This design comes from an exercise in tuning for small area on the open sky130 flow, not from production work. In this exercise RTL edits were held to simulation tests only and were not proved equivalent to the original. The series may have gaps, and a smaller design here may also do less where the tests do not look. Power and IR drop assume default switching activity.

## flow/config.mk

```make
export PLATFORM = sky130hd
export DESIGN_NAME = gpsclock
export DESIGN_NICKNAME = gpsclock
export VERILOG_FILES = /design/flow/design.v
export SDC_FILE = /design/flow/constraint.sdc
export NUM_CORES = 4
export LEC_CHECK = 0
export CAP_MARGIN = 20
export CORE_MARGIN = 2
export CORE_UTILIZATION = 40
export SLEW_MARGIN = 20
```

## flow/constraint.sdc

```tcl
create_clock -name core_clock -period 10.0 [get_ports {i_clk}]
set_input_delay 2.0000 -clock core_clock [delete_from_list [all_inputs] [get_ports {i_clk}]]
set_output_delay 2.0000 -clock core_clock [all_outputs]
set_load 0.01 [all_outputs]
```

## flow/design.v

```verilog
`default_nettype    none
module    gpsclock(i_clk, i_rst, i_pps, o_pps, o_led,
            o_tracking, o_count, o_step, o_err, o_locked, o_dbg);
    parameter [31:0] DEFAULT_STEP = 32'h0fa0_3c21; 
    localparam  RW=64, HRW=32;
    input wire    i_clk, i_rst;
    input wire    i_pps;
    output reg    o_pps;
    output reg    o_led;
    output reg              o_tracking;
    output reg [(RW-1):0]   o_count, o_step, o_err;
    output reg              o_locked;
    output wire    [1:0]    o_dbg;
    localparam [47:0] PRE_STEP48 = { DEFAULT_STEP[27:0], 20'h00 }
                        >> DEFAULT_STEP[31:28];
    localparam [63:0] PRE_STEP = { 16'h00, PRE_STEP48 };
    localparam [32:0] TSTEP    = { 1'b0, PRE_STEP[63:32] };
    localparam [32:0] BETA   = 33'h0_14bd_a12f;
    localparam [32:0] GAMMA  = 33'h0_1f53_3ae8;
    localparam [32:0] NBETA  = -BETA;
    localparam [32:0] NGAMMA = -GAMMA;
    localparam [16:0] LED_END1   = 17'd4194;     
    localparam [16:0] LED_START2 = 17'd67106;    
    localparam [16:0] LED_END2   = 17'd71299;    
    localparam [16:0] TIMEOUT    = 17'd125824;   
    reg    pps_d, ck_pps, lst_pps;
    always @(posedge i_clk)
    if (i_rst)
        { pps_d, ck_pps, lst_pps } <= 3'b000;
    else
        { pps_d, ck_pps, lst_pps } <= { i_pps, pps_d, ck_pps };
    wire    pps_edge = ck_pps && !lst_pps;
    reg    [31:0]    tick_enable_counter;
    reg              tick_enable_carry;
    always @(posedge i_clk)
    if (i_rst)
        { tick_enable_carry, tick_enable_counter } <= 0;
    else if (pps_edge)
        { tick_enable_carry, tick_enable_counter } <= 0;
    else if (tick_enable_carry)
        tick_enable_counter <= 32'hffff_ffff;
    else
        { tick_enable_carry, tick_enable_counter }
            <= o_step[61:30] + tick_enable_counter + 1'b1;
    wire    tick = pps_edge && tick_enable_carry;
    assign  o_dbg = { tick_enable_carry, tick };
    reg    [6:1]    t;
    always @(posedge i_clk)
    if (i_rst)
        t <= 0;
    else
        t <= { t[5:1], tick };
    reg    [31:0]    p_count;
    reg              cnt_carry;
    reg    [63:0]    r_count_correction;
    always @(posedge i_clk)
    if (i_rst)
    begin
        o_count   <= 0;
        p_count   <= 0;
        cnt_carry <= 0;
        o_pps     <= 0;
    end else begin
        { cnt_carry, p_count } <= p_count + r_count_correction[31:0];
        { o_pps, o_count[63:32] } <= o_count[63:32]
                + r_count_correction[63:32]
                + { 31'h00, cnt_carry };
        if (r_count_correction[63])
            o_pps <= 1'b0;
        o_count[31:0] <= p_count;
    end
    reg    [63:0]    r_filtered_err;
    reg    [63:0]    beta_prod, gamma_prod;
    reg    [31:0]    step_correction, delayed_step;
    reg              delayed_carry;
    reg    [4:0]     mpy_idx;
    reg              mpy_busy;
    wire signed [63:0] filter_diff = o_err - r_filtered_err;
    wire signed [63:0] filter_step = filter_diff >>> 2;
    always @(posedge i_clk)
    if (i_rst)
        r_filtered_err <= 0;
    else if (!o_tracking)
        r_filtered_err <= 0;
    else if (t[1])
        r_filtered_err <= r_filtered_err + filter_step;
    wire            mpy_bit  = r_filtered_err[HRW + mpy_idx];
    wire            mpy_last = (mpy_idx == 5'd31);
    wire    [32:0]  beta_op  = (!mpy_bit) ? 33'h0
                            : (mpy_last ? NBETA : BETA);
    wire    [32:0]  gamma_op = (!mpy_bit) ? 33'h0
                            : (mpy_last ? NGAMMA : GAMMA);
    wire    [32:0]  beta_sum  = { beta_prod[63], beta_prod[63:32] }
                            + beta_op;
    wire    [32:0]  gamma_sum = { gamma_prod[63], gamma_prod[63:32] }
                            + gamma_op;
    wire            mpy_hold = |t[5:1];
    always @(posedge i_clk)
    if (i_rst)
    begin
        beta_prod  <= 0;
        gamma_prod <= 0;
        mpy_idx    <= 0;
        mpy_busy   <= 0;
    end else if (mpy_hold)
    begin
    end else if (t[6] || !o_tracking)
    begin
        beta_prod  <= 0;
        gamma_prod <= 0;
        mpy_idx    <= 0;
        mpy_busy   <= t[6] && o_tracking;
    end else if (mpy_busy)
    begin
        beta_prod  <= { beta_sum,  beta_prod[31:1] };
        gamma_prod <= { gamma_sum, gamma_prod[31:1] };
        mpy_idx    <= mpy_idx + 1'b1;
        if (mpy_last)
            mpy_busy <= 1'b0;
    end
    always @(posedge i_clk)
    if (i_rst)
        step_correction <= 0;
    else if (t[6])
        step_correction <= gamma_prod[63:32];
    always @(posedge i_clk)
    if (i_rst)
        { delayed_carry, delayed_step } <= 0;
    else if (t[5])
        { delayed_carry, delayed_step } <= delayed_step
                + gamma_prod[31:0];
    always @(posedge i_clk)
    if (i_rst)
        r_count_correction <= 0;
    else if (t[5])
        r_count_correction <= o_step + beta_prod;
    else
        r_count_correction <= o_step;
    always @(posedge i_clk)
    if (i_rst)
        o_step <= PRE_STEP;
    else if (o_tracking && tick)
        o_step <= o_step + { {(HRW){step_correction[HRW-1]}},
                    step_correction } + { 63'h0, delayed_carry };
    always @(posedge i_clk)
    if (i_rst)
        o_err <= 0;
    else if (tick)
        o_err <= 64'h0 - o_count;
    reg    [16:0]    since_tick;
    reg              no_pulse;
    always @(posedge i_clk)
    if (i_rst)
    begin
        no_pulse   <= 1'b1;
        since_tick <= 0;
    end else if (tick)
    begin
        no_pulse   <= 1'b0;
        since_tick <= 0;
    end else begin
        if (since_tick == TIMEOUT)
            no_pulse <= 1'b1;
        since_tick <= since_tick + 1'b1;
    end
    wire    led_window = (since_tick <= LED_END1)
            || ((since_tick >= LED_START2) && (since_tick <= LED_END2));
    always @(posedge i_clk)
    if (i_rst)
        o_led <= 1'b0;
    else if (no_pulse)
        o_led <= o_count[63];
    else
        o_led <= led_window || (o_count[63:60] == 4'h0);
    reg    [2:0]    count_valid_ticks;
    always @(posedge i_clk)
    if (i_rst)
        count_valid_ticks <= 3'h0;
    else if (tick && (count_valid_ticks < 3'h7))
        count_valid_ticks <= count_valid_ticks + 1'b1;
    else if (no_pulse)
        count_valid_ticks <= 3'h0;
    always @(posedge i_clk)
    if (i_rst)
        o_tracking <= 1'b0;
    else if (tick && (&count_valid_ticks))
        o_tracking <= 1'b1;
    else if (tick || (count_valid_ticks == 0))
        o_tracking <= 1'b0;
    always @(posedge i_clk)
    if (i_rst)
        o_locked <= 1'b0;
    else if (tick)
        o_locked <= o_tracking && ((o_err[63:56] == 8'hff)
                    || (o_err[63:56] == 8'h00));
endmodule
```

## flow/run.sh

```bash
#!/bin/bash
# synth_recipe.tcl (not shown) runs the flow's synth.tcl, then flattens the netlist and writes it again
# the make line also repeats each setting of config.mk as NAME=value (left out here)
make -C /OpenROAD-flow-scripts/flow DESIGN_CONFIG=/design/flow/config.mk WORK_HOME=/design/flow/orfs CLKGATE_MAP_FILE= SYNTH_SCRIPT=/design/flow/synth_recipe.tcl finish
```

==> summary.md, run 1 <==
| Metric | Value |
|---|---|
| Ports | `201` |
| Die height | `335 um` |
| Setup crit start kind | `flip-flop` |
| Post-Syn Nets | `5946` |
| Reg2reg path depth | `24` |
| Area leader, netlist | `dfxtp_1` |
| Run status | `finished clean` |
| Pleak | `21.8 nW` |
| Worst slew margin relative to its limit | `19.8%` |
| Flop2flop setup slack | `3.30 ns` |
| Root Buffer | `clkbuf_16` |
| Placed instance area | `47100 um^2` |
| CTS max path bufs | `3` |
| Max cap viols | `0` |
| Synth-to-layout area growth | `13.4%` |
| Seq/Total Area, Yosys | `28.2%` |
| Fin crit period | `6.70 ns` |
| PD cells | `120 nW/um^2` |
| DPL Wire Length | `97.9 mm` |
| Clock power share | `50.0%` |
| Antenna violations before repair | `0` |
| Critical path class | `flip-flop to flip-flop` |
| Drt first pass iters | `6` |
| Largest net degree at the start of global routing | `211` |
| Vias in the first global route | `37000` |
## run 1: Yosys cell counts (48+ instances only)
cell type,n
xnor2_1,232
nand2b_1,56
ha_1,448
xor2_1,179
nor2_1,629
o21ai_0,285
a21o_1,248
mux2i_1,146
o21bai_1,66
a31oi_1,50
and3_1,53
or3_1,48
clkbuf_1,204
a22oi_1,107
a211oi_1,50
a21oi_1,531
dfxtp_1,619
nand4_1,59
nor2b_1,112
nand2_1,446
nor3_1,101
inv_1,197
nand3_1,104
## run 1: area by class of cell
type	instances	area (um^2)
Fill cell	10800	59000
Timing Repair Buffer	231	2250
Clock inverter	35	465
Clock buffer	97	2220
Tap cell	1414	1770
Inverter	199	747
Multi-Input combinational cell	4438	30000
Sequential cell	619	12400
## run 1: sequential cells by signal, indices dropped and copies added, names as in the netlist, 5 cells and up
signal and cells:
beta_prod 64, delayed_step 32, gamma_prod 64, mpy_idx 5, o_count 64, o_err 64
o_step 64, p_count 32, r_count_correction 64, r_filtered_err 64, since_tick 17, step_correction 32
t 6, tick_enable_counter 32
## run 1: critical path, delay by kind of cell, from the launching register on
| family | cells | cell delay [ns] |
|---|---|---|
| xor gates and xnor gates | 1 | 0.13 |
| AOI/OAI and AO/OA | 10 | 2.92 |
| and+or+nand+nor | 10 | 2.39 |
| DFF | 1 | 0.37 |
| buffers and inverters | 1 | 0.06 |
| adders and majority gates | 2 | 0.75 |
## run 1: cell families (layout without fill, tap and decap cells)
kind of cell | after synthesis | count (layout) | synth area share, %
buffers and inverters | 427 | 562 | 3.67
XOR/XNOR | 411 | 411 | 8.19
adder cells (fa/ha/maj) | 459 | 459 | 13.3
multiplexers | 158 | 158 | 3.89
AND/OR/NAND/NOR | 1768 | 1768 | 18.9
AO/OA/AOI/OAI | 1642 | 1642 | 23.9
flip-flops | 619 | 619 | 28.2
## run 1: routing by layer
layer  share of wire (%)  up-vias  track usage, %  routed length [um]
li1                    -    20000               -                   -
met1                  48    18500            31.2               62900
met2                  45      814            36.8               58800
met3                 4.2      181            2.49                5540
met4                 3.1        0            7.59                4030
met5                   0        -               0                   0
## run 1: power by group through the flow
stage | combinational [mW] | sequential (mW) | clock [mW]
floorplan | 0.316 | 2.59 | 0
global route | 0.482 | 2.56 | 3.15
CTS | 0.433 | 2.55 | 3.06
finish | 0.433 | 2.56 | 2.98
detailed placement | 0.431 | 2.61 | 0
global placement | 0.424 | 2.61 | 0
## run 1: path summary, 6_finish.rpt
kind	endpoint
hold reg to reg	t[5]
hold / removal	t[5]
setup reg to reg	r_filtered_err[63]
setup / recovery	r_filtered_err[63]
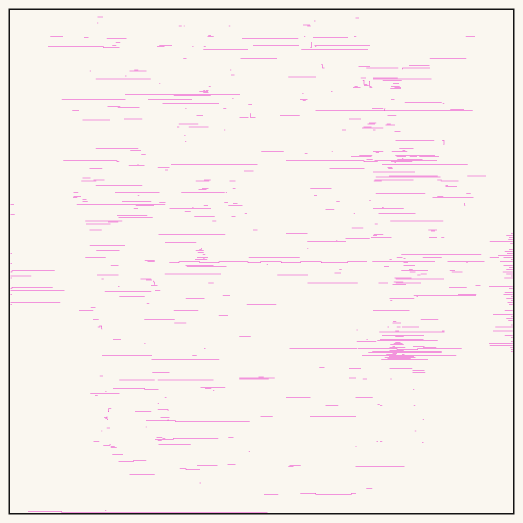
Run 1: the metal 3 layer
Drawn at 1.5 px/um.
- nets with wire on the layer: 332
- longest straight run: 137 um
- wire length on this layer: 5540 um
- share of all routed wire: 4.2%

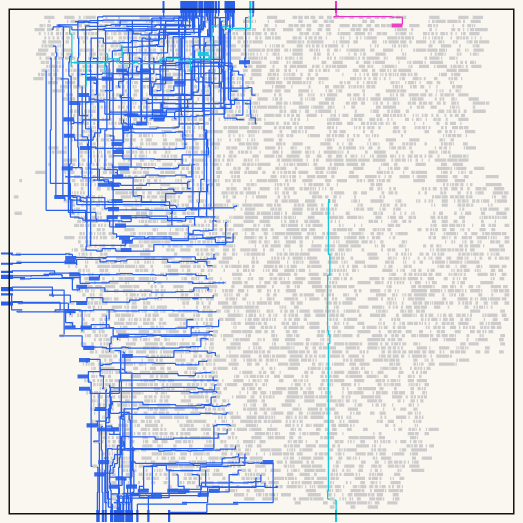
Run 1: nets reached from selected ports
Drawn at 1.5 px/um.
- cyan: `o_dbg` (direction output; edge 1 bottom, 1 top; end cells 2; buffers 3; wire 466 um)
- blue: `o_step` (direction output; edge 33 top, 21 bottom, 10 left; end cells 64; buffers 65; wire 12900 um)
- magenta: `o_led` (direction output; edge top; end cells 1; buffers 1; wire 57.0 um)

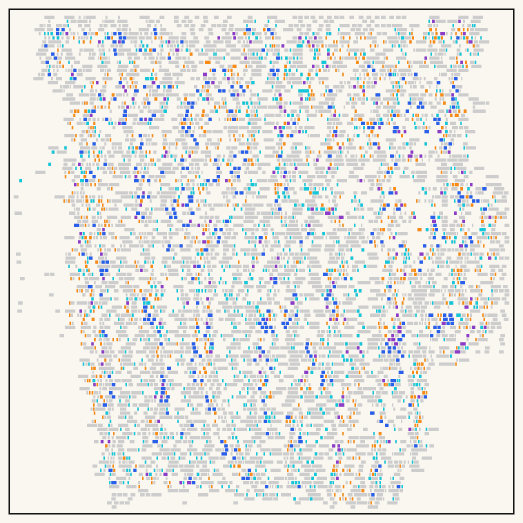
Run 1: gate families picked out
Drawn at 1.5 px/um.
- orange: nand cells (cells 677; most used nand2_1; where widely spread)
- purple: and/or cells (cells 194; most used and3_1; where widely spread)
- blue: non-inverting ao/oa cells (cells 382; most used a21o_1; where widely spread)
- cyan: nor cells (cells 897; most used nor2_1; where widely spread)

--- run 2 (changed files replaced; the others as in run 1) ---
==> flow/design.v <==
`default_nettype    none
module    gpsclock(i_clk, i_rst, i_pps, o_pps, o_led,
            o_tracking, o_count, o_step, o_err, o_locked, o_dbg);
    parameter [31:0] DEFAULT_STEP = 32'h0fa0_3c21; 
    localparam  RW=64, HRW=32;
    input wire    i_clk, i_rst;
    input wire    i_pps;
    output reg    o_pps;
    output reg    o_led;
    output reg              o_tracking;
    output reg [(RW-1):0]   o_count, o_step, o_err;
    output reg              o_locked;
    output wire    [1:0]    o_dbg;
    localparam [47:0] PRE_STEP48 = { DEFAULT_STEP[27:0], 20'h00 }
                        >> DEFAULT_STEP[31:28];
    localparam [63:0] PRE_STEP = { 16'h00, PRE_STEP48 };
    localparam [32:0] TSTEP    = { 1'b0, PRE_STEP[63:32] };
    localparam [32:0] BETA   = 33'h0_14bd_a12f;
    localparam [32:0] GAMMA  = 33'h0_1f53_3ae8;
    localparam [32:0] NBETA  = -BETA;
    localparam [32:0] NGAMMA = -GAMMA;
    localparam [16:0] LED_END1   = 17'd4194;     
    localparam [16:0] LED_START2 = 17'd67106;    
    localparam [16:0] LED_END2   = 17'd71299;    
    localparam [16:0] TIMEOUT    = 17'd125824;   
    reg    pps_d, ck_pps, lst_pps;
    always @(posedge i_clk)
    if (i_rst)
        { pps_d, ck_pps, lst_pps } <= 3'b000;
    else
        { pps_d, ck_pps, lst_pps } <= { i_pps, pps_d, ck_pps };
    wire    pps_edge = ck_pps && !lst_pps;
    reg    [31:0]    tick_enable_counter;
    reg              tick_enable_carry;
    always @(posedge i_clk)
    if (i_rst)
        { tick_enable_carry, tick_enable_counter } <= 0;
    else if (pps_edge)
        { tick_enable_carry, tick_enable_counter } <= 0;
    else if (tick_enable_carry)
        tick_enable_counter <= 32'hffff_ffff;
    else
        { tick_enable_carry, tick_enable_counter }
            <= o_step[61:30] + tick_enable_counter + 1'b1;
    wire    tick = pps_edge && tick_enable_carry;
    assign  o_dbg = { tick_enable_carry, tick };
    reg    [6:0]    seq_cnt;
    reg             seq_active;
    always @(posedge i_clk)
    if (i_rst)
        seq_active <= 1'b0;
    else if (tick)
        seq_active <= 1'b1;
    else if (seq_cnt == 7'd98)
        seq_active <= 1'b0;
    always @(posedge i_clk)
    if (tick)
        seq_cnt <= 0;
    else if (seq_active)
        seq_cnt <= seq_cnt + 1'b1;
    wire    filter_step = seq_active && (seq_cnt <= 7'd65);
    wire    mpy_start   = seq_active && (seq_cnt == 7'd66);
    wire    mpy_step    = seq_active && (seq_cnt >= 7'd67);
    wire    mpy_last    = (seq_cnt == 7'd98);
    wire    use_prod    = seq_active && (seq_cnt == 7'd4);
    wire    hold_prod   = seq_active && (seq_cnt <= 7'd4);
    reg    [31:0]    p_count;
    reg              cnt_carry;
    reg    [63:0]    r_count_correction;
    always @(posedge i_clk)
    if (i_rst)
    begin
        o_count   <= 0;
        p_count   <= 0;
        cnt_carry <= 0;
        o_pps     <= 0;
    end else begin
        { cnt_carry, p_count } <= p_count + r_count_correction[31:0];
        { o_pps, o_count[63:32] } <= o_count[63:32]
                + r_count_correction[63:32]
                + { 31'h00, cnt_carry };
        if (r_count_correction[63])
            o_pps <= 1'b0;
        o_count[31:0] <= p_count;
    end
    reg    [63:0]    r_filtered_err;
    reg              f_dcarry, f_scarry, f_dly1, f_dly2, f_d63;
    wire    f_ebit = o_err[seq_cnt[5:0]];
    wire    f_fbit = r_filtered_err[0];
    wire    f_dbit = f_ebit ^ !f_fbit ^ f_dcarry;
    wire    f_dsel = seq_cnt[6] ? f_d63 : f_dbit;
    wire    f_sbit = f_dly2 ^ f_dsel ^ f_scarry;
    always @(posedge i_clk)
    if (tick)
    begin
        f_dcarry <= 1'b1;
        f_scarry <= 1'b0;
    end else if (filter_step)
    begin
        f_dcarry <= (f_ebit & !f_fbit) | (f_ebit & f_dcarry)
                    | (!f_fbit & f_dcarry);
        if (seq_cnt >= 7'd2)
            f_scarry <= (f_dly2 & f_dsel) | (f_dly2 & f_scarry)
                    | (f_dsel & f_scarry);
    end
    always @(posedge i_clk)
    begin
        f_dly1 <= f_fbit;
        f_dly2 <= f_dly1;
        if (!seq_cnt[6])
            f_d63 <= f_dbit;
    end
    always @(posedge i_clk)
    if (i_rst || !o_tracking)
        r_filtered_err <= 0;
    else if (filter_step)
        r_filtered_err <= { f_sbit, r_filtered_err[63:1] };
    else if (mpy_step)
        r_filtered_err[63:32] <= { r_filtered_err[32],
                    r_filtered_err[63:33] };
    reg    [63:0]    beta_prod, gamma_prod;
    reg    [31:0]    step_correction, delayed_step;
    wire            mpy_bit  = r_filtered_err[HRW];
    wire    [32:0]  beta_op  = (!mpy_bit) ? 33'h0
                            : (mpy_last ? NBETA : BETA);
    wire    [32:0]  gamma_op = (!mpy_bit) ? 33'h0
                            : (mpy_last ? NGAMMA : GAMMA);
    wire    [32:0]  beta_sum  = { beta_prod[63], beta_prod[63:32] }
                            + beta_op;
    wire    [32:0]  gamma_sum = { gamma_prod[63], gamma_prod[63:32] }
                            + gamma_op + { 32'h0, gamma_prod[0] };
    wire            mpy_clear = i_rst || mpy_start
                            || (!o_tracking && !hold_prod);
    always @(posedge i_clk)
    if (mpy_clear)
    begin
        beta_prod  <= 0;
        gamma_prod <= { 32'h0, delayed_step };
    end else if (mpy_step)
    begin
        beta_prod  <= { beta_sum,  beta_prod[31:1] };
        gamma_prod <= { gamma_sum, gamma_prod[31:1] };
    end
    always @(posedge i_clk)
    if (mpy_start)
        step_correction <= gamma_prod[63:32];
    always @(posedge i_clk)
    if (i_rst)
        delayed_step <= 0;
    else if (use_prod)
        delayed_step <= gamma_prod[31:0];
    always @(posedge i_clk)
    if (i_rst)
        r_count_correction <= 0;
    else if (use_prod)
        r_count_correction <= o_step + beta_prod;
    else
        r_count_correction <= o_step;
    always @(posedge i_clk)
    if (i_rst)
        o_step <= PRE_STEP;
    else if (o_tracking && tick)
        o_step <= o_step + { {(HRW){step_correction[HRW-1]}},
                    step_correction };
    always @(posedge i_clk)
    if (i_rst)
        o_err <= 0;
    else if (tick)
        o_err <= 64'h0 - o_count;
    reg    [16:0]    since_tick;
    reg              no_pulse;
    always @(posedge i_clk)
    if (i_rst)
    begin
        no_pulse   <= 1'b1;
        since_tick <= 0;
    end else if (tick)
    begin
        no_pulse   <= 1'b0;
        since_tick <= 0;
    end else begin
        if (since_tick == TIMEOUT)
            no_pulse <= 1'b1;
        since_tick <= since_tick + 1'b1;
    end
    wire    led_window = (since_tick <= LED_END1)
            || ((since_tick >= LED_START2) && (since_tick <= LED_END2));
    always @(posedge i_clk)
    if (i_rst)
        o_led <= 1'b0;
    else if (no_pulse)
        o_led <= o_count[63];
    else
        o_led <= led_window || (o_count[63:60] == 4'h0);
    reg    [2:0]    count_valid_ticks;
    always @(posedge i_clk)
    if (i_rst)
        count_valid_ticks <= 3'h0;
    else if (tick && (count_valid_ticks < 3'h7))
        count_valid_ticks <= count_valid_ticks + 1'b1;
    else if (no_pulse)
        count_valid_ticks <= 3'h0;
    always @(posedge i_clk)
    if (i_rst)
        o_tracking <= 1'b0;
    else if (tick && (&count_valid_ticks))
        o_tracking <= 1'b1;
    else if (tick || (count_valid_ticks == 0))
        o_tracking <= 1'b0;
    always @(posedge i_clk)
    if (i_rst)
        o_locked <= 1'b0;
    else if (tick)
        o_locked <= o_tracking && ((o_err[63:56] == 8'hff)
                    || (o_err[63:56] == 8'h00));
endmodule
==> summary.md, run 2 <==
| Metric | Value |
|---|---|
| Delay-heaviest family, CP | `compound AO/OA/AOI/OAI gates` |
| Reg2reg end | `beta_prod[57]` |
| Post-Syn Nets | `5260 (-12%)` |
| Antenna violations before repair | `1 (+1)` |
| DPL Wire Length | `83.1 mm (-15%)` |
| Reg2reg path depth | `14 (-42%)` |
| Ports | `201 (unchanged)` |
| Die height | `316 um (-5.9%)` |
| Max cap viols | `0 (unchanged)` |
| Largest net degree at the start of global routing | `81 (-62%)` |
| Area of the multi-input gates | `24200 um^2 (-19%)` |
| Setup crit start kind | `flip-flop` |
| Vias per cell | `5.67` |
| Critical path class | `flip-flop to flip-flop` |
| Vias in the first global route | `32900 (-11%)` |
| Synth-to-layout area growth | `13.2%` |
| Logic pwr share | `6.2%` |
| Global-route wire length before repair | `183 mm` |
| Worst slew margin relative to its limit | `28.7% (+8.9 points)` |
| Clock power share | `47.5% (-2.5 points)` |
| Post-synth top cells | `nand2_1, a21oi_1, dfxtp_1` |
| Count leader, synth | `nand2_1` |
| PD cells | `126 nW/um^2 (+5.3%)` |
| Buf/Inv on CP | `2 (+1)` |
| Antenna Diode Count | `0` |
| Seq/Total Area, Yosys | `33.5% (+5.3 points)` |
| Fill cell count | `9706 (-9.9%)` |
| Run status | `finished clean` |
| Drt first pass iters | `6 (unchanged)` |
| Area leader, netlist | `dfxtp_1` |
| CTS max path bufs | `3 (unchanged)` |
| Pleak | `16.5 nW (-24%)` |
| Root Buffer | `clkbuf_16` |
| Register Area | `13000 um^2 (+5.1%)` |
| WL/cell | `18.4 um` |
-- run 2: cell count changes after synthesis, sizes merged, moves of 26 or more --
cell | previous run | this run
edfxtp | 0 | 64
inv | 197 | 125
nor2b | 112 | 74
ha | 448 | 239
nor2 | 630 | 347
a21oi | 531 | 597
a21o | 248 | 98
nand2 | 447 | 913
a22oi | 107 | 11
xor2 | 179 | 110
mux2i | 146 | 10
and2 | 41 | 15
dfxtp | 619 | 555
clkbuf | 204 | 279
-- run 2: area by class of cell --
type                    count  area share, %
multi-input cells        3949           55.0
flip-flops and latches    619           29.6
repair buffers            245           5.33
clock buffers             100           4.60
clock inverters            27          0.728
inverters                 126           1.07
well taps                1276           3.63
-- run 2: logic make-up after synthesis --
| logic type | count (synthesis) | share of synthesized area, % |
|---|---|---|
| simple gates | 1860 | 21.6 |
| compound gates | 1468 | 23.1 |
| flops | 619 | 33.5 |
| buf+inv | 441 | 4.33 |
| xor+xnor | 341 | 7.69 |
| fa+ha+maj | 248 | 8.16 |
| mux | 32 | 1.50 |
-- run 2: layer usage --
metal  part of all wire (%)  wire length (um)  GRT usage (%)  vias up
met5                      0                 0              0        -
met4                    3.2              3770           8.48        0
met3                    6.2              7270           3.44      188
met2                     42             49500           34.3     1108
met1                     48             56100           32.4    16800
li1                       -                 -              -    17900
-- run 2: metrics by stage --
stage          util [%]  hold slack (ns)  area, um^2  power (mW)
6_report           45.6            0.334       44000        5.55
5_1_grt            45.6            0.346       44000        5.76
4_1_cts            45.6            0.335       44000        5.62
3_5_place_dp       43.2            0.315       41700        2.97
3_3_place_gp       43.2            0.314       41700        2.97
2_1_floorplan         -            0.310       38900        2.88
-- run 2: worst max path at each step --
stage	from	end	slack (ns)	depth (start not counted)
5_1_grt	r_filtered_err[32]	beta_prod[55]	4.55	15
4_1_cts	r_filtered_err[32]	beta_prod[57]	4.99	14
3_3_place_gp	r_filtered_err[32]	beta_prod[57]	5.10	14
2_1_floorplan	seq_cnt[0]	beta_prod[57]	5.25	18
6_report	r_filtered_err[32]	beta_prod[57]	4.87	14
3_5_place_dp	r_filtered_err[32]	beta_prod[57]	5.01	14
-- run 2: power by group through the flow --
stage | Clock, mW | Combinational [mW] | Sequential (mW)
after global placement | 0 | 0.341 | 2.63
after CTS | 2.71 | 0.346 | 2.57
after detailed placement | 0 | 0.344 | 2.63
after floorplan | 0 | 0.259 | 2.62
after global routing | 2.80 | 0.390 | 2.57
final | 2.64 | 0.345 | 2.57
-- run 2: worst register-to-register path, cell delays in order, from the launching register on --
cell      delay [ns]
dfxtp_4         0.67
buf_4           0.73
ha_1            0.35
inv_1           0.07
fa_1            0.41
nor2b_1         0.17
a211oi_1        0.33
a311oi_1        0.11
o41ai_1         0.67
a32oi_1         0.25
o32ai_2         0.46
a21oi_1         0.13
a211o_1         0.32
xor2_1          0.14
a22o_1          0.21
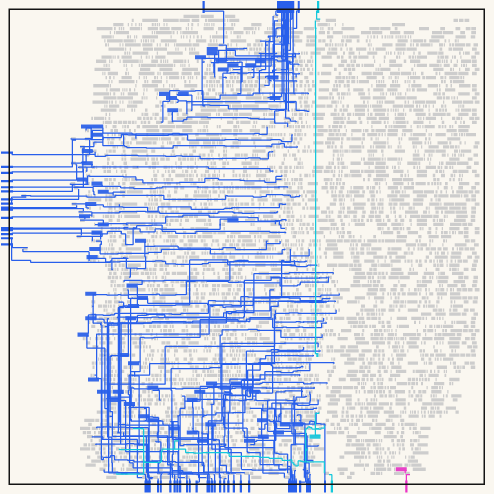
Run 2: nets reached from selected ports
Drawn at 1.5 px/um.
- blue: `o_step` (direction output; edge 34 bottom, 16 left, 14 top; end cells 64; buffers 68; wire 12900 um)
- cyan: `o_dbg` (direction output; edge 1 top, 1 bottom; end cells 2; buffers 3; wire 539 um)
- magenta: `o_led` (direction output; edge bottom; end cells 1; buffers 1; wire 10.5 um)

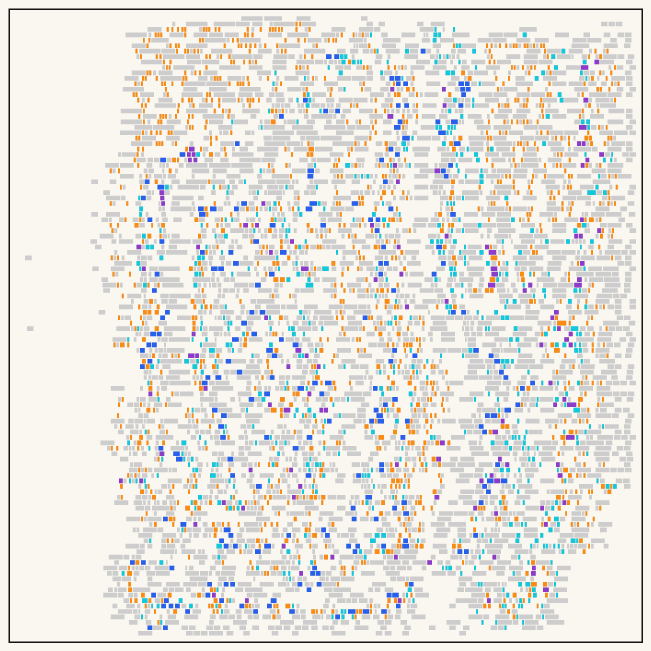
Run 2: gate families picked out
Drawn at 2 px/um.
- purple: and/or cells (cells 122; most used and3_1; where widely spread)
- orange: nand cells (cells 1161; most used nand2_1; where widely spread)
- cyan: nor cells (cells 577; most used nor2_1)
- blue: non-inverting ao/oa cells (cells 222; most used a21o_1)

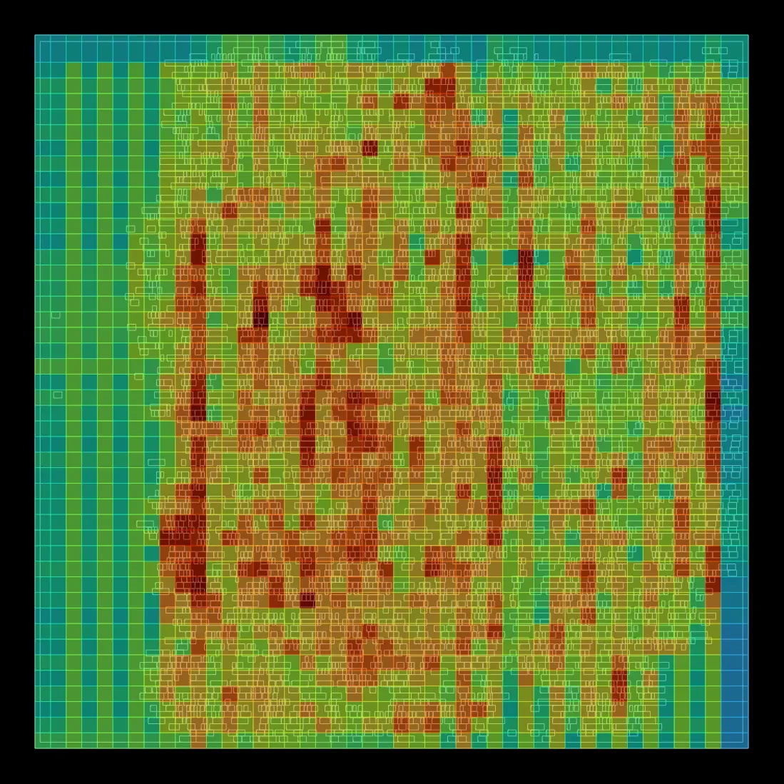
Run 2: track usage over the die
GRT met2 Usage: 34.3%
Final Util: 45.6%

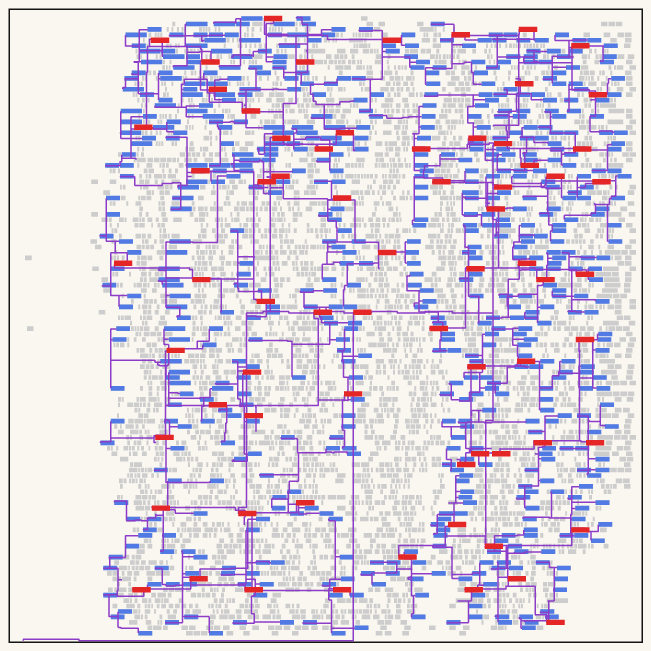
Run 2: clock network drawn from the DEF
Drawn at 2 px/um.
- purple: clock wires (length 8830 um)
- blue: flip-flops (count 619)
- red: clock drivers (count 69)
- routed clock nets: 70
- flops lie: widely spread

--- run 3 (changed files replaced; the others as in run 2) ---
==> flow/design.v <==
`default_nettype    none
module    gps_rca(i_a, i_b, i_c, o_s, o_c);
    parameter    W = 16;
    input   wire    [W-1:0]    i_a, i_b;
    input   wire               i_c;
    output  wire    [W-1:0]    o_s;
    output  wire               o_c;
    wire    [W:0]    c;
    assign  c[0] = i_c;
    genvar  k;
    generate for (k = 0; k < W; k = k + 1)
    begin : BIT
        assign o_s[k]   = i_a[k] ^ i_b[k] ^ c[k];
        assign c[k+1]   = (i_a[k] & i_b[k]) | (i_a[k] & c[k])
                        | (i_b[k] & c[k]);
    end endgenerate
    assign  o_c = c[W];
endmodule
module    gps_csadd32(i_a, i_b, i_c, o_s, o_c);
    input   wire    [31:0]    i_a, i_b;
    input   wire              i_c;
    output  wire    [31:0]    o_s;
    output  wire              o_c;
    wire    [15:0]    lo, hi0, hi1;
    wire              clo, c0, c1;
    gps_rca #(16) lower(i_a[15:0],  i_b[15:0],  i_c,  lo,  clo);
    gps_rca #(16) upper0(i_a[31:16], i_b[31:16], 1'b0, hi0, c0);
    gps_rca #(16) upper1(i_a[31:16], i_b[31:16], 1'b1, hi1, c1);
    assign  o_s = { (clo ? hi1 : hi0), lo };
    assign  o_c = clo ? c1 : c0;
endmodule
`default_nettype    none
module    gpsclock(i_clk, i_rst, i_pps, o_pps, o_led,
            o_tracking, o_count, o_step, o_err, o_locked, o_dbg);
    parameter [31:0] DEFAULT_STEP = 32'h0fa0_3c21; 
    input wire    i_clk, i_rst;
    input wire    i_pps;
    output reg    o_pps;
    output reg    o_led;
    output reg              o_tracking;
    output reg    [63:0]    o_count, o_step, o_err;
    output reg              o_locked;
    output wire    [1:0]    o_dbg;
    localparam [47:0] PRE_STEP48 = { DEFAULT_STEP[27:0], 20'h00 }
                        >> DEFAULT_STEP[31:28];
    localparam [63:0] PRE_STEP = { 16'h00, PRE_STEP48 };
    localparam [32:0] BETA   = 33'h0_14bd_a12f;
    localparam [32:0] GAMMA  = 33'h0_1f53_3ae8;
    localparam [32:0] NBETA  = -BETA;
    localparam [32:0] NGAMMA = -GAMMA;
    localparam [16:0] LED_END1   = 17'd4194;     
    localparam [16:0] LED_START2 = 17'd67106;    
    localparam [16:0] LED_END2   = 17'd71299;    
    localparam [16:0] TIMEOUT    = 17'd125824;   
    reg    pps_d, ck_pps, lst_pps;
    always @(posedge i_clk)
    if (i_rst)
        { pps_d, ck_pps, lst_pps } <= 3'b000;
    else
        { pps_d, ck_pps, lst_pps } <= { i_pps, pps_d, ck_pps };
    wire    pps_edge = ck_pps && !lst_pps;
    reg    [31:0]    tick_enable_counter;
    reg              tick_enable_carry;
    wire   [31:0]    tec_sum;
    wire             tec_carry;
    gps_csadd32 tecadd(o_step[61:30], tick_enable_counter, 1'b1,
                tec_sum, tec_carry);
    always @(posedge i_clk)
    if (i_rst)
        { tick_enable_carry, tick_enable_counter } <= 0;
    else if (pps_edge)
        { tick_enable_carry, tick_enable_counter } <= 0;
    else if (tick_enable_carry)
        tick_enable_counter <= 32'hffff_ffff;
    else
        { tick_enable_carry, tick_enable_counter }
            <= { tec_carry, tec_sum };
    wire    tick = pps_edge && tick_enable_carry;
    assign  o_dbg = { tick_enable_carry, tick };
    reg    [12:0]    seq_cnt;
    reg              seq_active;
    always @(posedge i_clk)
    if (i_rst)
        seq_active <= 1'b0;
    else if (tick)
        seq_active <= 1'b1;
    else if (seq_cnt == 13'h183f)
        seq_active <= 1'b0;
    always @(posedge i_clk)
    if (tick)
        seq_cnt <= 0;
    else if (seq_active)
        seq_cnt <= seq_cnt + 1'b1;
    wire    [5:0]    sq_r = seq_cnt[5:0];     
    wire    [4:0]    sq_i = seq_cnt[10:6];    
    wire    ph_gamma  = seq_active && (seq_cnt[12:11] == 2'b00);
    wire    ph_filter = seq_active && (seq_cnt[12:11] == 2'b01)
                    && (seq_cnt[10:7] == 4'h0) && (seq_cnt[6:0] <= 7'd65);
    wire    ph_beta   = seq_active && (seq_cnt[12:11] == 2'b10);
    wire    ph_step   = seq_active && (seq_cnt[12:11] == 2'b11);
    wire    ph_mpy    = ph_gamma || ph_beta;
    wire    use_prod  = seq_active && (seq_cnt == 13'd4);
    reg    step_changed;
    always @(posedge i_clk)
    if (tick)
        step_changed <= o_tracking;
    reg    [31:0]    p_count;
    reg              cnt_carry;
    reg    [63:0]    r_count_correction;
    wire   [31:0]    cnt_lo_sum, cnt_hi_sum;
    wire             cnt_lo_carry, cnt_hi_carry;
    gps_csadd32 cntlo(p_count, r_count_correction[31:0], 1'b0,
                cnt_lo_sum, cnt_lo_carry);
    gps_csadd32 cnthi(o_count[63:32], r_count_correction[63:32], cnt_carry,
                cnt_hi_sum, cnt_hi_carry);
    always @(posedge i_clk)
    if (i_rst)
    begin
        o_count   <= 0;
        p_count   <= 0;
        cnt_carry <= 0;
        o_pps     <= 0;
    end else begin
        { cnt_carry, p_count } <= { cnt_lo_carry, cnt_lo_sum };
        o_count[63:32] <= cnt_hi_sum;
        o_pps <= cnt_hi_carry && !r_count_correction[63];
        o_count[31:0] <= p_count;
    end
    reg    [63:0]    r_filtered_err;
    reg    [63:0]    beta_acc;     
    reg    [63:0]    gamma_acc;    
    always @(posedge i_clk)
    if (i_rst)
        r_count_correction <= 0;
    else if (use_prod && step_changed)
        r_count_correction <= beta_acc;
    else
        r_count_correction <= o_step;
    wire            m_x    = r_filtered_err[32];
    wire    [5:0]   m_k    = sq_r - { 1'b0, sq_i };
    wire            m_inb  = (sq_r >= { 1'b0, sq_i });
    wire    [32:0]  m_c33  = (sq_i == 5'd31)
                        ? (ph_gamma ? NGAMMA : NBETA)
                        : (ph_gamma ? GAMMA  : BETA);
    wire    [63:0]  m_c    = { 31'h0, m_c33 };
    wire            m_cbit = m_inb && m_c[m_k];
    wire            m_abit = m_x && m_cbit;
    wire            m_pbit = ph_gamma ? gamma_acc[0] : beta_acc[0];
    reg             m_carry;
    wire            m_cin  = (sq_r != 0) && m_carry;
    wire            m_sum  = m_pbit ^ m_abit ^ m_cin;
    always @(posedge i_clk)
        m_carry <= (m_pbit & m_abit) | (m_pbit & m_cin) | (m_abit & m_cin);
    wire            n_obit = o_step[sq_r];
    wire            n_hi   = sq_r[5];
    reg             n_sign, n_c32, n_carry, r_carry;
    wire            n_sbit = n_hi ? n_sign : gamma_acc[32];
    wire            n_cin  = (sq_r != 0) && n_carry;
    wire            n_bit  = n_obit ^ n_sbit ^ n_cin;
    wire            n_cout = (n_obit & n_sbit) | (n_obit & n_cin)
                        | (n_sbit & n_cin);
    wire            r_cin  = (sq_r != 0) && r_carry;
    wire            r_bit  = beta_acc[0] ^ n_bit ^ r_cin;
    always @(posedge i_clk)
    begin
        n_carry <= n_cout;
        r_carry <= (beta_acc[0] & n_bit) | (beta_acc[0] & r_cin)
                | (n_bit & r_cin);
        if (ph_step && (sq_r == 6'd0))
            n_sign <= gamma_acc[63];
        if (ph_step && (sq_r == 6'd31))
            n_c32 <= n_cout;
    end
    reg              f_dcarry, f_scarry, f_dly1, f_dly2, f_d63;
    wire    [6:0]    f_j    = seq_cnt[6:0];
    wire             f_ebit = o_err[f_j[5:0]];
    wire             f_fbit = r_filtered_err[0];
    wire             f_dbit = f_ebit ^ !f_fbit ^ f_dcarry;
    wire             f_dsel = f_j[6] ? f_d63 : f_dbit;
    wire             f_sbit = f_dly2 ^ f_dsel ^ f_scarry;
    always @(posedge i_clk)
    if (!ph_filter)
    begin
        f_dcarry <= 1'b1;
        f_scarry <= 1'b0;
    end else begin
        f_dcarry <= (f_ebit & !f_fbit) | (f_ebit & f_dcarry)
                    | (!f_fbit & f_dcarry);
        if (f_j >= 7'd2)
            f_scarry <= (f_dly2 & f_dsel) | (f_dly2 & f_scarry)
                    | (f_dsel & f_scarry);
    end
    always @(posedge i_clk)
    begin
        f_dly1 <= f_fbit;
        f_dly2 <= f_dly1;
        if (!f_j[6])
            f_d63 <= f_dbit;
    end
    always @(posedge i_clk)
    if (i_rst || (!o_tracking && !ph_gamma))
        r_filtered_err <= 0;
    else if (ph_filter)
        r_filtered_err <= { f_sbit, r_filtered_err[63:1] };
    else if (ph_mpy && (sq_r == 6'd63))
        r_filtered_err[63:32] <= { r_filtered_err[32],
                    r_filtered_err[63:33] };
    always @(posedge i_clk)
    if (i_rst)
        gamma_acc <= 0;
    else if (tick)
        gamma_acc <= { 32'h0, gamma_acc[31:0] };
    else if (ph_gamma)
        gamma_acc <= { m_sum, gamma_acc[63:1] };
    else if (ph_step)
        gamma_acc <= { gamma_acc[0], gamma_acc[63:33],
                (n_hi ? gamma_acc[32] : n_bit), gamma_acc[31:1] };
    always @(posedge i_clk)
    if (ph_filter)
        beta_acc <= 0;
    else if (ph_beta)
        beta_acc <= { m_sum, beta_acc[63:1] };
    else if (ph_step)
        beta_acc <= { r_bit, beta_acc[63:1] };
    wire            s_up = n_c32 && !n_sign;
    wire            s_dn = n_sign && !n_c32;
    wire    [32:0]  s_flip;
    assign  s_flip[0] = s_up || s_dn;
    genvar  gk;
    generate for (gk = 0; gk < 32; gk = gk + 1)
    begin : STEPHI
        assign s_flip[gk+1] = s_flip[gk] && (o_step[32+gk] ^ s_dn);
    end endgenerate
    always @(posedge i_clk)
    if (i_rst)
        o_step <= PRE_STEP;
    else if (o_tracking && tick)
        o_step <= { o_step[63:32] ^ s_flip[31:0], gamma_acc[63:32] };
    reg              cnt_lo_nz;
    wire    [63:0]   neg_or;
    assign  neg_or[0]  = 1'b0;
    assign  neg_or[32] = cnt_lo_nz;
    generate for (gk = 1; gk < 64; gk = gk + 1)
    begin : NEG
        if (gk != 32)
        begin : OR
            assign neg_or[gk] = neg_or[gk-1] | o_count[gk-1];
        end
    end endgenerate
    always @(posedge i_clk)
    if (i_rst)
        cnt_lo_nz <= 1'b0;
    else
        cnt_lo_nz <= |p_count;
    always @(posedge i_clk)
    if (i_rst)
        o_err <= 0;
    else if (tick)
        o_err <= o_count ^ neg_or;
    reg    [16:0]    since_tick;
    reg              no_pulse;
    always @(posedge i_clk)
    if (i_rst)
    begin
        no_pulse   <= 1'b1;
        since_tick <= 0;
    end else if (tick)
    begin
        no_pulse   <= 1'b0;
        since_tick <= 0;
    end else begin
        if (since_tick == TIMEOUT)
            no_pulse <= 1'b1;
        since_tick <= since_tick + 1'b1;
    end
    wire    led_window = (since_tick <= LED_END1)
            || ((since_tick >= LED_START2) && (since_tick <= LED_END2));
    always @(posedge i_clk)
    if (i_rst)
        o_led <= 1'b0;
    else if (no_pulse)
        o_led <= o_count[63];
    else
        o_led <= led_window || (o_count[63:60] == 4'h0);
    reg    [2:0]    count_valid_ticks;
    always @(posedge i_clk)
    if (i_rst)
        count_valid_ticks <= 3'h0;
    else if (tick && (count_valid_ticks < 3'h7))
        count_valid_ticks <= count_valid_ticks + 1'b1;
    else if (no_pulse)
        count_valid_ticks <= 3'h0;
    always @(posedge i_clk)
    if (i_rst)
        o_tracking <= 1'b0;
    else if (tick && (&count_valid_ticks))
        o_tracking <= 1'b1;
    else if (tick || (count_valid_ticks == 0))
        o_tracking <= 1'b0;
    always @(posedge i_clk)
    if (i_rst)
        o_locked <= 1'b0;
    else if (tick)
        o_locked <= o_tracking && ((o_err[63:56] == 8'hff)
                    || (o_err[63:56] == 8'h00));
endmodule
==> flow/config.mk <==
export PLATFORM = sky130hd
export DESIGN_NAME = gpsclock
export DESIGN_NICKNAME = gpsclock
export VERILOG_FILES = /design/flow/design.v
export SDC_FILE = /design/flow/constraint.sdc
export NUM_CORES = 4
export LEC_CHECK = 0
export CAP_MARGIN = 20
export CORE_MARGIN = 2
export CORE_UTILIZATION = 40
export CTS_BUF_LIST = sky130_fd_sc_hd__clkbuf_4
export CTS_CLUSTER_SIZE = 20
export SLEW_MARGIN = 20
==> summary.md, run 3 <==
| Metric | Value |
|---|---|
| Run status | `finished clean` |
| Worst Hold Slack | `0.327 ns (-0.00725 ns)` |
| Worst slew margin relative to its limit | `30.1% (+1.4 points)` |
| Fill cell count | `6072 (-37%)` |
| Post-Syn Nets | `3131 (-40%)` |
| Die height | `256 um (-19%)` |
| Setup crit start kind | `flip-flop` |
| DPL Wire Length | `43.6 mm (-48%)` |
| Pleak | `11.1 nW (-33%)` |
| Dpl cells | `3836` |
| CTS max path bufs | `3 (unchanged)` |
| Seq/Total Area, Yosys | `44.8% (+11 points)` |
| Largest net degree at the start of global routing | `122 (+51%)` |
| Area leader, netlist | `dfxtp_1` |
| 1st-iter DRT viols | `1233` |
| Critical path class | `flip-flop to flip-flop` |
| Tot Pwr | `4.64 mW (-17%)` |
| Post-route cell area | `30000 um^2 (-32%)` |
| Synth-to-layout area growth | `17.8%` |
| Max cap viols | `0 (unchanged)` |
| Placed instance area | `28000 um^2 (-33%)` |
| Clock power share | `43.9% (-3.6 points)` |
| Vias per cell | `5.05 (-11%)` |
| Register Area | `11400 um^2 (-13%)` |
| Root Buffer | `clkbuf_4` |
| Logic pwr share | `5.8% (-0.4 points)` |
| Die area | `65700 um^2` |
| Area of the multi-input gates | `13000 um^2 (-46%)` |
| Drt first pass iters | `6 (unchanged)` |
| WL/cell | `15.7 um (-14%)` |
| Ports | `201 (unchanged)` |
| Global-route wire length before repair | `105 mm (-43%)` |
-- run 3: cell types whose count changed in the layout (fill, tap and decap cells not counted), moves of 106 or more --
cell	previous run	this run
nand2_1	909	741
clkbuf_4	0	220
xnor2_1	231	52
a21oi_1	597	415
nor2_1	345	189
ha_1	239	133
o21ai_0	282	43
-- run 3: logic make-up after synthesis --
| kind of cell | synth area share [%] |
|---|---|
| DFF | 44.8 |
| buffers and inverters | 4.37 |
| xor gates and xnor gates | 3.75 |
| muxes | 4.40 |
| AOI/OAI and AO/OA | 11.8 |
| adders and majority gates | 10.6 |
| and+or+nand+nor | 20.3 |
-- run 3: critical path: cells and delay by family, from the launching register on --
family | cells | cell delay, ns
compound gates | 5 | 1.23
fa+ha+maj | 16 | 6.63
buf+inv | 2 | 0.15
flops | 1 | 0.31
mux | 1 | 0.35
simple gates | 1 | 0.19
-- run 3: routing by layer --
metal / track usage, % / routed length, um / up-vias
met5: 0 / 0 / -
met4: 8.41 / 1620 / 0
met3: 4.36 / 3350 / 108
met2: 33.3 / 31300 / 501
met1: 24.2 / 28400 / 9854
li1: - / - / 10300
-- run 3: power by group through the flow --
stage / Clock [mW] / Sequential (mW) / Combinational [mW]
6_report: 2.03 / 2.33 / 0.269
5_1_grt: 2.23 / 2.34 / 0.309
3_5_place_dp: 0 / 2.38 / 0.269
3_3_place_gp: 0 / 2.38 / 0.263
4_1_cts: 2.11 / 2.33 / 0.274
2_1_floorplan: 0 / 2.38 / 0.189
-- run 3: final timing paths --
check	startpoint	to	slack, ns	cells past startpoint
setup / recovery	o_count[32]	o_count[63]	1.02	25
hold / removal	f_dly1	f_dly2	0.33	0
setup reg to reg	o_count[32]	o_count[63]	1.02	25
hold reg to reg	f_dly1	f_dly2	0.33	0
-- run 3: layout make-up --
cell class                      instances  share of cell area, %
Timing Repair Buffer                  225                   7.32
Clock inverter                         47                  0.939
Tap cell                              846                   3.53
Inverter                              110                   1.38
Antenna cell                            3                 0.0250
Sequential cell                       568                   38.0
Clock buffer                          220                   5.51
Multi-Input combinational cell       2087                   43.3
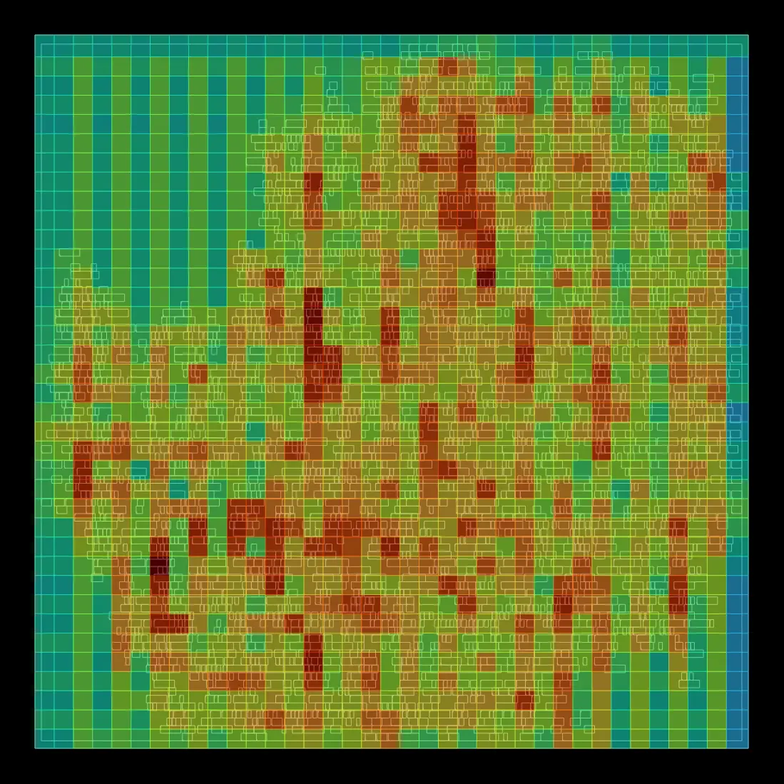
Run 3: track usage over the die
Final Util: 47.6%
grt peak-use layer: met2
GRT Resource Usage Total: 19.7%

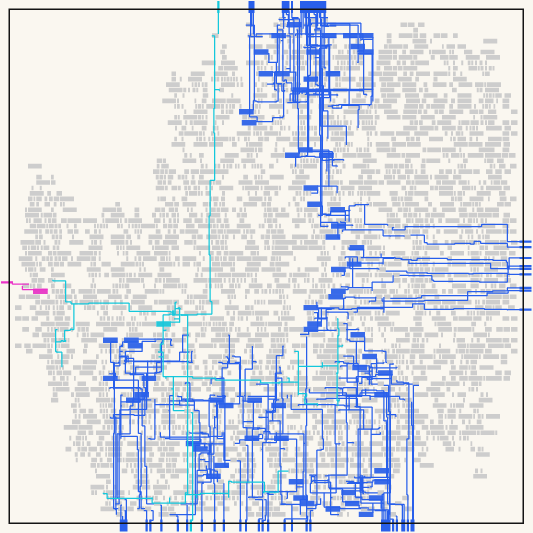
Run 3: nets reached from selected ports
Drawn at 2 px/um.
- cyan: `o_dbg` (direction output; edge 1 top, 1 bottom; end cells 2; buffers 3; wire 880 um)
- magenta: `o_led` (direction output; edge left; end cells 1; buffers 1; wire 23.9 um)
- blue: `o_step` (direction output; edge 33 bottom, 22 top, 9 right; end cells 64; buffers 64; wire 7360 um)

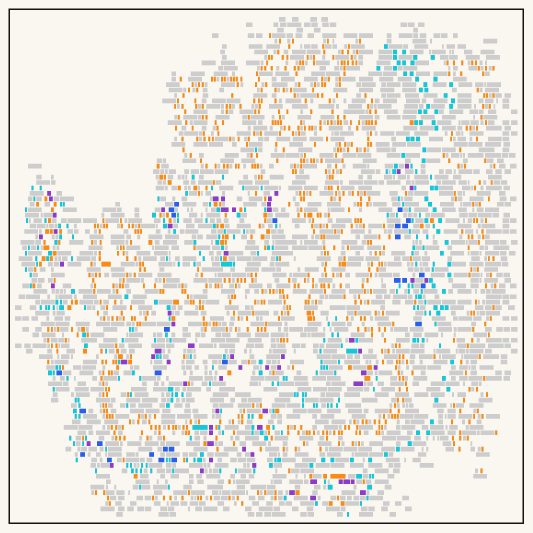
Run 3: gate families picked out
Drawn at 2 px/um.
- purple: and/or cells (cells 62; most used or2_2)
- cyan: nor cells (cells 320; most used nor2_1; where widely spread)
- blue: non-inverting ao/oa cells (cells 27; most used o21a_1)
- orange: nand cells (cells 805; most used nand2_1; where widely spread)

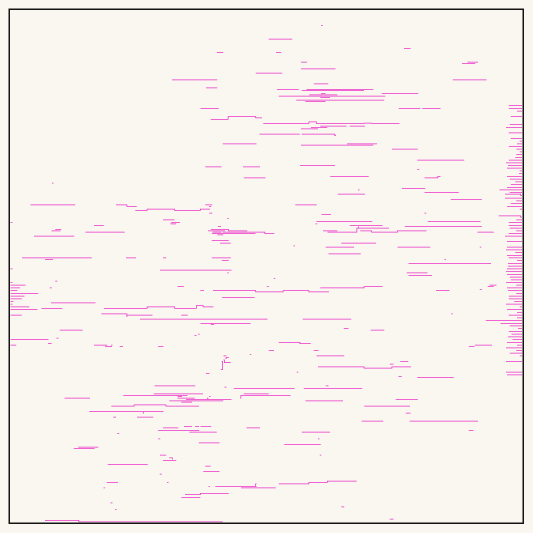
Run 3: the metal 3 layer
Drawn at 2 px/um.
- longest straight run: 71.8 um
- main direction: horizontal
- nets with wire on the layer: 212
- wire length on this layer: 3350 um
- share of all routed wire: 5.2%

--- run 4 (diff from run 3) ---
--- a/flow/config.mk
+++ b/flow/config.mk
@@ -8,6 +8,4 @@
 export CAP_MARGIN = 20
 export CORE_MARGIN = 2
 export CORE_UTILIZATION = 40
-export CTS_BUF_LIST = sky130_fd_sc_hd__clkbuf_4
-export CTS_CLUSTER_SIZE = 20
 export SLEW_MARGIN = 20
==> summary.md, run 4 <==
| Metric | Value |
|---|---|
| Post-route cell area | `30000 um^2 (about the same)` |
| Worst Hold Slack | `0.324 ns (-0.00275 ns)` |
| Post-Syn Area | `25500 um^2` |
| Pleak | `10.9 nW (-1.7%)` |
| Largest net degree at the start of global routing | `122 (unchanged)` |
| Clock Latency Late Sink | `0.63 ns` |
| Drt first pass iters | `5 (-1)` |
| Count leader, synth | `nand2_1` |
| Logic pwr share | `5.6% (-0.2 points)` |
| Setup bufs post-CTS | `0` |
| Main combinational cell family by area after synthesis | `simple AND/OR/NAND/NOR gates` |
| Max cap viols | `0 (unchanged)` |
| Critical path class | `flip-flop to flip-flop` |
| Post-Syn Nets | `3131 (unchanged)` |
| RSZ-0062 raised after global routing | `false` |
| Placed instance area | `28000 um^2 (unchanged)` |
| Worst slew margin relative to its limit | `32.2% (+2.1 points)` |
| Post-synth top cells | `nand2_1, dfxtp_1, a21oi_1` |
| Sw frac | `23.0%` |
| DPL Wire Length | `43.6 mm (unchanged)` |
| Tot Pwr | `4.77 mW (+2.8%)` |
| CTS tree | `done` |
| 1st-iter DRT viols | `1385 (+12%)` |
| Final TNS setup | `0 ns` |
| Vias per cell | `5.11 (+1.2%)` |
| Global-route wire length before repair | `104 mm (-1.1%)` |
| Synth Area in XOR/XNOR | `3.75% (unchanged)` |
| Area leader, netlist | `dfxtp_1` |
| Crit share post-route | `90.0%` |
| Die area | `65700 um^2 (unchanged)` |
| Synth Area in Simple Gates | `20.3% (unchanged)` |
| Seq/Total Area, Yosys | `44.8% (unchanged)` |
| Setup crit start kind | `flip-flop` |
| Synth-to-layout area growth | `17.8% (about the same)` |
| Synth Area in Compound Gates | `11.8% (unchanged)` |
| Fill cell count | `5967 (-1.7%)` |
| Adder-Cell Fraction of Synth Area | `10.6% (unchanged)` |
| Ports | `201 (unchanged)` |
| Synth Instances | `2943` |
| Flop2flop setup slack | `1.00 ns (about the same)` |
| Run status | `finished clean` |
| Die height | `256 um (unchanged)` |
| Core area | `63000 um^2` |
| Psw | `1.10 mW` |
| Layout cell share with drive strength beyond 1 | `6.74%` |
| Setup Viol. Count Final | `0` |
| Synth top area share | `44.4%` |
| WL/cell | `16.2 um (+3.1%)` |
| Clock power share | `45.4% (+1.5 points)` |
| Fraction of synthesized area in multiplexers | `4.40% (unchanged)` |
| GPL Wtd Cong | `0.831` |
| CTS max path bufs | `3 (unchanged)` |
| Root Buffer | `clkbuf_16` |
| Critical path fanouts, max | `5` |
[run 4: cell counts after synthesis]
Identical to the previous run, type by type.
[run 4: worst paths after layout]
kind	startpoint	to	depth (start not counted)
worst max-delay path	o_step[30]	tick_enable_carry	25
worst min-delay path	f_dly1	f_dly2	0
worst max register to register	o_step[30]	tick_enable_carry	25
worst min register to register	f_dly1	f_dly2	0
[run 4: routing by layer]
layer | GRT usage (%) | up-vias | share of wire, %
met5 | 0 | - | 0
met4 | 6.61 | 0 | 3.0
met3 | 2.78 | 111 | 4.3
met2 | 33.1 | 448 | 48
met1 | 24.8 | 9640 | 45
li1 | - | 9977 | -
[run 4: power groups by stage]
stage | Sequential [mW] | Clock (mW) | Combinational, mW
final | 2.33 | 2.16 | 0.269
after global routing | 2.34 | 2.31 | 0.309
after CTS | 2.33 | 2.22 | 0.274
after detailed placement | 2.38 | 0 | 0.269
after global placement | 2.38 | 0 | 0.263
after floorplan | 2.38 | 0 | 0.189
[run 4: metrics by stage]
stage	worst slack, ns	std cells
after floorplan	1.47	2943
final	1.00	3946
after global placement	1.13	3836
after global routing	0.505	3945
after CTS	0.937	3945
after detailed placement	0.963	3836
[run 4: cell families (layout without fill, tap and decap cells)]
kind of cell,after synthesis,count (layout)
adder cells (fa/ha/maj),185,185
AND/OR/NAND/NOR,1187,1187
flip-flops,568,568
XOR/XNOR,109,109
AO/OA/AOI/OAI,549,549
other,0,1
multiplexers,57,57
buffers and inverters,288,444
[run 4: layout make-up]
type	instances	area, um^2	share of cell area, %
tap	846	1060	3.53
timing repair buffer	225	2190	7.32
inverter	110	413	1.38
clock inverter	15	148	0.493
antenna	1	2.50	0.00835
sequential	568	11400	38.0
clock buffer	94	1780	5.93
multi-input combinational	2087	13000	43.3
[run 4: worst max-delay path: stages, from the launching register on]
cell and delay (ns):
dfxtp_1 0.34, inv_1 0.07, ha_1 0.14, inv_1 0.05
fa_1 0.40, fa_1 0.44, fa_1 0.42, fa_1 0.43
fa_1 0.43, fa_1 0.43, fa_1 0.42, fa_1 0.43
fa_1 0.44, fa_1 0.43, fa_1 0.43, fa_1 0.43
fa_1 0.43, fa_1 0.43, fa_1 0.45, nor2b_1 0.16
o211ai_1 0.22, o2bb2ai_1 0.23, o21ai_0 0.20, a2111oi_0 0.66
nor3_1 0.11, o31a_1 0.25
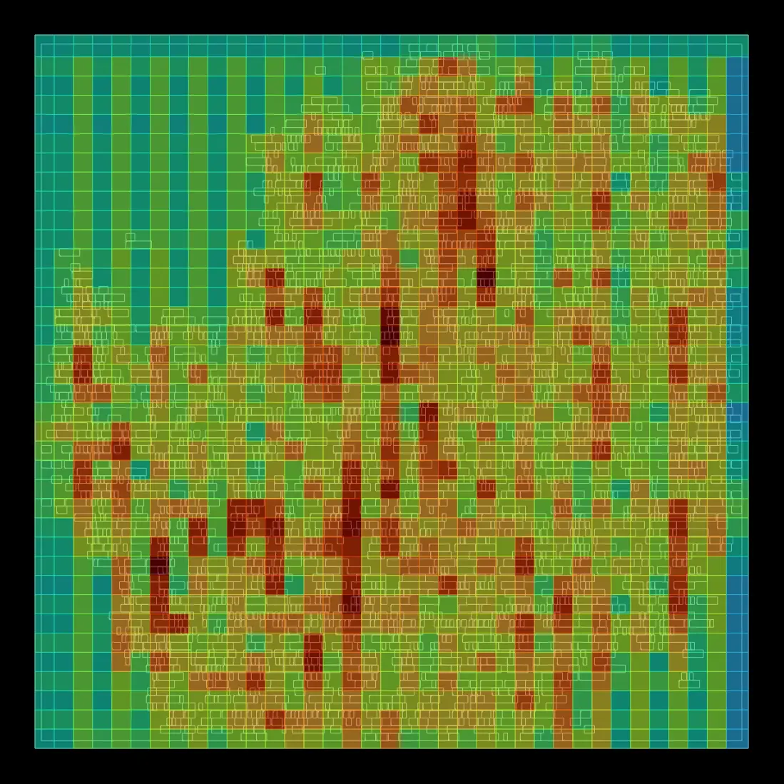
Run 4: track usage over the die
Final Util: 47.6%
GRT Resource Usage Total: 19.3%
GRT met3 Usage: 2.78%
met1 usage in global routing: 24.8%

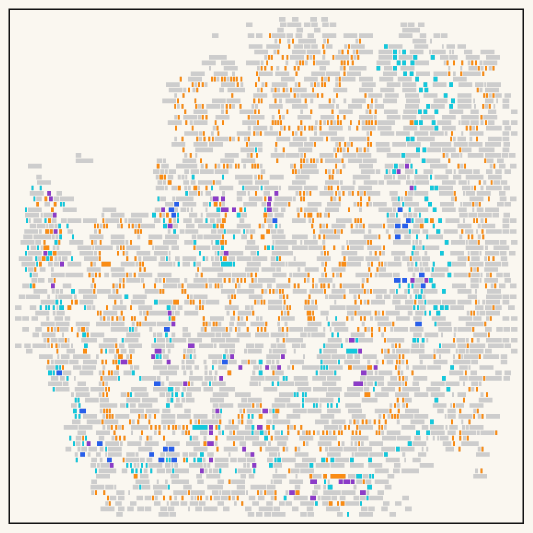
Run 4: gate families picked out
Drawn at 2 px/um.
- orange: nand cells (cells 805; most used nand2_1; where widely spread)
- purple: and/or cells (cells 62; most used or2_2)
- blue: non-inverting ao/oa cells (cells 27; most used o21a_1)
- cyan: nor cells (cells 320; most used nor2_1; where widely spread)

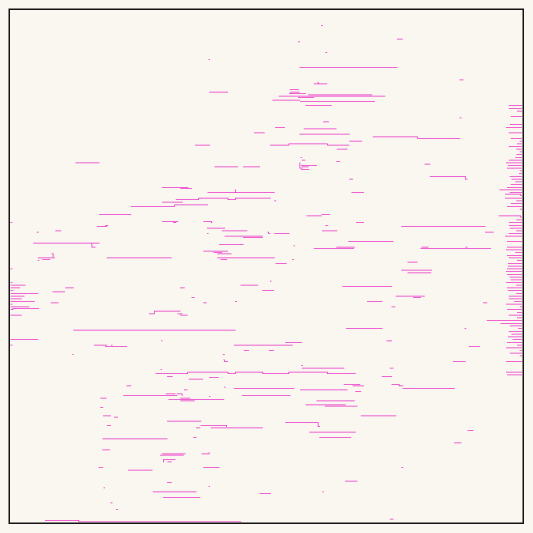
Run 4: the metal 3 layer
Drawn at 2 px/um.
- longest straight run: 81.0 um
- main direction: horizontal
- share of all routed wire: 4.3%
- nets with wire on the layer: 197
- wire length on this layer: 2750 um

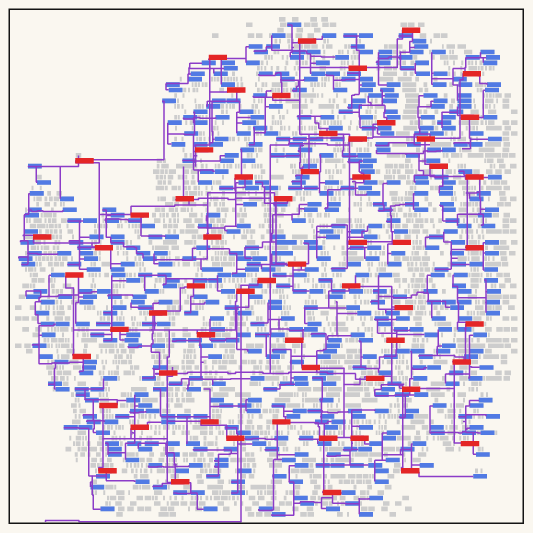
Run 4: clock network drawn from the DEF
Drawn at 2 px/um.
- purple: clock wires (length 7240 um)
- red: clock drivers (count 59)
- blue: flip-flops (count 568)
- routed clock nets: 60

--- run 5 (changed files replaced; the others as in run 4) ---
removed: flow/run.sh
==> flow/design.v <==
`default_nettype    none
module    gps_rca(i_a, i_b, i_c, o_s, o_c);
    parameter    W = 16;
    input   wire    [W-1:0]    i_a, i_b;
    input   wire               i_c;
    output  wire    [W-1:0]    o_s;
    output  wire               o_c;
    wire    [W:0]    c;
    assign  c[0] = i_c;
    genvar  k;
    generate for (k = 0; k < W; k = k + 1)
    begin : BIT
        assign o_s[k]   = i_a[k] ^ i_b[k] ^ c[k];
        assign c[k+1]   = (i_a[k] & i_b[k]) | (i_a[k] & c[k])
                        | (i_b[k] & c[k]);
    end endgenerate
    assign  o_c = c[W];
endmodule
module    gps_csadd32(i_a, i_b, i_c, o_s, o_c);
    input   wire    [31:0]    i_a, i_b;
    input   wire              i_c;
    output  wire    [31:0]    o_s;
    output  wire              o_c;
    wire    [15:0]    lo, hi0, hi1;
    wire              clo, c0, c1;
    gps_rca #(16) lower(i_a[15:0],  i_b[15:0],  i_c,  lo,  clo);
    gps_rca #(16) upper0(i_a[31:16], i_b[31:16], 1'b0, hi0, c0);
    gps_rca #(16) upper1(i_a[31:16], i_b[31:16], 1'b1, hi1, c1);
    assign  o_s = { (clo ? hi1 : hi0), lo };
    assign  o_c = clo ? c1 : c0;
endmodule
`default_nettype    none
module    gpsclock(i_clk, i_rst, i_pps, o_pps, o_led,
            o_tracking, o_count, o_step, o_err, o_locked, o_dbg);
    parameter [31:0] DEFAULT_STEP = 32'h0fa0_3c21; 
    input wire    i_clk, i_rst;
    input wire    i_pps;
    output reg    o_pps;
    output reg    o_led;
    output reg              o_tracking;
    output reg    [63:0]    o_count, o_step, o_err;
    output reg              o_locked;
    output wire    [1:0]    o_dbg;
    localparam [47:0] PRE_STEP48 = { DEFAULT_STEP[27:0], 20'h00 }
                        >> DEFAULT_STEP[31:28];
    localparam [63:0] PRE_STEP = { 16'h00, PRE_STEP48 };
    localparam [32:0] BETA   = 33'h0_14bd_a12f;
    localparam [32:0] GAMMA  = 33'h0_1f53_3ae8;
    localparam [32:0] NBETA  = -BETA;
    localparam [32:0] NGAMMA = -GAMMA;
    localparam [16:0] LFSR_LED_OFF1 = 17'h04389;    
    localparam [16:0] LFSR_LED_ON2  = 17'h1a60b;    
    localparam [16:0] LFSR_LED_OFF2 = 17'h0fae8;    
    localparam [16:0] LFSR_TIMEOUT  = 17'h110c3;    
    reg    pps_d, ck_pps, lst_pps;
    always @(posedge i_clk)
    if (i_rst)
        { pps_d, ck_pps, lst_pps } <= 3'b000;
    else
        { pps_d, ck_pps, lst_pps } <= { i_pps, pps_d, ck_pps };
    wire    pps_edge = ck_pps && !lst_pps;
    reg    [15:0]    tec_lo, tec_hi;
    reg              tec_c, tick_enable_carry;
    wire   [15:0]    tec_lo_sum, tec_hi_sum;
    wire             tec_lo_carry, tec_hi_carry;
    gps_rca #(16) teclo(tec_lo, o_step[45:30], 1'b1,
                tec_lo_sum, tec_lo_carry);
    gps_rca #(16) techi(tec_hi, o_step[61:46], tec_c,
                tec_hi_sum, tec_hi_carry);
    always @(posedge i_clk)
    if (i_rst || pps_edge)
    begin
        tick_enable_carry <= 1'b0;
        { tec_hi, tec_c, tec_lo } <= 0;
    end else begin
        tick_enable_carry <= tick_enable_carry || tec_hi_carry
                    || ((&tec_hi_sum) && tec_lo_carry);
        { tec_hi, tec_c, tec_lo } <= { tec_hi_sum, tec_lo_carry,
                    tec_lo_sum };
    end
    wire    tick = pps_edge && tick_enable_carry;
    assign  o_dbg = { tick_enable_carry, tick };
    reg    [5:0]     rot;
    reg    [6:0]     seq_blk;
    reg              seq_pend, seq_active;
    reg    [2:0]     tick_dly;     
    always @(posedge i_clk)
    if (i_rst)
        rot <= 0;
    else
        rot <= rot + 1'b1;
    wire    blk_end = (rot == 6'd63);
    always @(posedge i_clk)
    if (i_rst)
    begin
        seq_pend   <= 1'b0;
        seq_active <= 1'b0;
    end else if (tick)
    begin
        seq_pend   <= 1'b1;
        seq_active <= 1'b0;
    end else if (blk_end)
    begin
        if (seq_pend)
            seq_active <= 1'b1;
        else if (seq_blk == 7'd96)
            seq_active <= 1'b0;
        seq_pend <= 1'b0;
    end
    always @(posedge i_clk)
    if (blk_end)
        seq_blk <= seq_pend ? 7'h7f : (seq_blk + 1'b1);
    always @(posedge i_clk)
    if (i_rst)
        tick_dly <= 0;
    else if (tick)
        tick_dly <= 3'd1;
    else if (tick_dly != 0)
        tick_dly <= tick_dly + 1'b1;
    wire    [5:0]    sq_r = rot;              
    wire    [4:0]    sq_i = seq_blk[4:0];     
    wire    ph_gamma  = seq_active && (seq_blk[6:5] == 2'b00);
    wire    ph_filter = seq_active && ((seq_blk == 7'd32)
                    || ((seq_blk == 7'd33) && (rot[5:1] == 0)));
    wire    ph_beta   = seq_active && (seq_blk[6:5] == 2'b10);
    wire    ph_step   = seq_active && (seq_blk == 7'd96);
    wire    ph_mpy    = ph_gamma || ph_beta;
    wire    use_prod  = (tick_dly == 3'd5);
    wire    gamma_hold = seq_pend || ph_gamma
                    || (seq_active && (seq_blk == 7'h7f));
    reg    step_changed;
    always @(posedge i_clk)
    if (tick)
        step_changed <= o_tracking;
    reg    [31:0]    p_count;
    reg              cnt_carry, rst_d;
    reg    [63:0]    r_count_correction;
    wire   [31:0]    cnt_lo_sum, cnt_hi_sum;
    wire             cnt_lo_carry, cnt_hi_carry;
    gps_csadd32 cntlo(p_count, r_count_correction[31:0], 1'b0,
                cnt_lo_sum, cnt_lo_carry);
    gps_csadd32 cnthi(o_count[63:32], r_count_correction[63:32], cnt_carry,
                cnt_hi_sum, cnt_hi_carry);
    always @(posedge i_clk)
        rst_d <= i_rst;
    always @(posedge i_clk)
    if (i_rst || rst_d)
    begin
        o_count   <= 0;
        p_count   <= 0;
        cnt_carry <= 0;
        o_pps     <= 0;
    end else begin
        { cnt_carry, p_count } <= { cnt_lo_carry, cnt_lo_sum };
        o_count[63:32] <= cnt_hi_sum;
        o_pps <= cnt_hi_carry && !r_count_correction[63];
        o_count[31:0] <= p_count;
    end
    reg    [63:0]    r_filtered_err;
    reg    [63:0]    beta_acc;     
    reg    [63:0]    gamma_acc;    
    always @(posedge i_clk)
    if (use_prod && step_changed)
        r_count_correction <= beta_acc;
    else
        r_count_correction <= o_step;
    reg             m_x, m_xnext, f_zero;
    always @(posedge i_clk)
    begin
        if (rot == { 1'b0, sq_i + 1'b1 })
            m_xnext <= r_filtered_err[32] && !f_zero;
        if (blk_end)
            m_x <= m_xnext;
    end
    wire    [5:0]   m_k    = sq_r - { 1'b0, sq_i };
    wire            m_inb  = (sq_r >= { 1'b0, sq_i });
    wire    [32:0]  m_c33  = (sq_i == 5'd31)
                        ? (ph_gamma ? NGAMMA : NBETA)
                        : (ph_gamma ? GAMMA  : BETA);
    wire    [63:0]  m_c    = { 31'h0, m_c33 };
    wire            m_cbit = m_inb && m_c[m_k];
    wire            m_abit = m_x && m_cbit;
    wire            m_first = (sq_i == 5'd0);
    wire            m_pbit = ph_gamma ? (gamma_acc[0] && !(m_first && rot[5]))
                        : (beta_acc[0] && !m_first);
    reg             m_carry;
    wire            m_cin  = (sq_r != 0) && m_carry;
    wire            m_sum  = m_pbit ^ m_abit ^ m_cin;
    always @(posedge i_clk)
        m_carry <= (m_pbit & m_abit) | (m_pbit & m_cin) | (m_abit & m_cin);
    wire            n_obit = o_step[sq_r];
    wire            n_hi   = sq_r[5];
    reg             n_sign, n_c32, n_carry, r_carry;
    wire            n_sbit = n_hi ? n_sign : gamma_acc[32];
    wire            n_cin  = (sq_r != 0) && n_carry;
    wire            n_bit  = n_obit ^ n_sbit ^ n_cin;
    wire            n_cout = (n_obit & n_sbit) | (n_obit & n_cin)
                        | (n_sbit & n_cin);
    wire            r_cin  = (sq_r != 0) && r_carry;
    wire            r_bit  = beta_acc[0] ^ n_bit ^ r_cin;
    always @(posedge i_clk)
    begin
        n_carry <= n_cout;
        r_carry <= (beta_acc[0] & n_bit) | (beta_acc[0] & r_cin)
                | (n_bit & r_cin);
        if (ph_step && (sq_r == 6'd0))
            n_sign <= gamma_acc[63];
        if (ph_step && (sq_r == 6'd31))
            n_c32 <= n_cout;
    end
    reg              f_dcarry, f_scarry, f_dly1, f_dly2, f_d63;
    wire    [6:0]    f_j    = { seq_blk[0], rot };
    wire             f_ebit = o_err[f_j[5:0]];
    wire             f_fbit = r_filtered_err[0] && !f_zero;
    wire             f_dbit = f_ebit ^ !f_fbit ^ f_dcarry;
    wire             f_dsel = f_j[6] ? f_d63 : f_dbit;
    wire             f_sbit = f_dly2 ^ f_dsel ^ f_scarry;
    always @(posedge i_clk)
    if (!ph_filter)
    begin
        f_dcarry <= 1'b1;
        f_scarry <= 1'b0;
    end else begin
        f_dcarry <= (f_ebit & !f_fbit) | (f_ebit & f_dcarry)
                    | (!f_fbit & f_dcarry);
        if (f_j >= 7'd2)
            f_scarry <= (f_dly2 & f_dsel) | (f_dly2 & f_scarry)
                    | (f_dsel & f_scarry);
    end
    always @(posedge i_clk)
    begin
        f_dly1 <= f_fbit;
        f_dly2 <= f_dly1;
        if (!f_j[6])
            f_d63 <= f_dbit;
    end
    always @(posedge i_clk)
    if (i_rst || (!o_tracking && !gamma_hold))
        f_zero <= 1'b1;
    else if (ph_filter && (f_j == 7'd65))
        f_zero <= 1'b0;
    always @(posedge i_clk)
        r_filtered_err <= { r_filtered_err[0], r_filtered_err[63],
            (ph_filter && (f_j >= 7'd2)) ? f_sbit : r_filtered_err[62],
            r_filtered_err[61:1] };
    always @(posedge i_clk)
    if (ph_gamma)
        gamma_acc[63:32] <= { m_sum, gamma_acc[63:33] };
    else if (ph_step)
        gamma_acc[63:32] <= { gamma_acc[0], gamma_acc[63:33] };
    always @(posedge i_clk)
    if (i_rst)
        gamma_acc[31:0] <= 0;
    else
        gamma_acc[31:0] <= { ph_gamma ? gamma_acc[32]
                    : ph_step ? (n_hi ? gamma_acc[32] : n_bit)
                    : gamma_acc[0], gamma_acc[31:1] };
    always @(posedge i_clk)
    if (ph_beta)
        beta_acc <= { m_sum, beta_acc[63:1] };
    else if (ph_step)
        beta_acc <= { r_bit, beta_acc[63:1] };
    wire            s_up = n_c32 && !n_sign;
    wire            s_dn = n_sign && !n_c32;
    wire    [32:0]  s_flip;
    assign  s_flip[0] = s_up || s_dn;
    genvar  gk;
    generate for (gk = 0; gk < 32; gk = gk + 1)
    begin : STEPHI
        assign s_flip[gk+1] = s_flip[gk] && (o_step[32+gk] ^ s_dn);
    end endgenerate
    always @(posedge i_clk)
    if (i_rst)
        o_step <= PRE_STEP;
    else if (o_tracking && tick)
        o_step <= { o_step[63:32] ^ s_flip[31:0], gamma_acc[63:32] };
    reg              cnt_lo_nz;
    wire    [63:0]   neg_or;
    assign  neg_or[0]  = 1'b0;
    assign  neg_or[32] = cnt_lo_nz;
    generate for (gk = 1; gk < 64; gk = gk + 1)
    begin : NEG
        if (gk != 32)
        begin : OR
            assign neg_or[gk] = neg_or[gk-1] | o_count[gk-1];
        end
    end endgenerate
    always @(posedge i_clk)
    if (i_rst || rst_d)
        cnt_lo_nz <= 1'b0;
    else
        cnt_lo_nz <= |p_count;
    always @(posedge i_clk)
    if (i_rst)
        o_err <= 0;
    else if (tick)
        o_err <= o_count ^ neg_or;
    reg    [16:0]    since_tick;
    reg              no_pulse, led_window;
    always @(posedge i_clk)
    if (i_rst || tick)
        since_tick <= 17'h1;
    else
        since_tick <= { since_tick[15:0],
                    since_tick[16] ^ since_tick[13] };
    always @(posedge i_clk)
    if (i_rst)
    begin
        no_pulse   <= 1'b1;
        led_window <= 1'b1;
    end else if (tick)
    begin
        no_pulse   <= 1'b0;
        led_window <= 1'b1;
    end else begin
        if (since_tick == LFSR_TIMEOUT)
            no_pulse <= 1'b1;
        if ((since_tick == LFSR_LED_OFF1) || (since_tick == LFSR_LED_OFF2))
            led_window <= 1'b0;
        else if (since_tick == LFSR_LED_ON2)
            led_window <= 1'b1;
    end
    always @(posedge i_clk)
    if (i_rst)
        o_led <= 1'b0;
    else if (no_pulse)
        o_led <= o_count[63];
    else
        o_led <= led_window || (o_count[63:60] == 4'h0);
    reg    [2:0]    count_valid_ticks;
    always @(posedge i_clk)
    if (i_rst)
        count_valid_ticks <= 3'h0;
    else if (tick && (count_valid_ticks < 3'h7))
        count_valid_ticks <= count_valid_ticks + 1'b1;
    else if (no_pulse)
        count_valid_ticks <= 3'h0;
    always @(posedge i_clk)
    if (i_rst)
        o_tracking <= 1'b0;
    else if (tick && (&count_valid_ticks))
        o_tracking <= 1'b1;
    else if (tick || (count_valid_ticks == 0))
        o_tracking <= 1'b0;
    always @(posedge i_clk)
    if (i_rst)
        o_locked <= 1'b0;
    else if (tick)
        o_locked <= o_tracking && ((o_err[63:56] == 8'hff)
                    || (o_err[63:56] == 8'h00));
endmodule
==> flow/flow/run.sh <==
#!/bin/bash
# Standard layout, except that the port buffers use the smallest buffer
# and clock tree synthesis adds no dummy loads.
export BUFFER_PORTS_ARGS="-buffer_cell sky130_fd_sc_hd__buf_1"
export CTS_ARGS="-sink_clustering_enable -repair_clock_nets -dont_use_dummy_load -sink_clustering_size 20 -sink_clustering_max_diameter 100"
bash standard.sh > standard.log 2>&1
==> flow/standard.sh <==
#!/bin/bash
# synth_recipe.tcl (not shown) runs the flow's synth.tcl, then flattens the netlist and writes it again
# the make line also repeats each setting of config.mk as NAME=value (left out here)
make -C /OpenROAD-flow-scripts/flow DESIGN_CONFIG=/design/flow/config.mk WORK_HOME=/design/flow/orfs CLKGATE_MAP_FILE= SYNTH_SCRIPT=/design/flow/synth_recipe.tcl "${@:-finish}"
==> flow/config.mk <==
export PLATFORM = sky130hd
export DESIGN_NAME = gpsclock
export DESIGN_NICKNAME = gpsclock
export VERILOG_FILES = /design/flow/design.v
export SDC_FILE = /design/flow/constraint.sdc
export NUM_CORES = 4
export LEC_CHECK = 0
export CAP_MARGIN = 20
export CORE_AREA = 2 2 254.255 254.255
export DIE_AREA = 0 0 256.255 256.255
export SLEW_MARGIN = 20
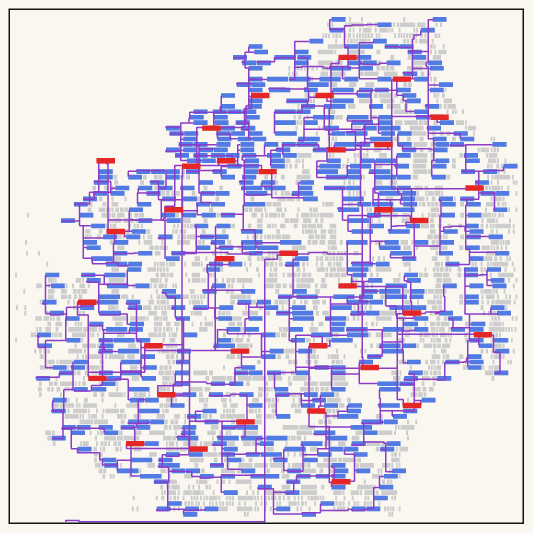
Run 5: clock network drawn from the DEF
Drawn at 2 px/um.
- red: clock drivers (count 35)
- purple: clock wires (length 6500 um)
- blue: flip-flops (count 578)
- routed clock nets: 36

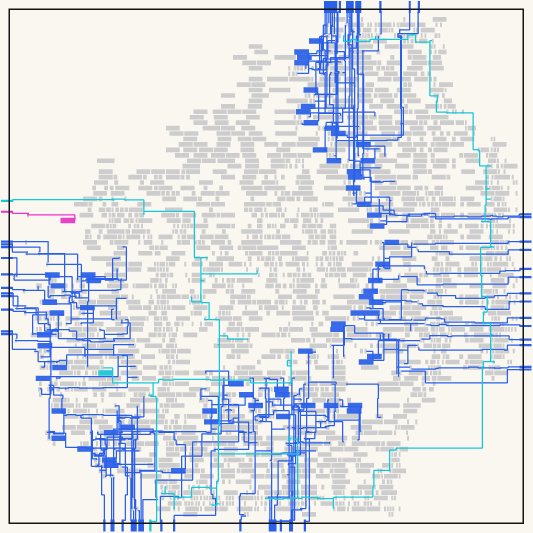
Run 5: nets reached from selected ports
Drawn at 2 px/um.
- magenta: `o_led` (direction output; edge left; end cells 1; buffers 1; wire 36.1 um)
- cyan: `o_dbg` (direction output; edge 1 left, 1 bottom; end cells 2; buffers 3; wire 1130 um)
- blue: `o_step` (direction output; edge 21 bottom, 18 top, 14 right, 11 left; end cells 64; buffers 64; wire 6950 um)

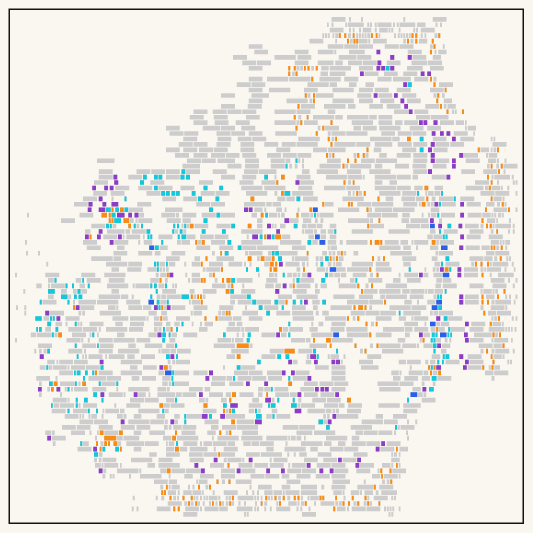
Run 5: gate families picked out
Drawn at 2 px/um.
- cyan: nor cells (cells 233; most used nor2_1)
- purple: and/or cells (cells 151; most used and2_1; where widely spread)
- blue: non-inverting ao/oa cells (cells 16; most used o22a_1)
- orange: nand cells (cells 284; most used nand2_1; where widely spread)

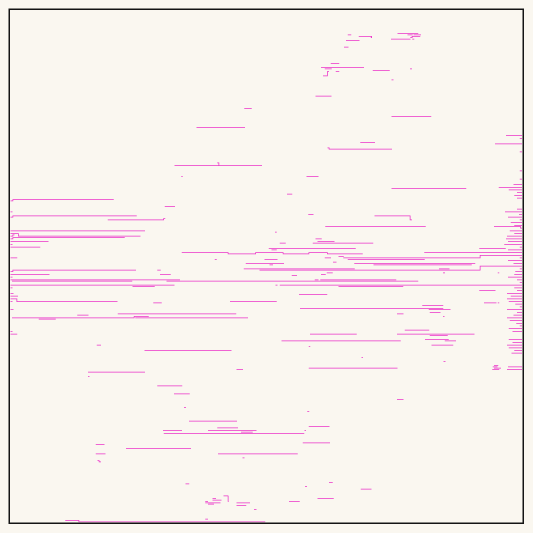
Run 5: the metal 3 layer
Drawn at 2 px/um.
- main direction: horizontal
- nets with wire on the layer: 166
- longest straight run: 126 um

==> summary.md, run 5 <==
| Metric | Value |
|---|---|
| Antenna Diode Count | `0 (-1)` |
| Most common cell on crit path | `fa_1` |
| Seq/Total Area, Yosys | `53.5% (+8.7 points)` |
| CTS max path bufs | `3 (unchanged)` |
| Ports | `201 (unchanged)` |
| Clock Latency Late Sink | `0.56 ns (-0.07 ns)` |
| Post-Syn Area | `23600 um^2 (-7.1%)` |
| Pleak | `9.50 nW (-13%)` |
| Worst slew margin relative to its limit | `35.5% (+3.3 points)` |
| Max incr delay on CP | `0.68 ns (+0.02 ns)` |
| Drt first pass iters | `5 (unchanged)` |
| Setup Viol. Count Final | `0 (unchanged)` |
| Cell Chain, Critical Path | `ha_1 -> fa_1 -> fa_1 -> fa_1 -> fa_1 -> fa_1 -> fa_1 -> fa_1 -> fa_1 -> fa_1 -> fa_1 -> fa_1 -> fa_1 -> fa_1 -> fa_1 -> fa_1 -> nand2b_1 -> a21oi_1 -> o32ai_1 -> o211ai_1 -> a21boi_0 -> xor2_1 -> nor2_1` |
| Area leader, netlist | `dfxtp_1` |
| Crit share post-route | `83.0% (-7.0 points)` |
| GRT Resource Usage Total | `16.3% (-3.0 points)` |
| Critical-path top delay cell | `o32ai_1` |
| Critical path class | `flip-flop to flip-flop` |
| Register Area | `12700 um^2 (+11%)` |
| Final Util | `41.4% (-6.2 points)` |
| Critical path fanouts, max | `5 (unchanged)` |
| Synth Instances | `2109 (-28%)` |
| Vias per cell | `4.90 (-4.2%)` |
| 1st-iter DRT viols | `1091 (-21%)` |
| Synth-to-layout area growth | `10.4%` |
| Die area | `65700 um^2 (unchanged)` |
| Die height | `256 um (unchanged)` |
| Final Hold Violating Endpoints | `0` |
| Run status | `finished clean` |
| Setup bufs post-CTS | `0 (unchanged)` |
| RSZ-0062 raised after global routing | `false` |
| WL/cell | `17.3 um (+6.4%)` |
| Area of the multi-input gates | `10100 um^2 (-22%)` |
| GPL Wtd Cong | `0.809 (-2.7%)` |
| Largest net degree at the start of global routing | `73 (-40%)` |
| Buf/Inv on CP | `0 (-2)` |
| Post-Syn Nets | `2300 (-27%)` |
| Setup crit start kind | `flip-flop` |
| Root Buffer | `clkbuf_16` |
| Synth top area share | `39.8% (-4.6 points)` |
| Layout cell share with drive strength beyond 1 | `8.62% (+1.9 points)` |
run 5: changes by cell type in the layout (fill, tap and decap cells not counted), moves of 24 or more:
cell	delta
nand2_1	-509
a21oi_1	-271
buf_1	+199
clkdlybuf4s50_1	-199
edfxtp_1	+105
dfxtp_1	-95
and2_1	+93
nor2_1	-72
mux2_2	+58
nor2b_1	-30
inv_1	+27
clkbuf_16	-24
run 5: layout make-up:
| cell class | count | share of cell area (%) |
|---|---|---|
| timing repair buffer | 214 | 3.30 |
| clock buffer | 35 | 3.36 |
| sequential | 578 | 48.5 |
| tap | 846 | 4.06 |
| inverter | 136 | 1.96 |
| multi-input combinational | 1299 | 38.8 |
run 5: final timing paths:
path                                    startpoint            endpoint  slack [ns]  depth (start not counted)
worst max-delay path                    p_count[0]         p_count[29]        1.70                         23
worst min-delay path            r_filtered_err[13]  r_filtered_err[12]        0.30                          0
worst max register to register          p_count[0]         p_count[29]        1.70                         23
worst min register to register  r_filtered_err[13]  r_filtered_err[12]        0.30                          0
run 5: through the flow:
step | cell area (um^2) | hold WS (ns) | setup slack [ns] | cells | total power, mW
global route | 26100 | 0.329 | 1.39 | 3108 | 4.11
global placement | 25200 | 0.311 | 1.82 | 3073 | 2.63
CTS | 26100 | 0.303 | 1.71 | 3108 | 4.00
finish | 26100 | 0.299 | 1.70 | 3108 | 3.95
detailed placement | 25200 | 0.312 | 1.75 | 3073 | 2.64
floorplan | 23600 | 0.310 | 2.37 | 2109 | 2.58
run 5: worst register-to-register path, delay by kind of cell (launching register included):
kind / cells / cell delay (ns)
AOI/OAI and AO/OA: 4 / 1.33
adders and majority gates: 16 / 6.15
DFF: 1 / 0.33
and+or+nand+nor: 2 / 0.16
xor gates and xnor gates: 1 / 0.18
run 5: kinds of logic (layout without fill, tap and decap cells):
kind of cell,count (synthesis),in the layout,synth area share [%]
AO/OA/AOI/OAI,246,246,6.02
flip-flops,578,578,53.5
buffers and inverters,232,385,3.77
AND/OR/NAND/NOR,668,668,14.2
XOR/XNOR,79,79,2.93
adder cells (fa/ha/maj),188,188,12.1
multiplexers,118,118,7.47
run 5: per-layer routing:
layer	global-route usage, %	wire (um)
met1	21.5	23700
met2	27.1	25300
met3	3.36	3540
met4	4.47	1030
met5	0	0
run 5: where the power goes:
group | switching (mW) | leakage [nW] | internal, mW | total (mW)
clock | 0.736 | 0.431 | 0.625 | 1.36
sequential | 0.0197 | 4.71 | 2.38 | 2.40
combinational | 0.109 | 4.36 | 0.0758 | 0.185
--- run 6 (diff from run 5) ---
--- a/flow/config.mk
+++ b/flow/config.mk
@@ -6,6 +6,6 @@
 export NUM_CORES = 4
 export LEC_CHECK = 0
 export CAP_MARGIN = 20
-export CORE_AREA = 2 2 254.255 254.255
-export DIE_AREA = 0 0 256.255 256.255
+export CORE_AREA = 2 2 198.1 198.1
+export DIE_AREA = 0 0 200.1 200.1
 export SLEW_MARGIN = 20
==> summary.md, run 6 <==
| Metric | Value |
|---|---|
| CTS max path bufs | `3 (unchanged)` |
| Post-Syn Area | `23600 um^2 (unchanged)` |
| Worst Hold Slack | `0.317 ns (+0.0176 ns)` |
| Post-route cell area | `25700 um^2 (-1.6%)` |
| Run status | `finished clean` |
| Drt first pass iters | `5 (unchanged)` |
| Clock Latency Late Sink | `0.55 ns (about the same)` |
| Worst slew margin relative to its limit | `33.9% (-1.6 points)` |
| Placed instance area | `24800 um^2 (-1.6%)` |
| GPL Wtd Cong | `0.850 (+5.1%)` |
| Crit share post-route | `84.0% (+1.1 points)` |
| Seq pwr share | `61.3% (+0.5 points)` |
| Setup crit start kind | `flip-flop` |
| Hold Path Depth | `0 (unchanged)` |
| Area leader, netlist | `dfxtp_1` |
| Tot Pwr | `3.91 mW (-0.88%)` |
| Layout cell share with drive strength beyond 1 | `8.66% (+0.040 points)` |
| Critical path fanouts, max | `5 (unchanged)` |
| Vias per cell | `5.47 (+12%)` |
| Layout Cells excl Fill | `2774 (-11%)` |
| Reg2reg path depth | `23 (unchanged)` |
| Logic pwr share | `4.7% (about the same)` |
| Final Hold Violating Endpoints | `0 (unchanged)` |
| Setup WS pre-CTS | `1.61 ns (-0.145 ns)` |
| PnR worst setup slack | `1.60 ns (-0.107 ns)` |
| Synth Instances | `2109 (unchanged)` |
| Synth-to-layout area growth | `8.63%` |
| Die area | `40000 um^2 (-39%)` |
| RSZ-0062 raised after global routing | `false` |
| Psw | `0.847 mW (-2.1%)` |
## run 6: changes by cell type in the layout (fill, tap and decap cells not counted), sizes merged
| cell | change |
|---|---|
| buf | +2 |
| clkbuf | -1 |
## run 6: cells by family after synthesis
| kind of cell | Yosys count | synth area share, % |
|---|---|---|
| AOI/OAI and AO/OA | 246 | 6.02 |
| xor gates and xnor gates | 79 | 2.93 |
| adders and majority gates | 188 | 12.1 |
| buffers and inverters | 232 | 3.77 |
| DFF | 578 | 53.5 |
| muxes | 118 | 7.47 |
| and+or+nand+nor | 668 | 14.2 |
## run 6: worst paths after layout
check | slack, ns | start | endpoint
setup / recovery | 1.60 | p_count[0] | p_count[29]
hold / removal | 0.32 | f_dly1 | f_dly2
setup reg to reg | 1.60 | p_count[0] | p_count[29]
hold reg to reg | 0.32 | f_dly1 | f_dly2
## run 6: critical path: stages, from the launching register on
cell,delay (ns)
dfxtp_1,0.33
ha_1,0.19
fa_1,0.38
fa_1,0.39
fa_1,0.41
fa_1,0.41
fa_1,0.41
fa_1,0.39
fa_1,0.40
fa_1,0.40
fa_1,0.41
fa_1,0.40
fa_1,0.39
fa_1,0.40
fa_1,0.40
fa_1,0.40
fa_1,0.43
nand2b_1,0.11
a21oi_1,0.08
o32ai_1,0.73
o211ai_1,0.20
a21boi_0,0.37
xor2_1,0.17
nor2_1,0.05
## run 6: area by class of cell
type | count | area, um^2 | share of cell area (%)
Inverter | 136 | 510 | 1.99
Timing Repair Buffer | 216 | 895 | 3.48
Sequential cell | 578 | 12700 | 49.3
Clock buffer | 34 | 851 | 3.31
Multi-Input combinational cell | 1299 | 10100 | 39.4
Tap cell | 511 | 639 | 2.49
## run 6: layer usage
layer	share of wire, %	wire [um]	GRT usage (%)
met5	0	0	0
met1	44	22100	33.9
met2	47	23600	42.4
met4	4.0	2000	10.9
met3	4.8	2380	4.10
## run 6: power groups by stage
stage / registers, mW / clock network [mW] / logic (mW)
floorplan: 2.45 / 0 / 0.134
global placement: 2.45 / 0 / 0.178
detailed placement: 2.45 / 0 / 0.184
CTS: 2.40 / 1.36 / 0.186
global route: 2.40 / 1.45 / 0.211
finish: 2.40 / 1.33 / 0.184
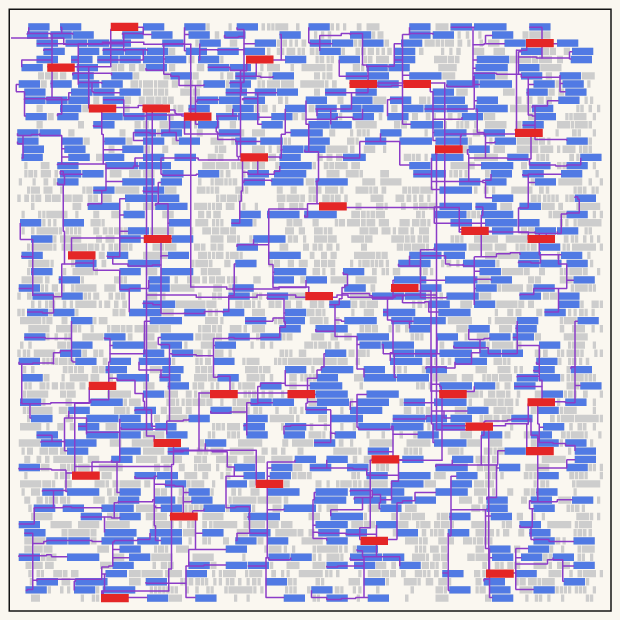
Run 6: clock network drawn from the DEF
Drawn at 3 px/um.
- blue: flip-flops (count 578)
- red: clock drivers (count 34)
- purple: clock wires (length 5980 um)
- flops lie: widely spread

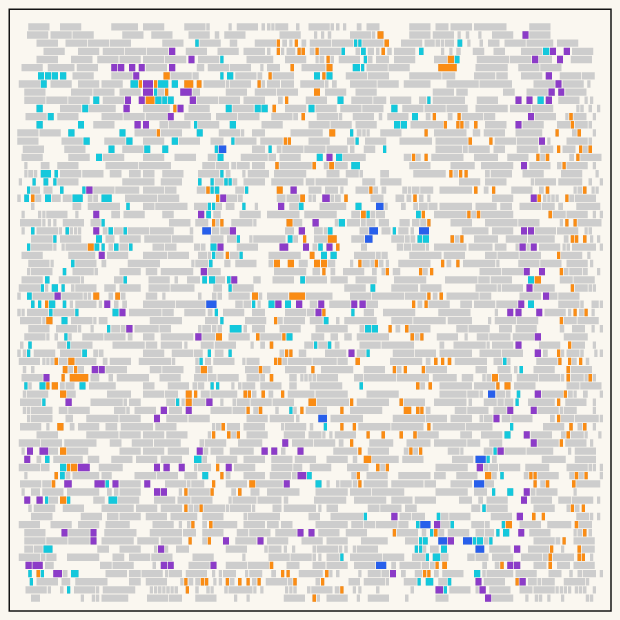
Run 6: gate families picked out
Drawn at 3 px/um.
- blue: non-inverting ao/oa cells (cells 16; most used o22a_1)
- purple: and/or cells (cells 151; most used and2_1; where widely spread)
- cyan: nor cells (cells 233; most used nor2_1; where widely spread)
- orange: nand cells (cells 284; most used nand2_1; where widely spread)

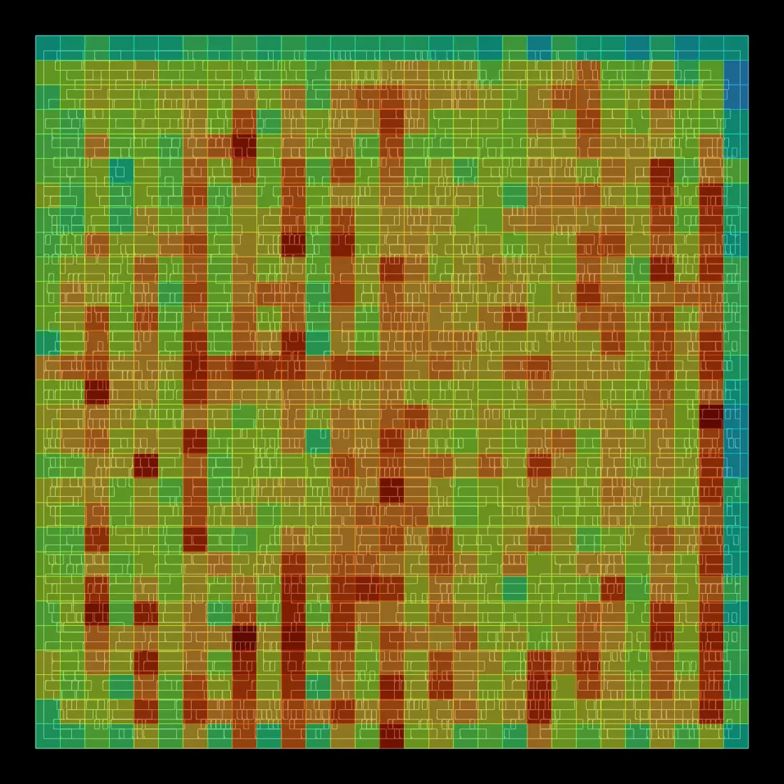
Run 6: track usage over the die
met1 usage in global routing: 33.9%
WL/cell: 18.1 um
GRT Resource Usage Total: 25.7%
Final Util: 68.0%

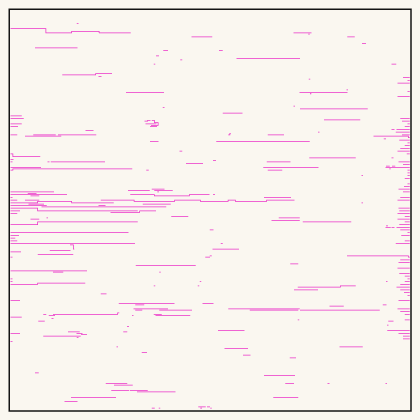
Run 6: the metal 3 layer
Drawn at 2 px/um.
- longest straight run: 62.1 um
- share of all routed wire: 4.8%

--- run 7 (diff from run 6) ---
==> flow/flow/run.sh (replaced) <==
#!/bin/bash
# Standard layout, except that the port buffers use the smallest buffer
# and clock tree synthesis adds no dummy loads.
export BUFFER_PORTS_ARGS="-buffer_cell sky130_fd_sc_hd__buf_1"
export CTS_ARGS="-sink_clustering_enable -repair_clock_nets -dont_use_dummy_load -sink_clustering_size 28 -sink_clustering_max_diameter 120"
bash standard.sh > standard.log 2>&1
--- a/flow/config.mk
+++ b/flow/config.mk
@@ -6,6 +6,6 @@
 export NUM_CORES = 4
 export LEC_CHECK = 0
 export CAP_MARGIN = 20
-export CORE_AREA = 2 2 198.1 198.1
-export DIE_AREA = 0 0 200.1 200.1
+export CORE_AREA = 2 2 254.255 254.255
+export DIE_AREA = 0 0 256.255 256.255
 export SLEW_MARGIN = 20
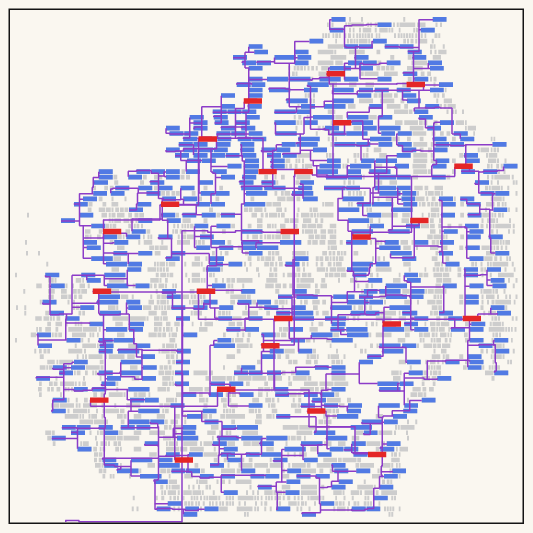
Run 7: clock network drawn from the DEF
Drawn at 2 px/um.
- purple: clock wires (length 6190 um)
- red: clock drivers (count 24)
- blue: flip-flops (count 578)
- routed clock nets: 25

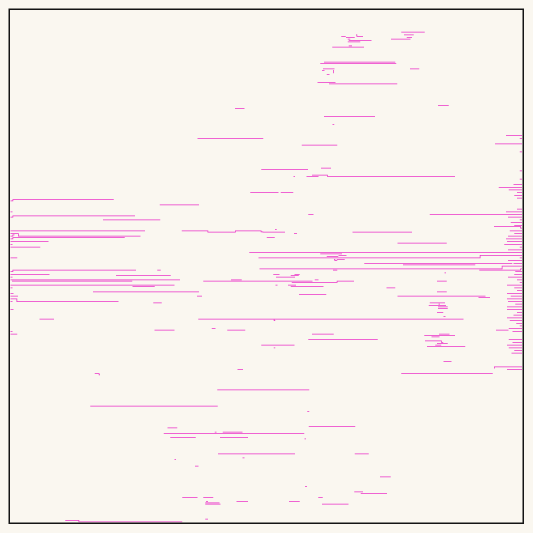
Run 7: the metal 3 layer
Drawn at 2 px/um.
- share of all routed wire: 6.2%
- nets with wire on the layer: 166
- main direction: horizontal
- wire length on this layer: 3310 um
- longest straight run: 136 um

==> summary.md, run 7 <==
| Metric | Value |
|---|---|
| CP startpoint | `p_count[0]` |
| Final Util | `41.0% (-27 points)` |
| Final WL | `53.1 mm` |
| Reg2reg path depth | `23 (unchanged)` |
| Area of the multi-input gates | `10100 um^2 (unchanged)` |
| Fin crit period | `8.32 ns` |
| Critical-path top delay cell | `o32ai_1` |
| Cell Chain, Critical Path | `ha_1 -> fa_1 -> fa_1 -> fa_1 -> fa_1 -> fa_1 -> fa_1 -> fa_1 -> fa_1 -> fa_1 -> fa_1 -> fa_1 -> fa_1 -> fa_1 -> fa_1 -> fa_1 -> nand2b_1 -> a21oi_1 -> o32ai_1 -> o211ai_1 -> a21boi_0 -> xor2_1 -> nor2_1` |
| Hold wc startpoint | `r_filtered_err[13]` |
| Synth-to-layout area growth | `9.19%` |
| Crit share post-route | `83.2% (-0.80 points)` |
| Area leader, netlist | `dfxtp_1` |
| Setup WS pre-CTS | `1.75 ns (+0.145 ns)` |
| Vias per cell | `4.90 (-11%)` |
| R2R Path Start | `p_count[0]` |
| Width of the die | `256 um` |
| Layout cell share with drive strength beyond 1 | `8.17% (-0.49 points)` |
| Reg2reg end | `p_count[29]` |
| Clock Latency Late Sink | `0.58 ns (+0.03 ns)` |
| Run status | `finished clean` |
| Ports | `201` |
| GRT Resource Usage Total | `16.0% (-9.7 points)` |
| Final TNS setup | `0 ns` |
| Synth Instances | `2109 (unchanged)` |
| Seq/Total Area, Yosys | `53.5%` |
| CTS tree | `done` |
| Top_reg_cell synth | `dfxtp_1` |
| Core area | `63000 um^2` |
| Synth cell types | `70` |
| Synth warn | `1` |
| Post-route cell area | `25800 um^2 (+0.52%)` |
| Clk_skew | `0.0359 ns` |
| Placed instance area | `25200 um^2 (+1.7%)` |
| GPL Wtd Cong | `0.809 (-4.8%)` |
| Critical path fanouts, max | `5 (unchanged)` |
| Initial Util | `37.5%` |
| Register Area | `12700 um^2 (unchanged)` |
| Drt first pass iters | `8 (+3)` |
| RSZ-0062 raised after global routing | `false` |
| Max incr delay on CP | `0.69 ns (-0.04 ns)` |
| Final Hold Violating Endpoints | `0 (unchanged)` |
| Setup crit start kind | `flip-flop` |
| CTS max path bufs | `3 (unchanged)` |
| WL/cell | `17.2 um (-5.0%)` |
| PnR worst setup slack | `1.68 ns (+0.0804 ns)` |
| Seq pwr share | `64.8% (+3.5 points)` |
| Worst slew margin relative to its limit | `35.5% (+1.6 points)` |
| Crit path to | `p_count[29]` |
| Logic pwr share | `5.0% (+0.3 points)` |
| Die height | `256 um` |
| Psw | `0.816 mW (-3.6%)` |
| Flop2flop setup slack | `1.68 ns (+0.08 ns)` |
| Most common cell on crit path | `fa_1` |
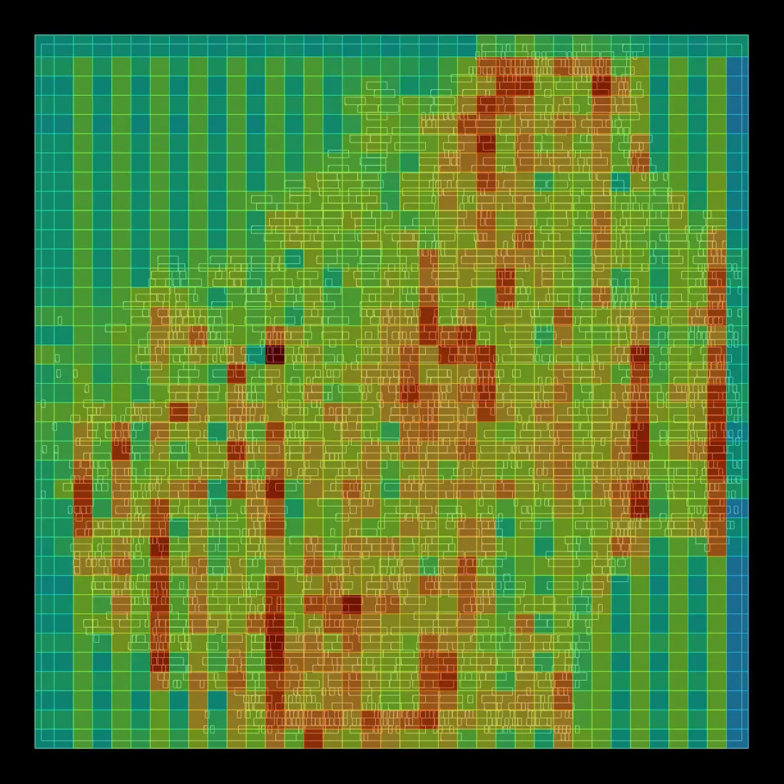
Run 7: track usage over the die
met1 usage in global routing: 21.6%
GRT met3 Usage: 3.02%

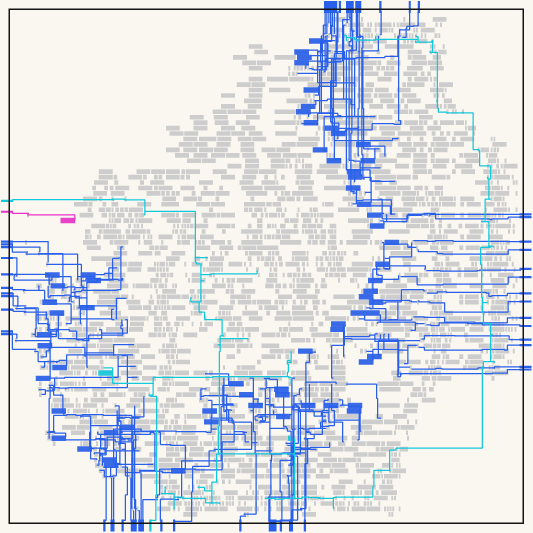
Run 7: nets reached from selected ports
Drawn at 2 px/um.
- magenta: `o_led` (direction output; edge left; end cells 1; buffers 1; wire 36.1 um)
- blue: `o_step` (direction output; edge 21 bottom, 18 top, 14 right, 11 left; end cells 64; buffers 64; wire 6890 um)
- cyan: `o_dbg` (direction output; edge 1 left, 1 bottom; end cells 2; buffers 3; wire 1130 um)

run 7: cell counts after synthesis:
Identical to the previous run, type by type.
run 7: critical path: cells and delay by family, from the launching register on:
family,cells,cell delay [ns]
adder cells (fa/ha/maj),16,6.16
XOR/XNOR,1,0.18
AND/OR/NAND/NOR,2,0.16
flip-flops,1,0.34
AO/OA/AOI/OAI,4,1.36
run 7: power groups by stage:
stage          clock network (mW)  logic [mW]  registers [mW]
2_1_floorplan                   0       0.134            2.45
3_3_place_gp                    0       0.178            2.45
3_5_place_dp                    0       0.184            2.45
4_1_cts                      1.17       0.186            2.40
5_1_grt                      1.26       0.210            2.40
6_report                     1.12       0.185            2.40
run 7: through the flow:
step,total power [mW],hold WS (ns),std cells
after global routing,3.87,0.340,3097
after floorplan,2.58,0.310,2109
after global placement,2.63,0.311,3073
after detailed placement,2.64,0.312,3073
after CTS,3.75,0.320,3097
final,3.71,0.321,3097
run 7: final cells by class:
type                    instances  share of cell area, %
flip-flops and latches        578                   49.0
repair buffers                214                   3.33
inverters                     136                   1.98
clock buffers                  24                   2.33
well taps                     846                   4.10
multi-input cells            1299                   39.2
run 7: kinds of logic (layout without fill, tap and decap cells):
group | count (synthesis) | count (layout) | synth area share, %
AO/OA/AOI/OAI | 246 | 246 | 6.02
XOR/XNOR | 79 | 79 | 2.93
adder cells (fa/ha/maj) | 188 | 188 | 12.1
buffers and inverters | 232 | 374 | 3.77
flip-flops | 578 | 578 | 53.5
multiplexers | 118 | 118 | 7.47
AND/OR/NAND/NOR | 668 | 668 | 14.2
run 7: per-layer routing:
| layer | GRT usage (%) | share of wire [%] | vias up |
|---|---|---|---|
| met5 | 0 | 0 | - |
| met4 | 3.15 | 1.3 | 0 |
| met3 | 3.02 | 6.2 | 50 |
| met2 | 26.9 | 47 | 337 |
| met1 | 21.6 | 45 | 7415 |
| li1 | - | - | 7368 |
run 7: how the worst min path moves through the flow:
stage                               to  slack (ns)  cells past startpoint
floorplan                       f_dly2        0.31                      0
global route        r_filtered_err[12]        0.34                      0
detailed placement  r_filtered_err[37]        0.31                      0
finish              r_filtered_err[12]        0.32                      0
CTS                 r_filtered_err[12]        0.32                      0
global placement    r_filtered_err[62]        0.31                      0
--- run 8 (diff from run 7) ---
==> flow/flow/run.sh (replaced) <==
#!/bin/bash
# Standard layout, except that the port buffers use the smallest buffer
# and clock tree synthesis adds no dummy loads.
export BUFFER_PORTS_ARGS="-buffer_cell sky130_fd_sc_hd__buf_1"
export CTS_ARGS="-sink_clustering_enable -repair_clock_nets -dont_use_dummy_load"
bash standard.sh > standard.log 2>&1
==> summary.md, run 8 <==
| Metric | Value |
|---|---|
| Post-CTS Hold Buffers | `0` |
| Synth warn | `1 (unchanged)` |
| Clk_skew | `0.0625 ns (+0.0266 ns)` |
| Final Util | `42.3% (+1.3 points)` |
| Logic pwr share | `4.2% (-0.8 points)` |
| Initial Util | `37.5% (unchanged)` |
| WL/cell | `17.3 um (+0.92%)` |
| Synth cell types | `70 (unchanged)` |
| Main combinational cell family by area after synthesis | `simple AND/OR/NAND/NOR gates` |
| Ports | `201 (unchanged)` |
| Synth Area in Simple Gates | `14.2% (unchanged)` |
| Vias per cell | `4.91 (+0.28%)` |
| PnR worst setup slack | `1.63 ns (-0.0519 ns)` |
| Area leader, netlist | `dfxtp_1` |
| Root Buffer | `clkbuf_16` |
| Final Hold Violating Endpoints | `0 (unchanged)` |
| Fin crit period | `8.37 ns (+0.0519 ns)` |
| Synth Area in XOR/XNOR | `2.93% (unchanged)` |
| Top_reg_cell synth | `dfxtp_1` |
| Synth-to-layout area growth | `12.7%` |
| RSZ-0062 raised after global routing | `false` |
| Clock Latency Late Sink | `0.61 ns (+0.03 ns)` |
| Worst Hold Slack | `0.325 ns (+0.00462 ns)` |
| Layout cell share with drive strength beyond 1 | `9.50% (+1.3 points)` |
| Run status | `finished clean` |
| Core area | `63000 um^2 (unchanged)` |
| Seq pwr share | `54.6% (-10 points)` |
| Worst slew margin relative to its limit | `35.5% (about the same)` |
| Seq/Total Area, Yosys | `53.5% (unchanged)` |
| Setup Viol. Count Final | `0` |
| GRT Resource Usage Total | `16.4% (+0.41 points)` |
| Fraction of synthesized area in multiplexers | `7.47% (unchanged)` |
| Synth Instances | `2109 (unchanged)` |
| Width of the die | `256 um (unchanged)` |
| Synth Area in Compound Gates | `6.02% (unchanged)` |
| Area of the multi-input gates | `10100 um^2 (unchanged)` |
| Adder-Cell Fraction of Synth Area | `12.1% (unchanged)` |
| Psw | `0.947 mW (+16%)` |
| Drt first pass iters | `6 (-2)` |
| Tot Pwr | `4.40 mW (+19%)` |
| Setup WS pre-CTS | `1.75 ns (unchanged)` |
| Final WL | `54.2 mm (+2.0%)` |
| CP arrival | `8.79 ns` |
| Setup crit start kind | `flip-flop` |
| Final TNS setup | `0 ns (unchanged)` |
| Die height | `256 um (unchanged)` |
| Critical path fanouts, max | `5 (unchanged)` |
| GPL Wtd Cong | `0.809 (unchanged)` |
| Crit share post-route | `83.7% (+0.52 points)` |
| Critical path class | `flip-flop to flip-flop` |
==> run 8: cell families after synthesis <==
kind of cell,Yosys count
simple gates,668
flops,578
compound gates,246
buf+inv,232
fa+ha+maj,188
mux,118
xor+xnor,79
==> run 8: power by group through the flow <==
stage / registers (mW) / logic [mW] / clock network [mW]
floorplan: 2.45 / 0.134 / 0
detailed placement: 2.45 / 0.184 / 0
finish: 2.40 / 0.185 / 1.81
CTS: 2.40 / 0.186 / 1.86
global route: 2.40 / 0.210 / 1.96
global placement: 2.45 / 0.178 / 0
==> run 8: worst paths after layout <==
path	endpoint	cells after the start	startpoint	slack, ns
hold / removal	r_filtered_err[13]	0	r_filtered_err[14]	0.33
hold reg to reg	r_filtered_err[13]	0	r_filtered_err[14]	0.33
setup / recovery	p_count[29]	23	p_count[0]	1.63
setup reg to reg	p_count[29]	23	p_count[0]	1.63
==> run 8: worst max-delay path, stage by stage, from the launching register on <==
cell and delay (ns):
dfxtp_1 0.32, ha_1 0.20, fa_1 0.38, fa_1 0.40, fa_1 0.40, fa_1 0.40, fa_1 0.39, fa_1 0.40
fa_1 0.40, fa_1 0.40, fa_1 0.39, fa_1 0.39, fa_1 0.39, fa_1 0.39, fa_1 0.39, fa_1 0.40
fa_1 0.43, nand2b_1 0.11, a21oi_1 0.08, o32ai_1 0.69, o211ai_1 0.22, a21boi_0 0.35, xor2_1 0.18, nor2_1 0.05
==> run 8: cell type report <==
class	instances	area share, %
clock buffers	57	5.35
inverters	136	1.92
multi-input cells	1299	38.0
flip-flops and latches	578	47.5
well taps	846	3.97
repair buffers	214	3.23
==> run 8: metal layers <==
metal / part of all wire (%) / track usage, % / vias up
li1: - / - / 7442
met1: 44 / 21.5 / 7496
met2: 47 / 27.1 / 355
met3: 6.8 / 4.05 / 82
met4: 2.0 / 4.13 / 0
met5: 0 / 0 / -
==> run 8: metrics by stage <==
step,std cells,area [um^2]
2_1_floorplan,2109,23600
3_3_place_gp,3073,25200
3_5_place_dp,3073,25200
4_1_cts,3130,26600
5_1_grt,3130,26600
6_report,3130,26600
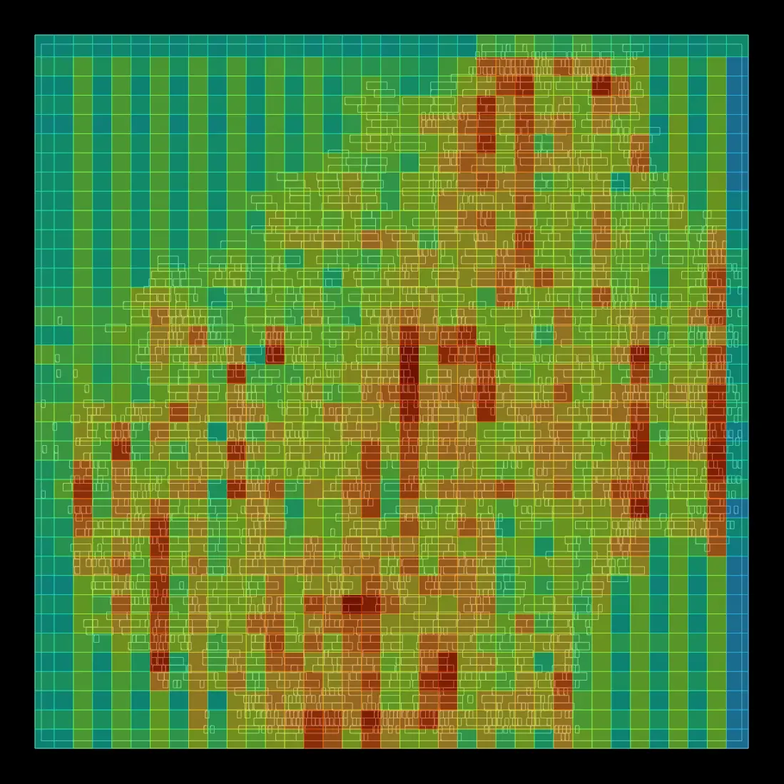
Run 8: track usage over the die
met1 usage in global routing: 21.5%
GRT met3 Usage: 4.05%

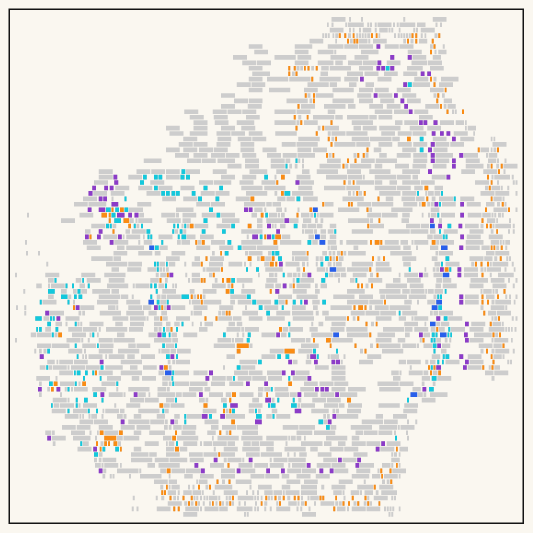
Run 8: gate families picked out
Drawn at 2 px/um.
- cyan: nor cells (cells 233; most used nor2_1)
- orange: nand cells (cells 284; most used nand2_1; where widely spread)
- purple: and/or cells (cells 151; most used and2_1; where widely spread)
- blue: non-inverting ao/oa cells (cells 16; most used o22a_1)

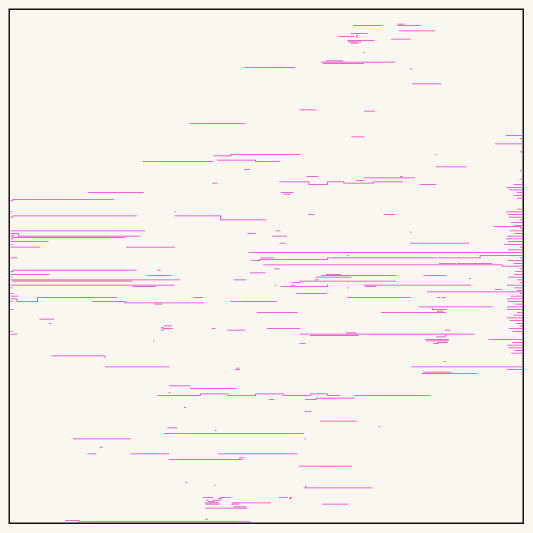
Run 8: the metal 3 layer
Drawn at 2 px/um.
- wire length on this layer: 3700 um
- main direction: horizontal
- longest straight run: 137 um
- nets with wire on the layer: 169

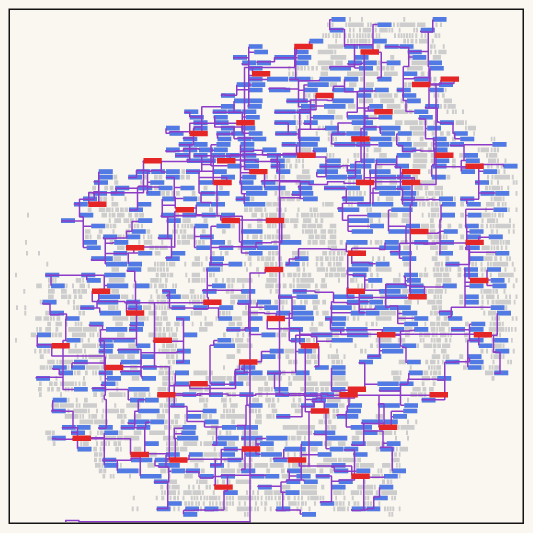
Run 8: clock network drawn from the DEF
Drawn at 2 px/um.
- blue: flip-flops (count 578)
- red: clock drivers (count 57)
- purple: clock wires (length 6970 um)
- routed clock nets: 58


==> layout pictures side by side <==
Nets reached from selected ports.
Drawn at 2 px/um.
picture 1
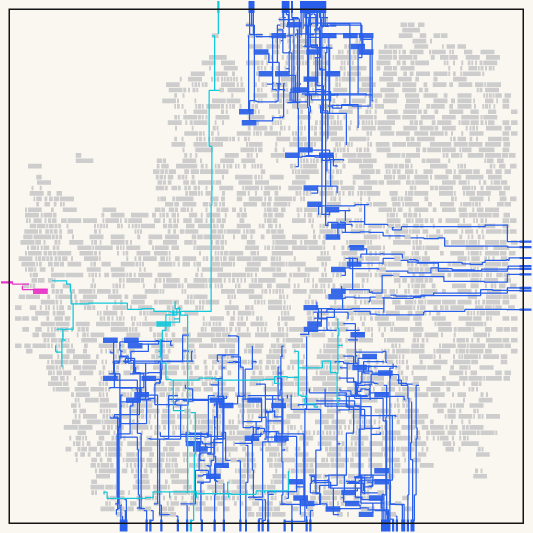
picture 2
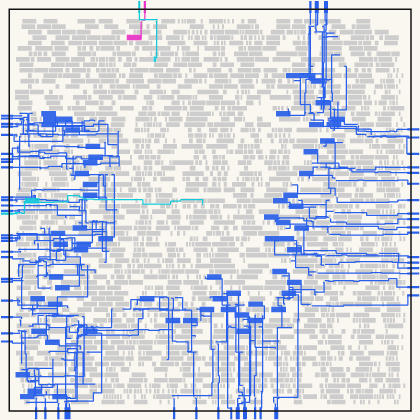
picture 3
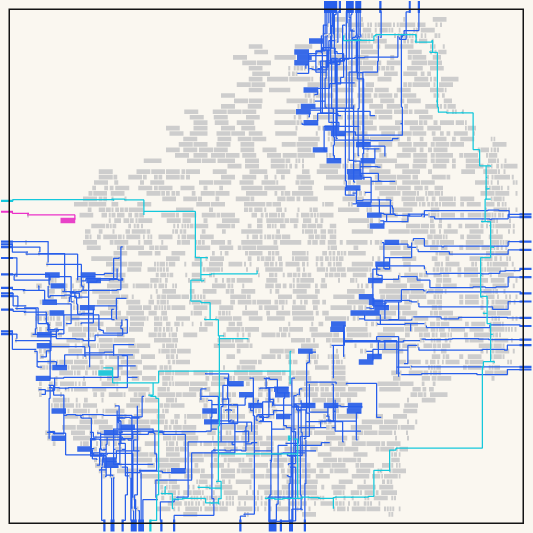
| from | picture |
|---|---|
| run 6 | picture 2 |
| run 4 | picture 1 |
| run 8 | picture 3 |
Of these, smallest die: picture 2
Of these, most cells: picture 1

Key to picture 3:
- blue: `o_step` (direction output; edge 21 bottom, 18 top, 14 right, 11 left; end cells 64; buffers 64; wire 6920 um)
- cyan: `o_dbg` (direction output; edge 1 left, 1 bottom; end cells 2; buffers 3; wire 1140 um)
- magenta: `o_led` (direction output; edge left; end cells 1; buffers 1; wire 36.1 um)

==> port drivers added, routing unchanged <==
How much do the figures lean on ideal ports? The routed layouts below were timed once more, with nothing changed but the port constraints.
Step 1 sets driving cells, clkbuf_16 on the clock port and buf_2 on the other inputs (assumed; they add their load-dependent delay and slew).
Step 2, shift: input delay + t, output delay - t, t = (earliest + latest rising clock arrival at the registers) / 2. This alone moves slack from input paths to output paths.
Three values: no drivers, after step 1, after step 2; two values: the first two.
| run | shift t [ns] | setup slack, ns | worst setup path at the end | clock arrival spread, ns | cell pins on the clock port's net |
|---|---|---|---|---|---|
| run 1 | 0.695 | 3.302 / 3.302 / 3.302 | register to register | 0.025 / 0.024 | 1 |
| run 2 | 0.693 | 4.874 / 4.874 / 4.874 | register to register | 0.033 / 0.033 | 1 |
| run 3 | 1.008 | 1.019 / 1.019 / 1.019 | register to register | 0.072 / 0.072 | 1 |
| run 4 | 0.678 | 1.005 / 1.005 / 1.005 | register to register | 0.020 / 0.020 | 1 |
| run 5 | 0.590 | 1.705 / 1.705 / 1.705 | register to register | 0.067 / 0.067 | 1 |
| run 6 | 0.595 | 1.597 / 1.597 / 1.597 | register to register | 0.019 / 0.019 | 1 |
| run 7 | 0.621 | 1.678 / 1.678 / 1.678 | register to register | 0.037 / 0.037 | 1 |
| run 8 | 0.637 | 1.626 / 1.626 / 1.626 | register to register | 0.062 / 0.062 | 1 |
After both steps setup and hold are still met in every run listed.
